Source: an optimization exercise on an open RTL-to-GDS flow (aim: small area). Production flows keep margins and buffers that such runs may drop.
In this exercise RTL edits were held to simulation tests only and were not proved equivalent to the original.
Some runs may be left out. An edit can pass the tests and still lose a function that they never use.

==> design.v <==
`timescale 1ns / 1ps
module matCalc(clk, reset,sel,c, MatrixIn,MatrixIn1,MatrixOut, determinant);
input clk, reset; 
input [2:0] sel; 
input [31:0] c; 
input [287:0] MatrixIn, MatrixIn1; 
output reg [31:0] determinant; 
output reg [287:0] MatrixOut; 
reg [31:0] X; 
reg [31:0] Y; 
reg [31:0] Z; 
always @(posedge reset, posedge clk) begin 
    if (reset) begin 
        determinant <= 16'b0;
        MatrixOut <= 288'b0; 
        X <= 32'b0;
        Y <= 32'b0;
        Z <= 32'b0;
    end 
    else begin 
        if (sel == 0) begin 
            MatrixOut[287:256] <= MatrixIn[287:256];  
            MatrixOut[255:224] <=  MatrixIn[191:160];  
            MatrixOut[223:192] <= MatrixIn[95:64];  
            MatrixOut[191:160] <= MatrixIn[255:224];  
            MatrixOut[159:128] <= MatrixIn[159:128];  
            MatrixOut[127:96] <= MatrixIn[63:32];  
            MatrixOut[95:64] <= MatrixIn[223:192];  
            MatrixOut[63:32] <= MatrixIn[127:96];   
            MatrixOut[31:0] <= MatrixIn[31:0];    
        end 
        else if (sel == 1) begin 
            MatrixOut[287:256] <= MatrixIn[287:256]+MatrixIn1[287:256]; 
            MatrixOut[255:224] <=  MatrixIn[255:224]+MatrixIn1[255:224]; 
            MatrixOut[223:192] <= MatrixIn[223:192]+MatrixIn1[223:192]; 
            MatrixOut[191:160] <= MatrixIn[191:160]+MatrixIn1[191:160]; 
            MatrixOut[159:128] <= MatrixIn[159:128]+MatrixIn1[159:128]; 
            MatrixOut[127:96] <= MatrixIn[127:96]+MatrixIn1[127:96]; 
            MatrixOut[95:64] <= MatrixIn[95:64]+MatrixIn1[95:64]; 
            MatrixOut[63:32] <= MatrixIn[63:32]+MatrixIn1[63:32];  
            MatrixOut[31:0] <= MatrixIn[31:0]+MatrixIn1[31:0];   
        end 
        else if (sel == 2) begin 
            MatrixOut[287:256] <= MatrixIn[287:256]-MatrixIn1[287:256]; 
            MatrixOut[255:224] <=  MatrixIn[255:224]-MatrixIn1[255:224]; 
            MatrixOut[223:192] <= MatrixIn[223:192]-MatrixIn1[223:192]; 
            MatrixOut[191:160] <= MatrixIn[191:160]-MatrixIn1[191:160]; 
            MatrixOut[159:128] <= MatrixIn[159:128]-MatrixIn1[159:128]; 
            MatrixOut[127:96] <= MatrixIn[127:96]-MatrixIn1[127:96]; 
            MatrixOut[95:64] <= MatrixIn[95:64]-MatrixIn1[95:64]; 
            MatrixOut[63:32] <= MatrixIn[63:32]-MatrixIn1[63:32];  
            MatrixOut[31:0] <= MatrixIn[31:0]-MatrixIn1[31:0]; 
        end 
        else if (sel == 3) begin 
            MatrixOut[287:256] <= c*MatrixIn[287:256]; 
            MatrixOut[255:224] <= c*MatrixIn[255:224]; 
            MatrixOut[223:192] <= c*MatrixIn[223:192]; 
            MatrixOut[191:160] <= c*MatrixIn[191:160]; 
            MatrixOut[159:128] <= c*MatrixIn[159:128]; 
            MatrixOut[127:96] <= c*MatrixIn[127:96]; 
            MatrixOut[95:64] <= c*MatrixIn[95:64]; 
            MatrixOut[63:32] <= c*MatrixIn[63:32];  
            MatrixOut[31:0] <= c*MatrixIn[31:0]; 
        end 
        else begin 
            X <= MatrixIn[287:256]*((MatrixIn[159:128]*MatrixIn[31:0])- (MatrixIn[63:32]*MatrixIn[127:96]));
            Y <= MatrixIn[255:224]*((MatrixIn[191:160]*MatrixIn[31:0])-(MatrixIn[95:64]*MatrixIn[127:96]));
            Z <= MatrixIn[223:192]*((MatrixIn[191:160]*MatrixIn[63:32])-(MatrixIn[95:64]*MatrixIn[159:128]));
            determinant <= X-Y+Z;
        end 
    end
 end 
endmodule
`timescale 1ns / 1ps
module DeterminantTopModule(clk, reset, SW, LED,sel,
                             c, 
                             E00, E01, E02, 
                             E10, E11, E12, 
                             E20, E21, E22, 
                             F00, F01, F02, 
                             F10, F11, F12, 
                             F20, F21, F22, 
                             G00, G01, G02, 
                             G10, G11, G12, 
                             G20, G21, G22, 
                             determinant);
input clk, reset; 
input [2:0] sel;
input [2:0] SW; 
input [31:0] c;
input [31:0] E00, E01, E02, 
             E10, E11, E12, 
             E20, E21, E22;
input [31:0]  F00, F01, F02, 
              F10, F11, F12, 
              F20, F21, F22; 
output [31:0] G00, G01, G02, 
              G10, G11, G12, 
              G20, G21, G22; 
output  wire  [15:0] LED;
output wire [31:0] determinant;
matCalc one (.clk (clk), .reset(reset), .c(c),.sel(sel),
             .MatrixIn({E00, E01, E02, E10, E11, E12, E20, E21,E22}), 
             .MatrixIn1({F00, F01, F02, F10, F11, F12, F20, F21,F22}),
             .MatrixOut({G00, G01, G02, G10, G11, G12, G20, G21,G22}),
             .determinant(determinant));
assign LED = E02[15:0];
endmodule
==> run.sh <==
#!/bin/bash
# synth_recipe.tcl (not shown) runs the flow's synth.tcl, then flattens the netlist and writes it again
# the make line also repeats each setting of config.mk as NAME=value (left out here)
make -C /OpenROAD-flow-scripts/flow DESIGN_CONFIG=/design/flow/config.mk WORK_HOME=/design/flow/orfs CLKGATE_MAP_FILE= SYNTH_SCRIPT=/design/flow/synth_recipe.tcl finish
==> config.mk <==
export PLATFORM = sky130hd
export DESIGN_NAME = DeterminantTopModule
export DESIGN_NICKNAME = DeterminantTopModule
export VERILOG_FILES = /design/flow/design.v
export SDC_FILE = /design/flow/constraint.sdc
export NUM_CORES = 8
export LEC_CHECK = 0
export CAP_MARGIN = 20
export CORE_MARGIN = 2
export CORE_UTILIZATION = 40
export SLEW_MARGIN = 20
==> constraint.sdc <==
create_clock -name core_clock -period 23.0 [get_ports {clk}]
set_input_delay 4.6000 -clock core_clock [delete_from_list [all_inputs] [get_ports {clk}]]
set_output_delay 4.6000 -clock core_clock [all_outputs]
set_load 0.01 [all_outputs]
**Run 1: clock wiring as the flow saved it**

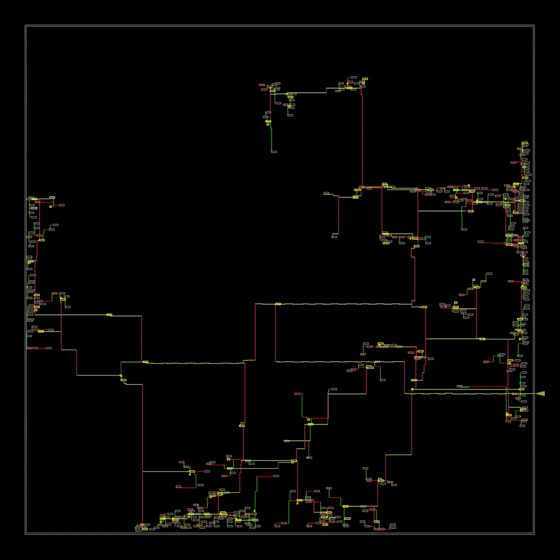
Worst Skew: 0.09529 ns
later-pin clock latency in the skew report: 0.96 ns

**Run 1: sequential cells grouped by signal name**

The bar under the picture is 200 um long. Other sequential cells in the stronger grey, the rest of the logic in the fainter grey.
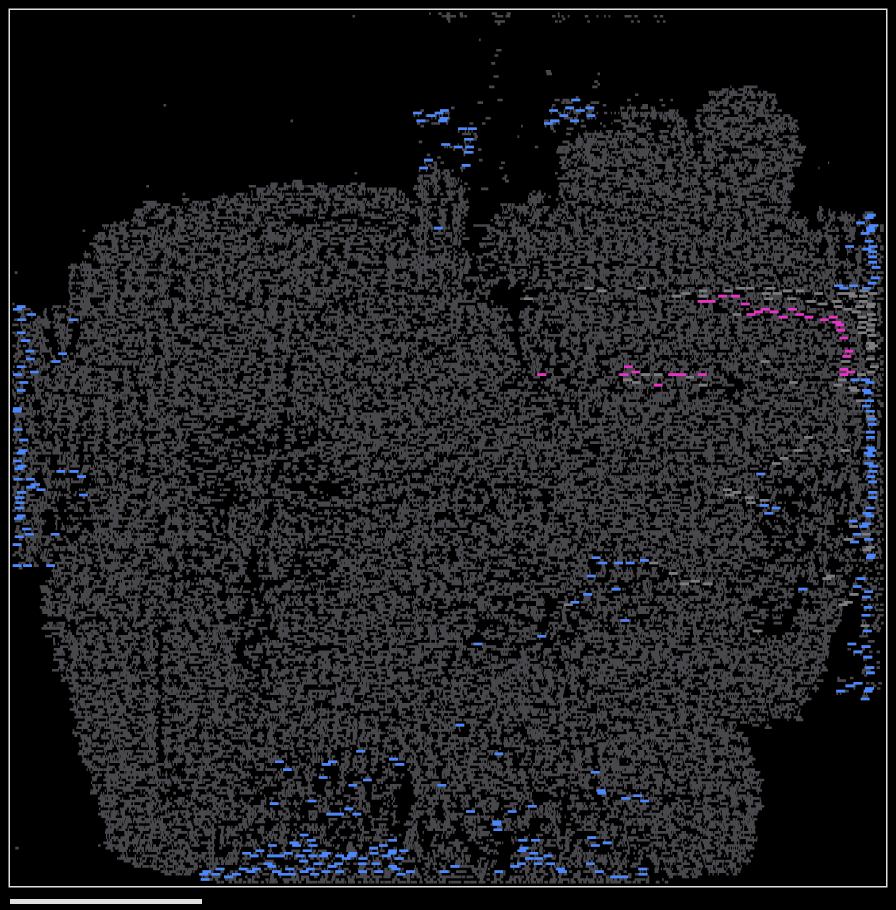
colour	signal	placed flops
magenta	one.Y	32
blue	one.MatrixOut	288
sequential cell area share: 2.943%
FF+latch area: 10410 um^2
Core Util, Final: 43.09%

**Run 1: wiring by layer**

The bar under the picture is 200 um long. Two of the layers only.
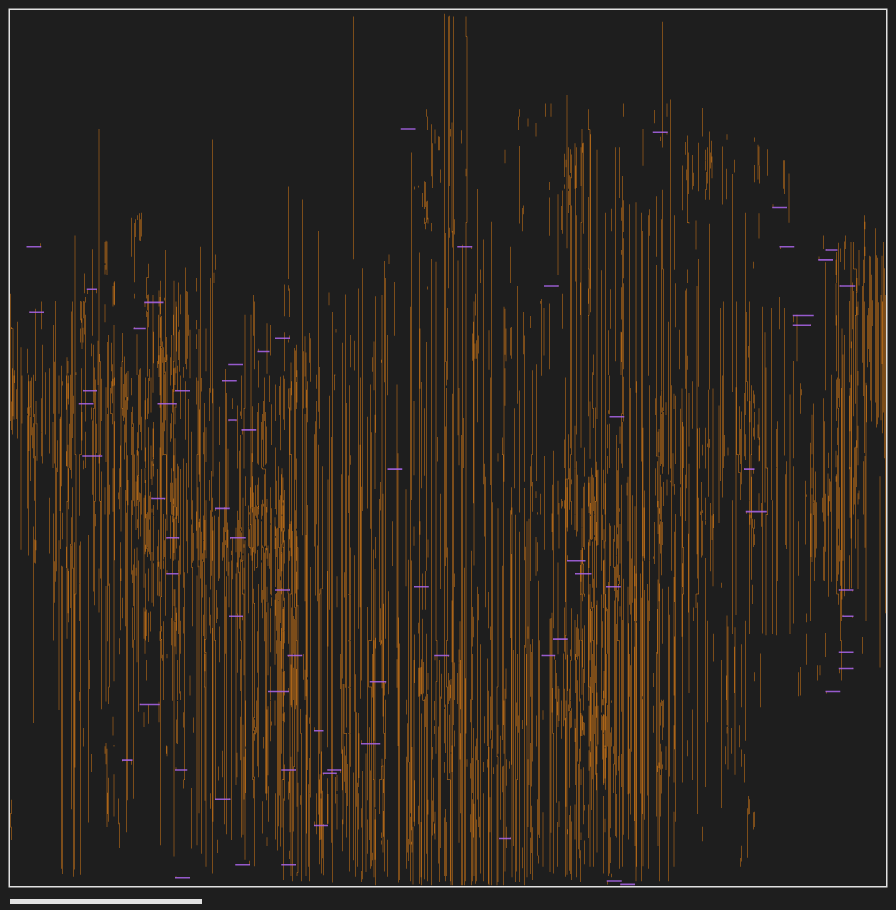
colour	layer	wire length
orange	met4	139 mm
purple	met5	956 um
per-cell routed wire length: 28.03 um
GRT Resource Usage Total: 33.45%
DR vias: 269818
WL final: 1389000 um

==> impl_metrics.yaml, run 1 <==
yosys:
  yosys_warnings: 1
  synth_area_per_cell_um2: 8.504
  synth.most_common_cell: "inv_1"
  async_flop_share_pct: 100.0
  syn_area_um2: 329000
  ys_seq_area_share_pct: 3.164
  synth_top_area_cell: "fa_1"
  synth_common_cells: "inv_1, fa_1, nand2_1, and2_1, ha_1"
  synthFlopType: "dfrtp_1"
  synth_edf_count: 0
  ys_ff_latch: 416
  synth.area.top_cells: "fa_1, ha_1, inv_1"
  synthesis.instances: 38688
  synth_nets: 49780
  synth_top_area_share_pct: 46.10
  ys_types: 88
floorplanning:
  io_pins: 952
  start_util_pct: 40.08
  fp.coreArea_um2: 820800
  design.die.area_um2: 829800
  nWellTaps: 10887
  fp.dieH_um: 910.9
  die_x_um: 910.9
  rows: 333
worst_setup_path:
  cp.arrival_ns: 22.57
  critPathSlowestCell: "xnor2_1"
  crit_path_max_fanout: 32
  path_buf_inv: 8
  criticalPathCategory: "in2reg"
  r2r_end: "one.determinant[31]$_DFFE_PP0P_"
  end_kind: "register"
  slowest_delay_ns: 0.90
  critPathLaunch: "E12[0]"
  r2r_start: "one.Z[1]$_DFFE_PP0P_"
  critical-path-top-delay-family: "adder cells"
  critPathRequiredTime_ns: 23.81
  endpoint: "one.X[31]$_DFFE_PP0P_"
  reg2reg_depth: 34
  worstSetupPathDepth: 73
  startpoint_type: "input pin"
  reg2reg_slack_ns: 15.80
layout:
  inverters: 9393
  nFlopsAndLatches: 416
  final-nonclk-buf-share_pct: 4.589
  syn_to_final_growth_pct: 7.504
  final_common_cell: "inv_1"
  area_dominant_class: "multi-input combinational cells"
  multi_input_area_share_pct: 77.75
  n_clock_buffer: 90
  fill_cells: 81267
  design_area_um2: 353700
  multi_input_cells: 26557
  layout_common_cells: "inv_1, fa_1, nand2_1, and2_1, ha_1"
  multiInputGateArea_um2: 275000
  clock_area_share_pct: 0.6774
  antennaDiodeCount: 306
  drive_above_1_share_pct: 3.891
  final_nets: 49417
  signal_buffers: 1885
clocking:
  cts_resized: 0
  ctsHoldBuffers: 0
  cts_tree: "yes"
  cts_root_buffer: "clkbuf_16"
  ctsLongestPathBuffers: 4
  h-tree-depth: 3
  postCtsSetupBuffers: 0
  cts_sinks: 416
  clk_pin_slew_ns: 0.08
  cts_made_buffers: 72
global_route:
  grt_max_degree: 151
  grt_pass1_wl_um: 2009000
  grt_pass1_vias: 283767
  grt_antenna_before_repair: 307
  gr-total-overflow: 0
worst_hold_path:
  holdPathEnd: "one.MatrixOut[13]$_DFFE_PP0N_"
  min-delay-start: "one.MatrixOut[13]$_DFFE_PP0N_"
  min_path_cells: 2
  min_path_type: "reg2reg"
sta:
  fin_crit_sh_pct: 94.60
  fin_setup_tns_ns: 0
  rsz0062_at_grt: "no"
  worstMarginPinSlew_ns: 1.353
  max_freq_ghz: 0.04596
  finalHoldViolCount: 0
  setup_viol: 0
  slew_headroom_pct: 9.172
  min_period_ns: 21.76
  report.final.slew_viol_count: 0
placement:
  placed_area_um2: 350500
  port_buffers: 948
  place.gp.congestion: 0.9848
  dp_hpwl_um: 1110000
drt:
  drtAntennaViolNets: 0
  drt_first_pass_iters: 14
  drc: 0
  routed_via_density: 5.444
  drtIter0Drc: 25164
run_status:
  status: "timing/DRC/antenna clean"
flow_run:
  cap_viol_max_count: 0
[run 1: through the flow]
stage               instances  hold WS (ns)  worst slack (ns)
global placement        49131        0.4645            0.4101
detailed placement      49134        0.4696            0.5945
global route            49428        0.4970            0.3038
floorplan               38688        0.4485             2.277
CTS                     49257        0.4825             1.564
finish                  49567        0.4747             1.241
[run 1: per-layer routing]
layer  vias to the layer above  GRT usage, %  part of all wire [%]
met5                         -             0                 0.069
met4                       138         26.83                    10
met3                      3683         10.37                    11
met2                     15127         49.74                    43
met1                    139101         40.12                    36
li1                     111769             -                     -
[run 1: cells by family after synthesis]
family	share of synthesized area [%]
simple gates	15.73
mux	0.2677
fa+ha+maj	57.13
xor+xnor	4.275
flops	3.164
compound gates	6.048
buf+inv	13.39
[run 1: flip-flops by register name (all words and copies together), names as in the netlist]
name             count
one.determinant     32
one.Y               32
one.MatrixOut      288
one.Z               32
one.X               32
--- run 2 (diff from run 1) ---
==> design.v (replaced) <==
`timescale 1ns / 1ps
module matCalc(clk, reset,sel,c, MatrixIn,MatrixIn1,MatrixOut, determinant);
input clk, reset;
input [2:0] sel;
input [31:0] c;
input [287:0] MatrixIn, MatrixIn1;
output reg [31:0] determinant;
output reg [287:0] MatrixOut;
reg [31:0] D;
wire [31:0] E00 = MatrixIn[287:256], E01 = MatrixIn[255:224], E02 = MatrixIn[223:192];
wire [31:0] E10 = MatrixIn[191:160], E11 = MatrixIn[159:128], E12 = MatrixIn[127:96];
wire [31:0] E20 = MatrixIn[95:64],   E21 = MatrixIn[63:32],   E22 = MatrixIn[31:0];
wire det = sel[2];
wire [31:0] p11 = E11 * (det ? E22 : c);
wire [31:0] p21 = E21 * (det ? E12 : c);
wire [31:0] p12 = E12 * (det ? E20 : c);
wire [31:0] p22 = E22 * (det ? E10 : c);
wire [31:0] p10 = E10 * (det ? E21 : c);
wire [31:0] p20 = E20 * (det ? E11 : c);
wire [31:0] m0 = p11 - p21;    
wire [31:0] m1 = p12 - p22;    
wire [31:0] m2 = p10 - p20;    
wire [31:0] p00 = E00 * (det ? m0 : c);
wire [31:0] p01 = E01 * (det ? m1 : c);
wire [31:0] p02 = E02 * (det ? m2 : c);
wire [31:0] dnew = p00 + p01 + p02;
wire [287:0] prod = {p00, p01, p02, p10, p11, p12, p20, p21, p22};
wire [287:0] trans = {E00, E10, E20, E01, E11, E21, E02, E12, E22};
reg [287:0] gnext;
integer i;
always @* begin
    for (i = 0; i < 9; i = i + 1) begin
        case (sel[1:0])
            2'd0: gnext[32*i +: 32] = trans[32*i +: 32];
            2'd1: gnext[32*i +: 32] = MatrixIn[32*i +: 32] + MatrixIn1[32*i +: 32];
            2'd2: gnext[32*i +: 32] = MatrixIn[32*i +: 32] - MatrixIn1[32*i +: 32];
            default: gnext[32*i +: 32] = prod[32*i +: 32];
        endcase
    end
end
always @(posedge reset, posedge clk) begin
    if (reset) begin
        determinant <= 32'b0;
        MatrixOut <= 288'b0;
        D <= 32'b0;
    end
    else if (det) begin
        determinant <= D;
        D <= dnew;
    end
    else begin
        MatrixOut <= gnext;
    end
end
endmodule
`timescale 1ns / 1ps
module DeterminantTopModule(clk, reset, SW, LED,sel,
                             c, 
                             E00, E01, E02, 
                             E10, E11, E12, 
                             E20, E21, E22, 
                             F00, F01, F02, 
                             F10, F11, F12, 
                             F20, F21, F22, 
                             G00, G01, G02, 
                             G10, G11, G12, 
                             G20, G21, G22, 
                             determinant);
input clk, reset; 
input [2:0] sel;
input [2:0] SW; 
input [31:0] c;
input [31:0] E00, E01, E02, 
             E10, E11, E12, 
             E20, E21, E22;
input [31:0]  F00, F01, F02, 
              F10, F11, F12, 
              F20, F21, F22; 
output [31:0] G00, G01, G02, 
              G10, G11, G12, 
              G20, G21, G22; 
output  wire  [15:0] LED;
output wire [31:0] determinant;
matCalc one (.clk (clk), .reset(reset), .c(c),.sel(sel),
             .MatrixIn({E00, E01, E02, E10, E11, E12, E20, E21,E22}), 
             .MatrixIn1({F00, F01, F02, F10, F11, F12, F20, F21,F22}),
             .MatrixOut({G00, G01, G02, G10, G11, G12, G20, G21,G22}),
             .determinant(determinant));
assign LED = E02[15:0];
endmodule
**Run 2: wiring by layer**

The bar under the picture is 200 um long. Two of the layers only.
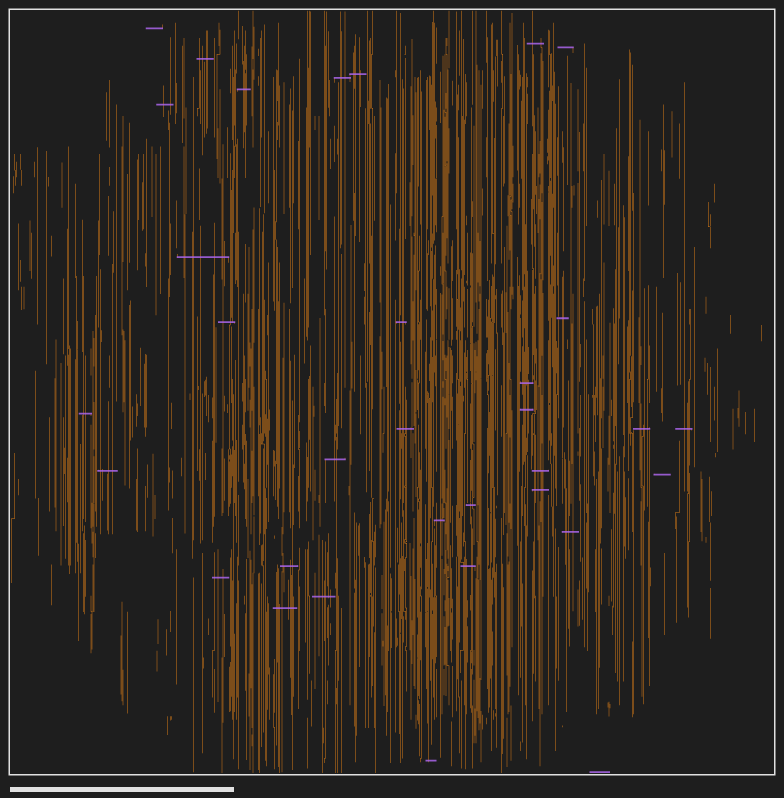
colour	layer	wire length
purple	met5	466 um
orange	met4	109 mm
GRT Resource Usage Total: 38.95%
WL final: 901200 um

**Run 2: clock wiring as the flow saved it**

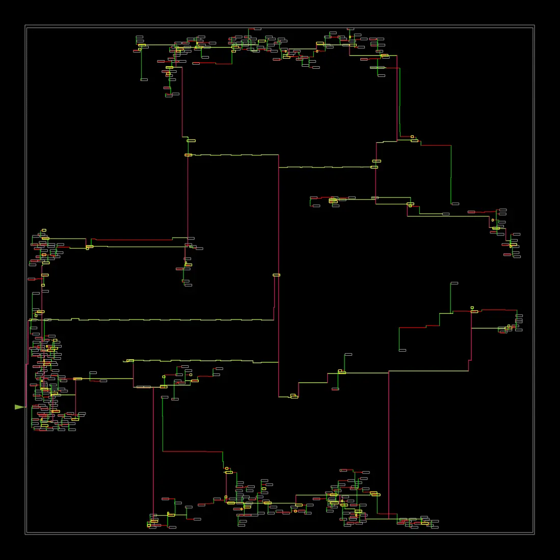
number of sequential cells: 352
CTS buffer count: 52
total clock sinks: 352
clock buffers: 71

==> run 2 against run 1 <==
  * Still clean on timing, DRC and antenna
  * Synthesized cell count down 44%
  * Global-route usage up 5.5 points
  * Final cell count down 39%
  * Routed wire length down 35%
  * Worst setup slack worse by 0.89 ns
  * Register-to-register slack better by 6.2 ns
  * Critical path type unchanged
  * Highest routed layer unchanged
==> impl_metrics.yaml, run 2 <==
worst_setup_path:
  slowest_delay_ns: 0.59
  cp.arrival_ns: 23.33
  reg2reg_slack_ns: 22.03
  path_buf_inv: 14
  critPathSlowestCell: "fa_1"
  criticalPathCategory: "in2reg"
  crit_path_max_fanout: 19
  end_kind: "register"
  critPathRequiredTime_ns: 23.69
  startpoint_type: "input pin"
  critical-path-top-delay-family: "adder cells"
drt:
  routed.top_layer: "met5"
  vias: 164391
  drc: 0
  route.met2.wl_um: 381200
  wl_met1_um: 326100
  drtAntennaViolNets: 0
  route.met3.wl_um: 84770
  drt_first_pass_iters: 6
  routed_via_density: 5.476
  wl_per_cell_um: 30.02
  drtIter0Drc: 16310
global_route:
  met2_usage_pct: 56.95
  grt_use_met3_pct: 9.847
  grt_busiest_layer: "met2"
  grt_util_met1_pct: 46.24
  grt_pass1_wl_um: 1267000
  grt_pass1_vias: 166324
  grt_max_degree: 101
  grt_antenna_before_repair: 195
  gr-total-overflow: 0
placement:
  place.gp.congestion: 1.092
  place_ws_ns: -1.696
  port_buffers: 948
  dp_hpwl_um: 760600
  placed_area_um2: 214800
  placedCellCount: 29759
sta:
  fin_ws_ns: 0.3541
  fin_crit_sh_pct: 98.46
  report.final.slew_viol_count: 0
  finalHoldViolCount: 0
  slew_headroom_pct: 3.091
  fin_worst_skew_ns: 0.07259
  setup_viol: 0
  worstMarginPinSlew_ns: 1.444
  min_period_ns: 22.65
  max_freq_ghz: 0.04416
  whs_ns: 0.4793
  fin_setup_tns_ns: 0
  rsz0062_at_grt: "yes"
layout:
  utilization_pct: 47.78
  top_register: "one.MatrixOut"
  syn_to_final_growth_pct: 18.92
  largestRegisters: "one.MatrixOut: 288 flops, one.D: 32 flops, one.determinant: 32 flops"
  layout_common_cells: "inv_1, fa_1, nand2_1, buf_4, and2_1"
  final_common_cell: "inv_1"
  seq_area_um2: 8808
  multiInputGateArea_um2: 154500
  layoutNonFillerInstCount: 30020
  design_area_um2: 218100
  drive_above_1_share_pct: 11.07
  fill_cells: 44604
  final_nets: 29561
  largest_reg_flops: 288
yosys:
  ys_seq_area_share_pct: 4.804
  synth.most_common_cell: "inv_1"
  synthesis.instances: 21706
  synth_common_cells: "inv_1, fa_1, nand2_1, and2_1, ha_1"
  synth_top_area_share_pct: 40.57
  yosys.area_share.simple_pct: 16.43
  yosys_warnings: 1
  ys_types: 86
  synth_area_per_cell_um2: 8.448
  synth_top_family_by_area: "adder cells"
  synth_nets: 27549
  ys_ff_latch: 352
  syn_area_um2: 183400
  async_flop_share_pct: 100.0
  synth_top_area_cell: "fa_1"
  synthFlopType: "dfrtp_1"
  synth.area.top_cells: "fa_1, ha_1, inv_1"
  synth_xor_area_share_pct: 6.540
  synthAdderAreaFrac_pct: 50.92
  muxShareOfSynthArea_pct: 0.4735
  synth_compound_area_share_pct: 9.137
  synth_edf_count: 0
clocking:
  cts_tree: "yes"
  ctsLongestPathBuffers: 3
  h-tree-depth: 2
  cts_root_buffer: "clkbuf_16"
  clk-insertion-delay-late_ns: 0.87
  clk_pin_slew_ns: 0.07
worst_hold_path:
  min_path_type: "reg2reg"
flow_run:
  cap_viol_max_count: 0
floorplanning:
  io_pins: 952
  design.die.area_um2: 463900
  fp.coreArea_um2: 456400
  start_util_pct: 40.17
  fp.dieH_um: 681.1
  die_x_um: 681.1
  rows: 248
run_status:
  status: "timing/DRC/antenna clean"
-- run 2: timing repair --
action,in CTS,in global routing
setup buffers,3,22
pin swaps,17,127
hold buffers,0,0
setup endpoints to repair,2,4
resized for setup,29,175
-- run 2: area by class of cell --
class                           instances  share of cell area (%)
Antenna cell                          133                  0.1526
Clock buffer                           71                  0.6615
Clock inverter                         27                  0.1509
Inverter                             4552                   7.845
Multi-Input combinational cell      15661                   70.83
Sequential cell                       352                   4.039
Tap cell                             6125                   3.514
Timing Repair Buffer                 3099                   12.80
-- run 2: final timing paths --
check	start	endpoint	cells past startpoint
worst min-delay path	one.MatrixOut[73]$_DFFE_PP0N_	one.MatrixOut[73]$_DFFE_PP0N_	1
min in group asynchronous	reset	one.MatrixOut[68]$_DFFE_PP0N_	2
max in group asynchronous	reset	one.MatrixOut[96]$_DFFE_PP0N_	4
worst min register to register	one.MatrixOut[73]$_DFFE_PP0N_	one.MatrixOut[73]$_DFFE_PP0N_	1
worst max-delay path	sel[2]	one.D[31]$_DFFE_PP0P_	81
worst max register to register	one.D[28]$_DFFE_PP0P_	one.determinant[28]$_DFFE_PP0P_	1
--- run 3: outline of the changes from run 2 ---
design.v: 90 -> 1198 lines; modules unchanged: 1
  matCalc: edited, 54 -> 69 lines
  rdec: new, 10 lines
  unitE: new, 12 lines
  mulunit: new, 870 lines
  add2: new, 69 lines
  add3: new, 132 lines
==> module add2 as of run 3 <==
module add2(X0, X1, cin, Y);
input [31:0] X0, X1;
input cin;
output [31:0] Y;
    wire as1 = X0[0] ^ X1[0] ^ cin;
    wire ac2 = (X0[0] & X1[0]) | (cin & (X0[0] | X1[0]));
    wire as3 = X0[1] ^ X1[1] ^ ac2;
    wire ac4 = (X0[1] & X1[1]) | (ac2 & (X0[1] | X1[1]));
    wire as5 = X0[2] ^ X1[2] ^ ac4;
    wire ac6 = (X0[2] & X1[2]) | (ac4 & (X0[2] | X1[2]));
    wire as7 = X0[3] ^ X1[3] ^ ac6;
    wire ac8 = (X0[3] & X1[3]) | (ac6 & (X0[3] | X1[3]));
    wire as9 = X0[4] ^ X1[4] ^ ac8;
    wire ac10 = (X0[4] & X1[4]) | (ac8 & (X0[4] | X1[4]));
    wire as11 = X0[5] ^ X1[5] ^ ac10;
    wire ac12 = (X0[5] & X1[5]) | (ac10 & (X0[5] | X1[5]));
    wire as13 = X0[6] ^ X1[6] ^ ac12;
    wire ac14 = (X0[6] & X1[6]) | (ac12 & (X0[6] | X1[6]));
    wire as15 = X0[7] ^ X1[7] ^ ac14;
    wire ac16 = (X0[7] & X1[7]) | (ac14 & (X0[7] | X1[7]));
    wire as17 = X0[8] ^ X1[8] ^ ac16;
    wire ac18 = (X0[8] & X1[8]) | (ac16 & (X0[8] | X1[8]));
    wire as19 = X0[9] ^ X1[9] ^ ac18;
    wire ac20 = (X0[9] & X1[9]) | (ac18 & (X0[9] | X1[9]));
    wire as21 = X0[10] ^ X1[10] ^ ac20;
    wire ac22 = (X0[10] & X1[10]) | (ac20 & (X0[10] | X1[10]));
    wire as23 = X0[11] ^ X1[11] ^ ac22;
    wire ac24 = (X0[11] & X1[11]) | (ac22 & (X0[11] | X1[11]));
    wire as25 = X0[12] ^ X1[12] ^ ac24;
    wire ac26 = (X0[12] & X1[12]) | (ac24 & (X0[12] | X1[12]));
    wire as27 = X0[13] ^ X1[13] ^ ac26;
    wire ac28 = (X0[13] & X1[13]) | (ac26 & (X0[13] | X1[13]));
    wire as29 = X0[14] ^ X1[14] ^ ac28;
    wire ac30 = (X0[14] & X1[14]) | (ac28 & (X0[14] | X1[14]));
    wire as31 = X0[15] ^ X1[15] ^ ac30;
    wire ac32 = (X0[15] & X1[15]) | (ac30 & (X0[15] | X1[15]));
    wire as33 = X0[16] ^ X1[16] ^ ac32;
    wire ac34 = (X0[16] & X1[16]) | (ac32 & (X0[16] | X1[16]));
    wire as35 = X0[17] ^ X1[17] ^ ac34;
    wire ac36 = (X0[17] & X1[17]) | (ac34 & (X0[17] | X1[17]));
    wire as37 = X0[18] ^ X1[18] ^ ac36;
    wire ac38 = (X0[18] & X1[18]) | (ac36 & (X0[18] | X1[18]));
    wire as39 = X0[19] ^ X1[19] ^ ac38;
    wire ac40 = (X0[19] & X1[19]) | (ac38 & (X0[19] | X1[19]));
    wire as41 = X0[20] ^ X1[20] ^ ac40;
    wire ac42 = (X0[20] & X1[20]) | (ac40 & (X0[20] | X1[20]));
    wire as43 = X0[21] ^ X1[21] ^ ac42;
    wire ac44 = (X0[21] & X1[21]) | (ac42 & (X0[21] | X1[21]));
    wire as45 = X0[22] ^ X1[22] ^ ac44;
    wire ac46 = (X0[22] & X1[22]) | (ac44 & (X0[22] | X1[22]));
    wire as47 = X0[23] ^ X1[23] ^ ac46;
    wire ac48 = (X0[23] & X1[23]) | (ac46 & (X0[23] | X1[23]));
    wire as49 = X0[24] ^ X1[24] ^ ac48;
    wire ac50 = (X0[24] & X1[24]) | (ac48 & (X0[24] | X1[24]));
    wire as51 = X0[25] ^ X1[25] ^ ac50;
    wire ac52 = (X0[25] & X1[25]) | (ac50 & (X0[25] | X1[25]));
    wire as53 = X0[26] ^ X1[26] ^ ac52;
    wire ac54 = (X0[26] & X1[26]) | (ac52 & (X0[26] | X1[26]));
    wire as55 = X0[27] ^ X1[27] ^ ac54;
    wire ac56 = (X0[27] & X1[27]) | (ac54 & (X0[27] | X1[27]));
    wire as57 = X0[28] ^ X1[28] ^ ac56;
    wire ac58 = (X0[28] & X1[28]) | (ac56 & (X0[28] | X1[28]));
    wire as59 = X0[29] ^ X1[29] ^ ac58;
    wire ac60 = (X0[29] & X1[29]) | (ac58 & (X0[29] | X1[29]));
    wire as61 = X0[30] ^ X1[30] ^ ac60;
    wire ac62 = (X0[30] & X1[30]) | (ac60 & (X0[30] | X1[30]));
    wire as63 = X0[31] ^ X1[31] ^ ac62;
    assign Y = {as63, as61, as59, as57, as55, as53, as51, as49, as47, as45, as43, as41, as39, as37, as35, as33, as31, as29, as27, as25, as23, as21, as19, as17, as15, as13, as11, as9, as7, as5, as3, as1};
endmodule
==> module unitE as of run 3 <==
module unitE(det, A, Bd, g1, g2, g3, R, cin, P);
input det;
input [31:0] A, Bd;
input [15:0] g1, g2, g3;
input [31:0] R;
input cin;
output [31:0] P;
wire [15:0] d1, d2, d3;
rdec db (.B(Bd), .s1(d1), .s2(d2), .s3(d3));
mulunit mu (.A(A), .s1(det ? d1 : g1), .s2(det ? d2 : g2), .s3(det ? d3 : g3),
            .R(R), .cin(cin), .P(P));
endmodule
==> module add3 as of run 3 <==
module add3(X0, X1, X2, cin, Y);
input [31:0] X0, X1, X2;
input cin;
output [31:0] Y;
    wire as1 = X0[0] ^ X1[0] ^ X2[0];
    wire ac2 = (X0[0] & X1[0]) | (X2[0] & (X0[0] | X1[0]));
    wire as3 = cin ^ as1;
    wire ac4 = cin & as1;
    wire as5 = X0[1] ^ X1[1] ^ X2[1];
    wire ac6 = (X0[1] & X1[1]) | (X2[1] & (X0[1] | X1[1]));
    wire as7 = ac2 ^ as5 ^ ac4;
    wire ac8 = (ac2 & as5) | (ac4 & (ac2 | as5));
    wire as9 = X0[2] ^ X1[2] ^ X2[2];
    wire ac10 = (X0[2] & X1[2]) | (X2[2] & (X0[2] | X1[2]));
    wire as11 = ac6 ^ as9 ^ ac8;
    wire ac12 = (ac6 & as9) | (ac8 & (ac6 | as9));
    wire as13 = X0[3] ^ X1[3] ^ X2[3];
    wire ac14 = (X0[3] & X1[3]) | (X2[3] & (X0[3] | X1[3]));
    wire as15 = ac10 ^ as13 ^ ac12;
    wire ac16 = (ac10 & as13) | (ac12 & (ac10 | as13));
    wire as17 = X0[4] ^ X1[4] ^ X2[4];
    wire ac18 = (X0[4] & X1[4]) | (X2[4] & (X0[4] | X1[4]));
    wire as19 = ac14 ^ as17 ^ ac16;
    wire ac20 = (ac14 & as17) | (ac16 & (ac14 | as17));
    wire as21 = X0[5] ^ X1[5] ^ X2[5];
    wire ac22 = (X0[5] & X1[5]) | (X2[5] & (X0[5] | X1[5]));
    wire as23 = ac18 ^ as21 ^ ac20;
    wire ac24 = (ac18 & as21) | (ac20 & (ac18 | as21));
    wire as25 = X0[6] ^ X1[6] ^ X2[6];
    wire ac26 = (X0[6] & X1[6]) | (X2[6] & (X0[6] | X1[6]));
    wire as27 = ac22 ^ as25 ^ ac24;
    wire ac28 = (ac22 & as25) | (ac24 & (ac22 | as25));
    wire as29 = X0[7] ^ X1[7] ^ X2[7];
    wire ac30 = (X0[7] & X1[7]) | (X2[7] & (X0[7] | X1[7]));
    wire as31 = ac26 ^ as29 ^ ac28;
    wire ac32 = (ac26 & as29) | (ac28 & (ac26 | as29));
    wire as33 = X0[8] ^ X1[8] ^ X2[8];
    wire ac34 = (X0[8] & X1[8]) | (X2[8] & (X0[8] | X1[8]));
    wire as35 = ac30 ^ as33 ^ ac32;
    wire ac36 = (ac30 & as33) | (ac32 & (ac30 | as33));
    wire as37 = X0[9] ^ X1[9] ^ X2[9];
    wire ac38 = (X0[9] & X1[9]) | (X2[9] & (X0[9] | X1[9]));
    wire as39 = ac34 ^ as37 ^ ac36;
    wire ac40 = (ac34 & as37) | (ac36 & (ac34 | as37));
    wire as41 = X0[10] ^ X1[10] ^ X2[10];
    wire ac42 = (X0[10] & X1[10]) | (X2[10] & (X0[10] | X1[10]));
    wire as43 = ac38 ^ as41 ^ ac40;
    wire ac44 = (ac38 & as41) | (ac40 & (ac38 | as41));
    wire as45 = X0[11] ^ X1[11] ^ X2[11];
    wire ac46 = (X0[11] & X1[11]) | (X2[11] & (X0[11] | X1[11]));
    wire as47 = ac42 ^ as45 ^ ac44;
    wire ac48 = (ac42 & as45) | (ac44 & (ac42 | as45));
    wire as49 = X0[12] ^ X1[12] ^ X2[12];
    wire ac50 = (X0[12] & X1[12]) | (X2[12] & (X0[12] | X1[12]));
    wire as51 = ac46 ^ as49 ^ ac48;
    wire ac52 = (ac46 & as49) | (ac48 & (ac46 | as49));
    wire as53 = X0[13] ^ X1[13] ^ X2[13];
    wire ac54 = (X0[13] & X1[13]) | (X2[13] & (X0[13] | X1[13]));
    wire as55 = ac50 ^ as53 ^ ac52;
    wire ac56 = (ac50 & as53) | (ac52 & (ac50 | as53));
    wire as57 = X0[14] ^ X1[14] ^ X2[14];
    wire ac58 = (X0[14] & X1[14]) | (X2[14] & (X0[14] | X1[14]));
    wire as59 = ac54 ^ as57 ^ ac56;
    wire ac60 = (ac54 & as57) | (ac56 & (ac54 | as57));
    wire as61 = X0[15] ^ X1[15] ^ X2[15];
    wire ac62 = (X0[15] & X1[15]) | (X2[15] & (X0[15] | X1[15]));
    wire as63 = ac58 ^ as61 ^ ac60;
    wire ac64 = (ac58 & as61) | (ac60 & (ac58 | as61));
    wire as65 = X0[16] ^ X1[16] ^ X2[16];
    wire ac66 = (X0[16] & X1[16]) | (X2[16] & (X0[16] | X1[16]));
    wire as67 = ac62 ^ as65 ^ ac64;
    wire ac68 = (ac62 & as65) | (ac64 & (ac62 | as65));
    wire as69 = X0[17] ^ X1[17] ^ X2[17];
    wire ac70 = (X0[17] & X1[17]) | (X2[17] & (X0[17] | X1[17]));
    wire as71 = ac66 ^ as69 ^ ac68;
    wire ac72 = (ac66 & as69) | (ac68 & (ac66 | as69));
    wire as73 = X0[18] ^ X1[18] ^ X2[18];
    wire ac74 = (X0[18] & X1[18]) | (X2[18] & (X0[18] | X1[18]));
    wire as75 = ac70 ^ as73 ^ ac72;
    wire ac76 = (ac70 & as73) | (ac72 & (ac70 | as73));
    wire as77 = X0[19] ^ X1[19] ^ X2[19];
    wire ac78 = (X0[19] & X1[19]) | (X2[19] & (X0[19] | X1[19]));
    wire as79 = ac74 ^ as77 ^ ac76;
    wire ac80 = (ac74 & as77) | (ac76 & (ac74 | as77));
    wire as81 = X0[20] ^ X1[20] ^ X2[20];
    wire ac82 = (X0[20] & X1[20]) | (X2[20] & (X0[20] | X1[20]));
    wire as83 = ac78 ^ as81 ^ ac80;
    wire ac84 = (ac78 & as81) | (ac80 & (ac78 | as81));
    wire as85 = X0[21] ^ X1[21] ^ X2[21];
    wire ac86 = (X0[21] & X1[21]) | (X2[21] & (X0[21] | X1[21]));
    wire as87 = ac82 ^ as85 ^ ac84;
    wire ac88 = (ac82 & as85) | (ac84 & (ac82 | as85));
    wire as89 = X0[22] ^ X1[22] ^ X2[22];
    wire ac90 = (X0[22] & X1[22]) | (X2[22] & (X0[22] | X1[22]));
    wire as91 = ac86 ^ as89 ^ ac88;
    wire ac92 = (ac86 & as89) | (ac88 & (ac86 | as89));
    wire as93 = X0[23] ^ X1[23] ^ X2[23];
    wire ac94 = (X0[23] & X1[23]) | (X2[23] & (X0[23] | X1[23]));
    wire as95 = ac90 ^ as93 ^ ac92;
    wire ac96 = (ac90 & as93) | (ac92 & (ac90 | as93));
    wire as97 = X0[24] ^ X1[24] ^ X2[24];
    wire ac98 = (X0[24] & X1[24]) | (X2[24] & (X0[24] | X1[24]));
    wire as99 = ac94 ^ as97 ^ ac96;
    wire ac100 = (ac94 & as97) | (ac96 & (ac94 | as97));
    wire as101 = X0[25] ^ X1[25] ^ X2[25];
    wire ac102 = (X0[25] & X1[25]) | (X2[25] & (X0[25] | X1[25]));
    wire as103 = ac98 ^ as101 ^ ac100;
    wire ac104 = (ac98 & as101) | (ac100 & (ac98 | as101));
    wire as105 = X0[26] ^ X1[26] ^ X2[26];
    wire ac106 = (X0[26] & X1[26]) | (X2[26] & (X0[26] | X1[26]));
    wire as107 = ac102 ^ as105 ^ ac104;
    wire ac108 = (ac102 & as105) | (ac104 & (ac102 | as105));
    wire as109 = X0[27] ^ X1[27] ^ X2[27];
    wire ac110 = (X0[27] & X1[27]) | (X2[27] & (X0[27] | X1[27]));
    wire as111 = ac106 ^ as109 ^ ac108;
    wire ac112 = (ac106 & as109) | (ac108 & (ac106 | as109));
    wire as113 = X0[28] ^ X1[28] ^ X2[28];
    wire ac114 = (X0[28] & X1[28]) | (X2[28] & (X0[28] | X1[28]));
    wire as115 = ac110 ^ as113 ^ ac112;
    wire ac116 = (ac110 & as113) | (ac112 & (ac110 | as113));
    wire as117 = X0[29] ^ X1[29] ^ X2[29];
    wire ac118 = (X0[29] & X1[29]) | (X2[29] & (X0[29] | X1[29]));
    wire as119 = ac114 ^ as117 ^ ac116;
    wire ac120 = (ac114 & as117) | (ac116 & (ac114 | as117));
    wire as121 = X0[30] ^ X1[30] ^ X2[30];
    wire ac122 = (X0[30] & X1[30]) | (X2[30] & (X0[30] | X1[30]));
    wire as123 = ac118 ^ as121 ^ ac120;
    wire ac124 = (ac118 & as121) | (ac120 & (ac118 | as121));
    wire as125 = X0[31] ^ X1[31] ^ X2[31];
    wire as126 = ac122 ^ as125 ^ ac124;
    assign Y = {as126, as123, as119, as115, as111, as107, as103, as99, as95, as91, as87, as83, as79, as75, as71, as67, as63, as59, as55, as51, as47, as43, as39, as35, as31, as27, as23, as19, as15, as11, as7, as3};
endmodule
==> module rdec as of run 3 <==
module rdec(B, s1, s2, s3);
input [31:0] B;
output [15:0] s1, s2, s3;
genvar k;
generate for (k = 0; k < 16; k = k + 1) begin : d
    assign s1[k] = ~B[2*k+1] & B[2*k];
    assign s2[k] = B[2*k+1] & ~B[2*k];
    assign s3[k] = B[2*k+1] & B[2*k];
end endgenerate
endmodule
**Run 3: clock network drawn from the DEF**

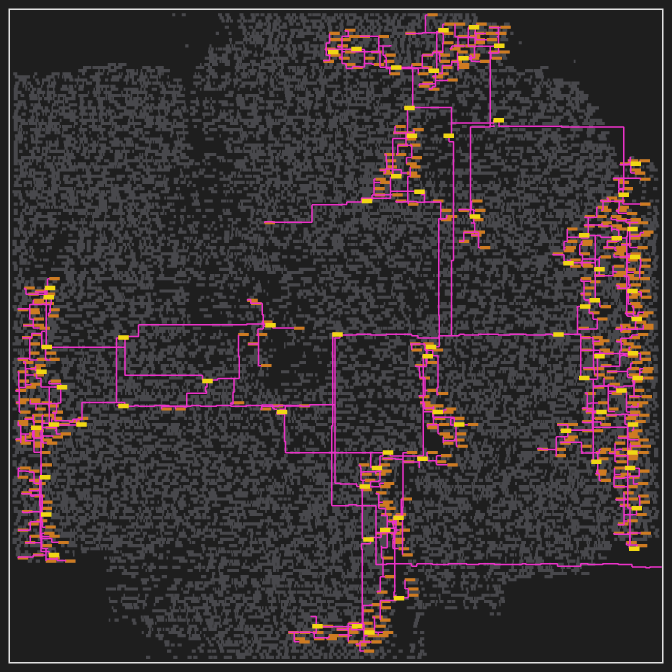
[orange] flip-flops | count: 512
[yellow] cells driving clock nets | count: 74
[magenta] clock wires | length: 9760 um
routed clock nets	75
flops lie	all over the die
later-pin clock latency in the skew report: 0.81 ns

**Run 3: wire density map**

The die is cut into 29 by 29 equal tiles; dark purple is low, yellow is high, scaled to the fullest tile. Values are wire area over tile area, all layers added.
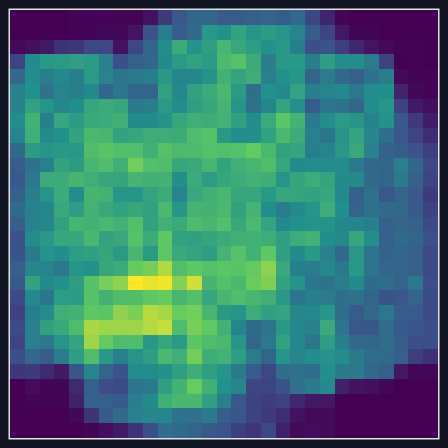
fullest tile	0.97
emptiest ninth of the die	bottom right
densest ninth of the die	middle
tiles over half the peak	42%
mean over tiles	0.41
nearly empty tiles	9.8%
GRT Resource Usage Total: 43.31%
DR vias: 124010
WL final: 718800 um
per-cell routed wire length: 39.55 um

==> run 3 against run 2 <==
  * Fmax grew 7.9%
  * Synthesized cell count shrank 39%
  * Final cell count shrank 39%
  * Sequential share of layout area grew 4.7 points
  * Global-route usage grew 4.4 points
  * Worst hold slack gained 0.0032 ns
  * Design area shrank 33%
==> impl_metrics.yaml, run 3 <==
sta:
  fin_ws_ns: 2.009
  rsz0062_at_grt: "no"
  report.final.slew_viol_count: 0
  worstMarginPinSlew_ns: 1.354
  min_period_ns: 20.99
  finalHoldViolCount: 0
  fin_setup_tns_ns: 0
  max_freq_ghz: 0.04764
  fin_worst_skew_ns: 0.06512
global_route:
  gr-total-overflow: 0
  grt_pass1_wl_um: 987500
  met2_usage_pct: 58.82
  grt_use_met3_pct: 19.90
  grt_antenna_before_repair: 163
  grt_util_met1_pct: 52.43
  grt_pass1_vias: 119837
  grt_busiest_layer: "met2"
clocking:
  postCtsSetupBuffers: 0
  ctsLongestPathBuffers: 4
  cts_resized: 0
floorplanning:
  rows: 208
  design.die.area_um2: 326400
  fp.coreArea_um2: 320600
  fp.dieH_um: 571.3
  die_x_um: 571.3
yosys:
  synthesis.instances: 13337
  syn_area_um2: 128700
  synth_nets: 16936
  synthFlopType: "dfrtp_1"
  ys_seq_area_share_pct: 9.952
  synth_area_per_cell_um2: 9.653
  ys_ff_latch: 512
  async_flop_share_pct: 100.0
drt:
  route.met3.wl_um: 109000
  routed.top_layer: "met5"
  route.met2.wl_um: 286900
  drc: 0
  routed_via_density: 6.823
  drtIter0Drc: 23773
  drtAntennaViolNets: 0
worst_setup_path:
  worstSetupPathDepth: 46
  critPathLaunch: "sel[2]"
  reg2reg_slack_ns: 6.02
  r2r_end: "one.determinant[31]$_DFFE_PP0P_"
  criticalPathCategory: "in2reg"
  critical-path-top-delay-family: "adder cells"
  critPathSlowestCell: "fa_1"
  critPathRequiredTime_ns: 23.64
  startpoint_type: "input pin"
  slowest_delay_ns: 1.03
  endpoint: "one.determinant[31]$_DFFE_PP0P_"
placement:
  place_ws_ns: 1.410
  dp_hpwl_um: 575500
  placedCellCount: 17932
run_status:
  status: "timing/DRC/antenna clean"
layout:
  top_register: "one.MatrixOut"
  final_nets: 17304
  layout_common_cells: "fa_1, inv_1, nor2_1, clkdlybuf4s50_1, a222oi_1"
  syn_to_final_growth_pct: 14.00
worst_hold_path:
  holdPathEnd: "one.determinant[19]$_DFFE_PP0P_"
  min_path_type: "reg2reg"
  min_path_cells: 2
flow_run:
  cap_viol_max_count: 0
## run 3: cell types whose count changed after synthesis, moves of 330 or more
cell,previous run,this run
nand2_1,3598,451
inv_1,4549,1534
and2_1,1525,26
fa_1,3716,2548
ha_1,1511,435
a222oi_1,0,856
xnor2_1,1070,236
nor2_1,572,1325
o22ai_1,18,518
a21o_1,432,96
a221oi_1,189,519
## run 3: layout make-up
type | count | area (um^2)
Multi-Input combinational cell | 9876 | 104900
Inverter | 1562 | 5881
Timing Repair Buffer | 1679 | 15060
Sequential cell | 512 | 12810
Fill cell | 31193 | 173900
Antenna cell | 115 | 287.8
Tap cell | 4305 | 5386
Clock buffer | 90 | 2023
Clock inverter | 35 | 394.1
## run 3: kinds of logic after synthesis
logic type | synth area share, %
compound gates | 23.03
xor+xnor | 2.690
fa+ha+maj | 43.97
buf+inv | 8.938
flops | 9.952
mux | 4.991
simple gates | 6.429
## run 3: per-stage QoR
stage          hold WS [ns]  util [%]  instance area (um^2)
6_report             0.4825     45.77                146800
5_1_grt              0.4998     45.72                146600
4_1_cts              0.4854     45.67                146400
3_5_place_dp         0.4718     44.92                144000
3_3_place_gp         0.4657     44.90                144000
2_1_floorplan        0.4746         -                128700
**Run 3: clock wiring as the flow saved it**

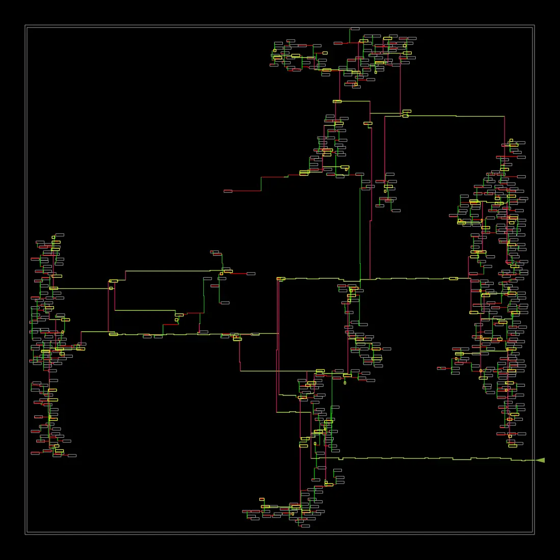

==> run 4: too many edits to list; what changed since run 3 <==
design.v: 1198 -> 2072 lines; modules unchanged: 1
  matCalc: edited, 69 -> 54 lines
  unitD: new, 877 lines
  unitO: new, 877 lines
  sub2: new, 69 lines
  add3n: new, 131 lines
  fa: new, 6 lines
  ha: new, 6 lines
  hai: new, 6 lines
  xnr2: new, 5 lines
  or2m: new, 5 lines
  removed: rdec, unitE, mulunit, add2, add3
==> module hai as of run 4 <==
module hai(a, b, s, co);
input a, b;
output s, co;
xnr2 x (.a(a), .b(b), .y(s));
or2m o (.a(a), .b(b), .y(co));
endmodule
==> module sub2 as of run 4 <==
module sub2(X0, X1, Y);
input [31:0] X0, X1;
output [31:0] Y;
    wire as1, ac2;
    hai aias1 (.a(X0[0]), .b(X1[0]), .s(as1), .co(ac2));
    wire as3, ac4;
    fa afas3 (.a(X0[1]), .b(X1[1]), .c(ac2), .s(as3), .co(ac4));
    wire as5, ac6;
    fa afas5 (.a(X0[2]), .b(X1[2]), .c(ac4), .s(as5), .co(ac6));
    wire as7, ac8;
    fa afas7 (.a(X0[3]), .b(X1[3]), .c(ac6), .s(as7), .co(ac8));
    wire as9, ac10;
    fa afas9 (.a(X0[4]), .b(X1[4]), .c(ac8), .s(as9), .co(ac10));
    wire as11, ac12;
    fa afas11 (.a(X0[5]), .b(X1[5]), .c(ac10), .s(as11), .co(ac12));
    wire as13, ac14;
    fa afas13 (.a(X0[6]), .b(X1[6]), .c(ac12), .s(as13), .co(ac14));
    wire as15, ac16;
    fa afas15 (.a(X0[7]), .b(X1[7]), .c(ac14), .s(as15), .co(ac16));
    wire as17, ac18;
    fa afas17 (.a(X0[8]), .b(X1[8]), .c(ac16), .s(as17), .co(ac18));
    wire as19, ac20;
    fa afas19 (.a(X0[9]), .b(X1[9]), .c(ac18), .s(as19), .co(ac20));
    wire as21, ac22;
    fa afas21 (.a(X0[10]), .b(X1[10]), .c(ac20), .s(as21), .co(ac22));
    wire as23, ac24;
    fa afas23 (.a(X0[11]), .b(X1[11]), .c(ac22), .s(as23), .co(ac24));
    wire as25, ac26;
    fa afas25 (.a(X0[12]), .b(X1[12]), .c(ac24), .s(as25), .co(ac26));
    wire as27, ac28;
    fa afas27 (.a(X0[13]), .b(X1[13]), .c(ac26), .s(as27), .co(ac28));
    wire as29, ac30;
    fa afas29 (.a(X0[14]), .b(X1[14]), .c(ac28), .s(as29), .co(ac30));
    wire as31, ac32;
    fa afas31 (.a(X0[15]), .b(X1[15]), .c(ac30), .s(as31), .co(ac32));
    wire as33, ac34;
    fa afas33 (.a(X0[16]), .b(X1[16]), .c(ac32), .s(as33), .co(ac34));
    wire as35, ac36;
    fa afas35 (.a(X0[17]), .b(X1[17]), .c(ac34), .s(as35), .co(ac36));
    wire as37, ac38;
    fa afas37 (.a(X0[18]), .b(X1[18]), .c(ac36), .s(as37), .co(ac38));
    wire as39, ac40;
    fa afas39 (.a(X0[19]), .b(X1[19]), .c(ac38), .s(as39), .co(ac40));
    wire as41, ac42;
    fa afas41 (.a(X0[20]), .b(X1[20]), .c(ac40), .s(as41), .co(ac42));
    wire as43, ac44;
    fa afas43 (.a(X0[21]), .b(X1[21]), .c(ac42), .s(as43), .co(ac44));
    wire as45, ac46;
    fa afas45 (.a(X0[22]), .b(X1[22]), .c(ac44), .s(as45), .co(ac46));
    wire as47, ac48;
    fa afas47 (.a(X0[23]), .b(X1[23]), .c(ac46), .s(as47), .co(ac48));
    wire as49, ac50;
    fa afas49 (.a(X0[24]), .b(X1[24]), .c(ac48), .s(as49), .co(ac50));
    wire as51, ac52;
    fa afas51 (.a(X0[25]), .b(X1[25]), .c(ac50), .s(as51), .co(ac52));
    wire as53, ac54;
    fa afas53 (.a(X0[26]), .b(X1[26]), .c(ac52), .s(as53), .co(ac54));
    wire as55, ac56;
    fa afas55 (.a(X0[27]), .b(X1[27]), .c(ac54), .s(as55), .co(ac56));
    wire as57, ac58;
    fa afas57 (.a(X0[28]), .b(X1[28]), .c(ac56), .s(as57), .co(ac58));
    wire as59, ac60;
    fa afas59 (.a(X0[29]), .b(X1[29]), .c(ac58), .s(as59), .co(ac60));
    wire as61, ac62;
    fa afas61 (.a(X0[30]), .b(X1[30]), .c(ac60), .s(as61), .co(ac62));
    wire as63, ac64;
    assign as63 = X0[31] ^ X1[31] ^ ac62;
    assign Y = {as63, as61, as59, as57, as55, as53, as51, as49, as47, as45, as43, as41, as39, as37, as35, as33, as31, as29, as27, as25, as23, as21, as19, as17, as15, as13, as11, as9, as7, as5, as3, as1};
endmodule
==> module matCalc as of run 4 <==
module matCalc(clk, reset,sel,c, MatrixIn,MatrixIn1,MatrixOut, determinant);
input clk, reset;
input [2:0] sel;
input [31:0] c;
input [287:0] MatrixIn, MatrixIn1;
output reg [31:0] determinant;
output reg [287:0] MatrixOut;
reg [31:0] ep0, ep1, ep2;
reg [31:0] mn0, mn1, mn2;
wire [31:0] E00 = MatrixIn[287:256], E01 = MatrixIn[255:224], E02 = MatrixIn[223:192];
wire [31:0] E10 = MatrixIn[191:160], E11 = MatrixIn[159:128], E12 = MatrixIn[127:96];
wire [31:0] E20 = MatrixIn[95:64],   E21 = MatrixIn[63:32],   E22 = MatrixIn[31:0];
wire [31:0] F00 = MatrixIn1[287:256], F01 = MatrixIn1[255:224], F02 = MatrixIn1[223:192];
wire [31:0] F10 = MatrixIn1[191:160], F11 = MatrixIn1[159:128], F12 = MatrixIn1[127:96];
wire [31:0] F20 = MatrixIn1[95:64],   F21 = MatrixIn1[63:32],   F22 = MatrixIn1[31:0];
wire det = sel[2];
wire op0 = (sel == 3'd0);
wire op1 = (sel == 3'd1);
wire op2 = (sel == 3'd2);
wire op3 = (sel == 3'd3);
wire [31:0] cg = c & {32{op3}};
wire [31:0] np00, np01, np02, np10, np11, np12, np20, np21, np22;
unitD u11 (.det(det), .op0(op0), .op1(op1), .op2(op2), .A(E11), .Bd(E22), .cg(cg), .F(F11), .nP(np11));
unitO u21 (.det(det), .op0(op0), .op1(op1), .op2(op2), .A(E21), .Bd(E12), .cg(cg), .F(F21), .T(E12), .nP(np21));
unitO u12 (.det(det), .op0(op0), .op1(op1), .op2(op2), .A(E12), .Bd(E20), .cg(cg), .F(F12), .T(E21), .nP(np12));
unitD u22 (.det(det), .op0(op0), .op1(op1), .op2(op2), .A(E22), .Bd(E10), .cg(cg), .F(F22), .nP(np22));
unitO u10 (.det(det), .op0(op0), .op1(op1), .op2(op2), .A(E10), .Bd(E21), .cg(cg), .F(F10), .T(E01), .nP(np10));
unitO u20 (.det(det), .op0(op0), .op1(op1), .op2(op2), .A(E20), .Bd(E11), .cg(cg), .F(F20), .T(E02), .nP(np20));
wire [31:0] m0, m1, m2;
sub2 s0 (.X0(~np11), .X1(np21), .Y(m0));    
sub2 s1 (.X0(~np12), .X1(np22), .Y(m1));    
sub2 s2 (.X0(~np10), .X1(np20), .Y(m2));    
unitD u00 (.det(det), .op0(op0), .op1(op1), .op2(op2), .A(det ? ep0 : E00), .Bd(mn0), .cg(cg), .F(F00), .nP(np00));
unitO u01 (.det(det), .op0(op0), .op1(op1), .op2(op2), .A(det ? ep1 : E01), .Bd(mn1), .cg(cg), .F(F01), .T(E10), .nP(np01));
unitO u02 (.det(det), .op0(op0), .op1(op1), .op2(op2), .A(det ? ep2 : E02), .Bd(mn2), .cg(cg), .F(F02), .T(E20), .nP(np02));
wire [31:0] ndsum;
add3n s3 (.X0(np00), .X1(np01), .X2(np02), .Y(ndsum));
always @(posedge reset, posedge clk) begin
    if (reset) begin
        determinant <= 32'b0;
        MatrixOut <= 288'b0;
        ep0 <= 32'b0; ep1 <= 32'b0; ep2 <= 32'b0;
        mn0 <= 32'b0; mn1 <= 32'b0; mn2 <= 32'b0;
    end
    else if (det) begin
        determinant <= ~ndsum;
        ep0 <= E00; ep1 <= E01; ep2 <= E02;
        mn0 <= m0; mn1 <= m1; mn2 <= m2;
    end
    else begin
        MatrixOut <= ~{np00, np01, np02, np10, np11, np12, np20, np21, np22};
    end
end
endmodule
==> module fa as of run 4 <==
module fa(a, b, c, s, co);
input a, b, c;
output s, co;
assign s = a ^ b ^ c;
assign co = (a & b) | (c & (a | b));
endmodule
==> module add3n as of run 4 <==
module add3n(X0, X1, X2, Y);
input [31:0] X0, X1, X2;
output [31:0] Y;
    wire as1, ac2;
    fa afas1 (.a(X0[0]), .b(X1[0]), .c(X2[0]), .s(as1), .co(ac2));
    wire as3, ac4;
    fa afas3 (.a(X0[1]), .b(X1[1]), .c(X2[1]), .s(as3), .co(ac4));
    wire as5, ac6;
    hai ahas5 (.a(ac2), .b(as3), .s(as5), .co(ac6));
    wire as7, ac8;
    fa afas7 (.a(X0[2]), .b(X1[2]), .c(X2[2]), .s(as7), .co(ac8));
    wire as9, ac10;
    fa afas9 (.a(ac4), .b(as7), .c(ac6), .s(as9), .co(ac10));
    wire as11, ac12;
    fa afas11 (.a(X0[3]), .b(X1[3]), .c(X2[3]), .s(as11), .co(ac12));
    wire as13, ac14;
    fa afas13 (.a(ac8), .b(as11), .c(ac10), .s(as13), .co(ac14));
    wire as15, ac16;
    fa afas15 (.a(X0[4]), .b(X1[4]), .c(X2[4]), .s(as15), .co(ac16));
    wire as17, ac18;
    fa afas17 (.a(ac12), .b(as15), .c(ac14), .s(as17), .co(ac18));
    wire as19, ac20;
    fa afas19 (.a(X0[5]), .b(X1[5]), .c(X2[5]), .s(as19), .co(ac20));
    wire as21, ac22;
    fa afas21 (.a(ac16), .b(as19), .c(ac18), .s(as21), .co(ac22));
    wire as23, ac24;
    fa afas23 (.a(X0[6]), .b(X1[6]), .c(X2[6]), .s(as23), .co(ac24));
    wire as25, ac26;
    fa afas25 (.a(ac20), .b(as23), .c(ac22), .s(as25), .co(ac26));
    wire as27, ac28;
    fa afas27 (.a(X0[7]), .b(X1[7]), .c(X2[7]), .s(as27), .co(ac28));
    wire as29, ac30;
    fa afas29 (.a(ac24), .b(as27), .c(ac26), .s(as29), .co(ac30));
    wire as31, ac32;
    fa afas31 (.a(X0[8]), .b(X1[8]), .c(X2[8]), .s(as31), .co(ac32));
    wire as33, ac34;
    fa afas33 (.a(ac28), .b(as31), .c(ac30), .s(as33), .co(ac34));
    wire as35, ac36;
    fa afas35 (.a(X0[9]), .b(X1[9]), .c(X2[9]), .s(as35), .co(ac36));
    wire as37, ac38;
    fa afas37 (.a(ac32), .b(as35), .c(ac34), .s(as37), .co(ac38));
    wire as39, ac40;
    fa afas39 (.a(X0[10]), .b(X1[10]), .c(X2[10]), .s(as39), .co(ac40));
    wire as41, ac42;
    fa afas41 (.a(ac36), .b(as39), .c(ac38), .s(as41), .co(ac42));
    wire as43, ac44;
    fa afas43 (.a(X0[11]), .b(X1[11]), .c(X2[11]), .s(as43), .co(ac44));
    wire as45, ac46;
    fa afas45 (.a(ac40), .b(as43), .c(ac42), .s(as45), .co(ac46));
    wire as47, ac48;
    fa afas47 (.a(X0[12]), .b(X1[12]), .c(X2[12]), .s(as47), .co(ac48));
    wire as49, ac50;
    fa afas49 (.a(ac44), .b(as47), .c(ac46), .s(as49), .co(ac50));
    wire as51, ac52;
    fa afas51 (.a(X0[13]), .b(X1[13]), .c(X2[13]), .s(as51), .co(ac52));
    wire as53, ac54;
    fa afas53 (.a(ac48), .b(as51), .c(ac50), .s(as53), .co(ac54));
    wire as55, ac56;
    fa afas55 (.a(X0[14]), .b(X1[14]), .c(X2[14]), .s(as55), .co(ac56));
    wire as57, ac58;
    fa afas57 (.a(ac52), .b(as55), .c(ac54), .s(as57), .co(ac58));
    wire as59, ac60;
    fa afas59 (.a(X0[15]), .b(X1[15]), .c(X2[15]), .s(as59), .co(ac60));
    wire as61, ac62;
    fa afas61 (.a(ac56), .b(as59), .c(ac58), .s(as61), .co(ac62));
    wire as63, ac64;
    fa afas63 (.a(X0[16]), .b(X1[16]), .c(X2[16]), .s(as63), .co(ac64));
    wire as65, ac66;
    fa afas65 (.a(ac60), .b(as63), .c(ac62), .s(as65), .co(ac66));
    wire as67, ac68;
    fa afas67 (.a(X0[17]), .b(X1[17]), .c(X2[17]), .s(as67), .co(ac68));
    wire as69, ac70;
    fa afas69 (.a(ac64), .b(as67), .c(ac66), .s(as69), .co(ac70));
    wire as71, ac72;
    fa afas71 (.a(X0[18]), .b(X1[18]), .c(X2[18]), .s(as71), .co(ac72));
    wire as73, ac74;
    fa afas73 (.a(ac68), .b(as71), .c(ac70), .s(as73), .co(ac74));
    wire as75, ac76;
    fa afas75 (.a(X0[19]), .b(X1[19]), .c(X2[19]), .s(as75), .co(ac76));
    wire as77, ac78;
    fa afas77 (.a(ac72), .b(as75), .c(ac74), .s(as77), .co(ac78));
    wire as79, ac80;
    fa afas79 (.a(X0[20]), .b(X1[20]), .c(X2[20]), .s(as79), .co(ac80));
    wire as81, ac82;
    fa afas81 (.a(ac76), .b(as79), .c(ac78), .s(as81), .co(ac82));
    wire as83, ac84;
    fa afas83 (.a(X0[21]), .b(X1[21]), .c(X2[21]), .s(as83), .co(ac84));
    wire as85, ac86;
    fa afas85 (.a(ac80), .b(as83), .c(ac82), .s(as85), .co(ac86));
    wire as87, ac88;
    fa afas87 (.a(X0[22]), .b(X1[22]), .c(X2[22]), .s(as87), .co(ac88));
    wire as89, ac90;
    fa afas89 (.a(ac84), .b(as87), .c(ac86), .s(as89), .co(ac90));
    wire as91, ac92;
    fa afas91 (.a(X0[23]), .b(X1[23]), .c(X2[23]), .s(as91), .co(ac92));
    wire as93, ac94;
    fa afas93 (.a(ac88), .b(as91), .c(ac90), .s(as93), .co(ac94));
    wire as95, ac96;
    fa afas95 (.a(X0[24]), .b(X1[24]), .c(X2[24]), .s(as95), .co(ac96));
    wire as97, ac98;
    fa afas97 (.a(ac92), .b(as95), .c(ac94), .s(as97), .co(ac98));
    wire as99, ac100;
    fa afas99 (.a(X0[25]), .b(X1[25]), .c(X2[25]), .s(as99), .co(ac100));
    wire as101, ac102;
    fa afas101 (.a(ac96), .b(as99), .c(ac98), .s(as101), .co(ac102));
    wire as103, ac104;
    fa afas103 (.a(X0[26]), .b(X1[26]), .c(X2[26]), .s(as103), .co(ac104));
    wire as105, ac106;
    fa afas105 (.a(ac100), .b(as103), .c(ac102), .s(as105), .co(ac106));
    wire as107, ac108;
    fa afas107 (.a(X0[27]), .b(X1[27]), .c(X2[27]), .s(as107), .co(ac108));
    wire as109, ac110;
    fa afas109 (.a(ac104), .b(as107), .c(ac106), .s(as109), .co(ac110));
    wire as111, ac112;
    fa afas111 (.a(X0[28]), .b(X1[28]), .c(X2[28]), .s(as111), .co(ac112));
    wire as113, ac114;
    fa afas113 (.a(ac108), .b(as111), .c(ac110), .s(as113), .co(ac114));
    wire as115, ac116;
    fa afas115 (.a(X0[29]), .b(X1[29]), .c(X2[29]), .s(as115), .co(ac116));
    wire as117, ac118;
    fa afas117 (.a(ac112), .b(as115), .c(ac114), .s(as117), .co(ac118));
    wire as119, ac120;
    fa afas119 (.a(X0[30]), .b(X1[30]), .c(X2[30]), .s(as119), .co(ac120));
    wire as121, ac122;
    fa afas121 (.a(ac116), .b(as119), .c(ac118), .s(as121), .co(ac122));
    wire as123, ac124;
    assign as123 = X0[31] ^ X1[31] ^ X2[31];
    wire as125, ac126;
    assign as125 = ac120 ^ as123 ^ ac122;
    assign Y = {as125, as121, as117, as113, as109, as105, as101, as97, as93, as89, as85, as81, as77, as73, as69, as65, as61, as57, as53, as49, as45, as41, as37, as33, as29, as25, as21, as17, as13, as9, as5, as1};
endmodule
==> module xnr2 as of run 4 <==
module xnr2(a, b, y);
input a, b;
output y;
assign y = ~(a ^ b);
endmodule
==> module or2m as of run 4 <==
module or2m(a, b, y);
input a, b;
output y;
assign y = a | b;
endmodule
==> module ha as of run 4 <==
module ha(a, b, s, co);
input a, b;
output s, co;
assign s = a ^ b;
assign co = a & b;
endmodule
--- a/config.mk
+++ b/config.mk
@@ -10,2 +10,4 @@
 export CORE_UTILIZATION = 40
 export SLEW_MARGIN = 20
+export SYNTH_HIERARCHICAL = 1
+export SYNTH_MINIMUM_KEEP_SIZE = 0
**Run 4: clock wiring as the flow saved it**

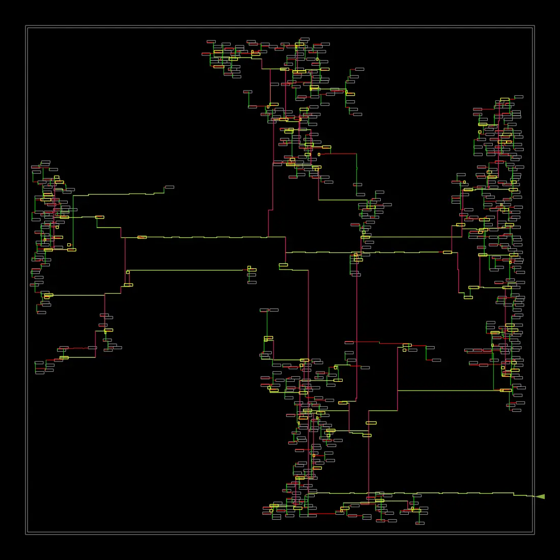
number of sequential cells: 512
Worst Skew: 0.07395 ns
later-pin clock latency in the skew report: 0.83 ns
clock buffers: 90

==> run 4 against run 3 <==
  * Now fails the layout checks on max-capacitance violations, max-slew violations
  * Register-to-register slack worse by 0.25 ns
  * Clock skew is 0.0088 ns higher
  * Final cell count is 19% lower
  * Design area is 9.3% lower
  * Non-clock buffer count is 138 lower
  * Routed wire length is 17% lower
  * First-iteration DRC count is 17% higher
  * Die area is 6.6% lower
  * Core utilization is 1.3 points lower
  * Critical endpoint is now one.mn1[31]$_DFFE_PP0P_
  * Largest cell class unchanged
  * Highest routed layer unchanged
==> impl_metrics.yaml, run 4 <==
run_status:
  status: "complete, but fails checks"
  so_faults: "max-capacitance violations, max-slew violations"
yosys:
  synth_area_per_cell_um2: 10.92
  synth_top_area_share_pct: 38.79
  ys_ff_latch: 512
  synth_nets: 13952
  synth.area.top_cells: "fa_1, a222oi_1, dfrtp_1"
  synthesis.instances: 10999
  synthFlopType: "dfrtp_1"
  synth_top_area_cell: "fa_1"
  synth.most_common_cell: "fa_1"
  synth_edf_count: 0
  async_flop_share_pct: 100.0
  syn_area_um2: 120100
  yosys_warnings: 7
floorplanning:
  fp.coreArea_um2: 299300
  rows: 201
  io_pins: 952
  fp.dieH_um: 552.0
worst_setup_path:
  startpoint_type: "input pin"
  critPathSlowestCell: "clkdlybuf4s50_1"
  criticalPathCategory: "in2reg"
  path_buf_inv: 7
  critical-path-top-delay-family: "adder cells"
  r2r_start: "one.ep1[2]$_DFFE_PP0P_"
  end_kind: "register"
  crit_path_max_fanout: 18
  reg2reg_slack_ns: 5.77
  critPathRequiredTime_ns: 23.67
  r2r_end: "one.determinant[31]$_DFFE_PP0P_"
  slowest_delay_ns: 0.99
  cp.arrival_ns: 22.04
  critPathLaunch: "sel[1]"
sta:
  fin_ws_ns: 1.627
  fin_setup_tns_ns: 0
  setup_viol: 0
  slew_headroom_pct: -1.990
  fin_crit_sh_pct: 92.92
  max_freq_ghz: 0.04679
  report.final.slew_viol_count: 2
  finalHoldViolCount: 0
layout:
  final_common_cell: "fa_1"
  top_register: "one.MatrixOut"
  drive_above_1_share_pct: 14.15
  layout_common_cells: "fa_1, a222oi_1, clkdlybuf4s50_1, buf_4, mux2_2"
  final_nets: 13674
  syn_to_final_growth_pct: 10.84
  largest_reg_flops: 288
global_route:
  grt_pass1_wl_um: 845400
  gr-total-overflow: 0
  grt_usage_pct: 37.86
worst_hold_path:
  min_path_type: "reg2reg"
  min-delay-start: "one.MatrixOut[85]$_DFFE_PP0N_"
  holdPathEnd: "one.MatrixOut[85]$_DFFE_PP0N_"
  min_path_cells: 2
drt:
  wl_per_cell_um: 40.38
  vias: 111787
  drt_first_pass_iters: 22
  drtIter0Drc: 27776
clocking:
  cts_tree: "yes"
  cts_sinks: 512
  h-tree-depth: 3
  ctsHoldBuffers: 0
  clk_pin_slew_ns: 0.06
  cts_resized: 0
  cts_root_buffer: "clkbuf_16"
  postCtsSetupBuffers: 0
placement:
  dp_hpwl_um: 448300
  place.gp.congestion: 0.9968
flow_run:
  cap_viol_max_count: 1
**Run 4: clock network drawn from the DEF**

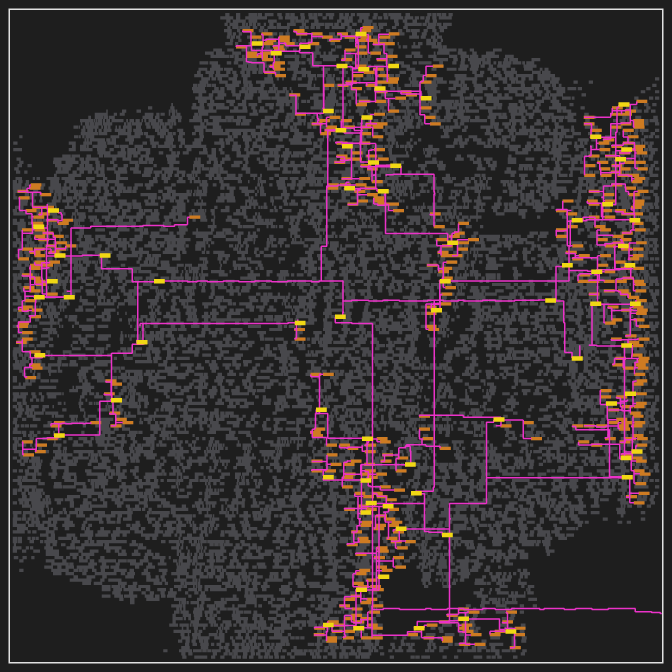
[yellow] cells driving clock nets | count: 74
[orange] flip-flops | count: 512
[magenta] clock wires | length: 9860 um
routed clock nets	75

-- run 4: layout make-up --
class | count | area [um^2]
antenna | 64 | 160.2
clock inverter | 37 | 412.9
clock buffer | 90 | 2002
multi-input combinational | 8177 | 97230
tap | 3958 | 4952
sequential | 512 | 12810
inverter | 415 | 1565
fill | 27873 | 166100
timing repair buffer | 1541 | 14020
-- run 4: cell families after synthesis --
kind of cell	count (synthesis)	synth area share, %
mux	919	8.255
fa+ha+maj	2337	38.89
buf+inv	2310	9.275
simple gates	1271	4.985
compound gates	3280	24.54
flops	512	10.67
xor+xnor	370	3.390
-- run 4: per-stage QoR --
step                utilization, %  area, um^2  hold slack (ns)
global placement             43.55      130300           0.4727
floorplan                        -      120100           0.4749
detailed placement           43.59      130400           0.4762
finish                       44.49      133200           0.4925
global route                 44.47      133100           0.5113
CTS                          44.39      132900           0.4948
-- run 4: per-layer routing --
layer | wire length (um) | track usage [%] | vias up
met3 | 85490 | 13.61 | 1714
met2 | 251000 | 54.46 | 10078
met1 | 214600 | 47.92 | 57732
li1 | - | - | 42223
met5 | 263 | 0 | -
met4 | 46010 | 24.53 | 40

## port drivers added, routing unchanged
The flow's constraints put no driver on any port. The routed layouts listed below were extracted and timed again, unchanged, in two steps.
Step 1, drivers: a clkbuf_16 drives clk and a buf_2 each remaining input, both assumed.
Step 2 also shifts input and output timing later by t, the mid clock arrival at the registers, as if the neighbouring blocks saw the same clock.
Three values: ideal, step 1, step 2; two values: the first two.
run | t (ns) | setup slack, ns | hold WS [ns] | latest minus earliest clock arrival (ns) | worst slew at a driven data input, ns
run 1 | 1.026 | 1.241 / 1.183 / 0.157 | 0.475 / 0.475 / 0.475 | 0.136 / 0.135 | 0.71
run 2 | 0.943 | 0.354 / 0.327 / -0.616 | 0.479 / 0.479 / 0.479 | 0.105 / 0.105 | 0.38
run 3 | 0.897 | 2.009 / 2.074 / 1.177 | 0.483 / 0.483 / 0.483 | 0.066 / 0.067 | 0.44
run 4 | 0.897 | 1.627 / 1.705 / 0.808 | 0.493 / 0.493 / 0.493 | 0.093 / 0.093 | 0.23
With both steps, setup timing fails in run 2, where it was met with ideal ports. For run 1, which loses most, drivers alone change the setup slack by -0.058 ns; drivers and shift together by -1.084 ns.
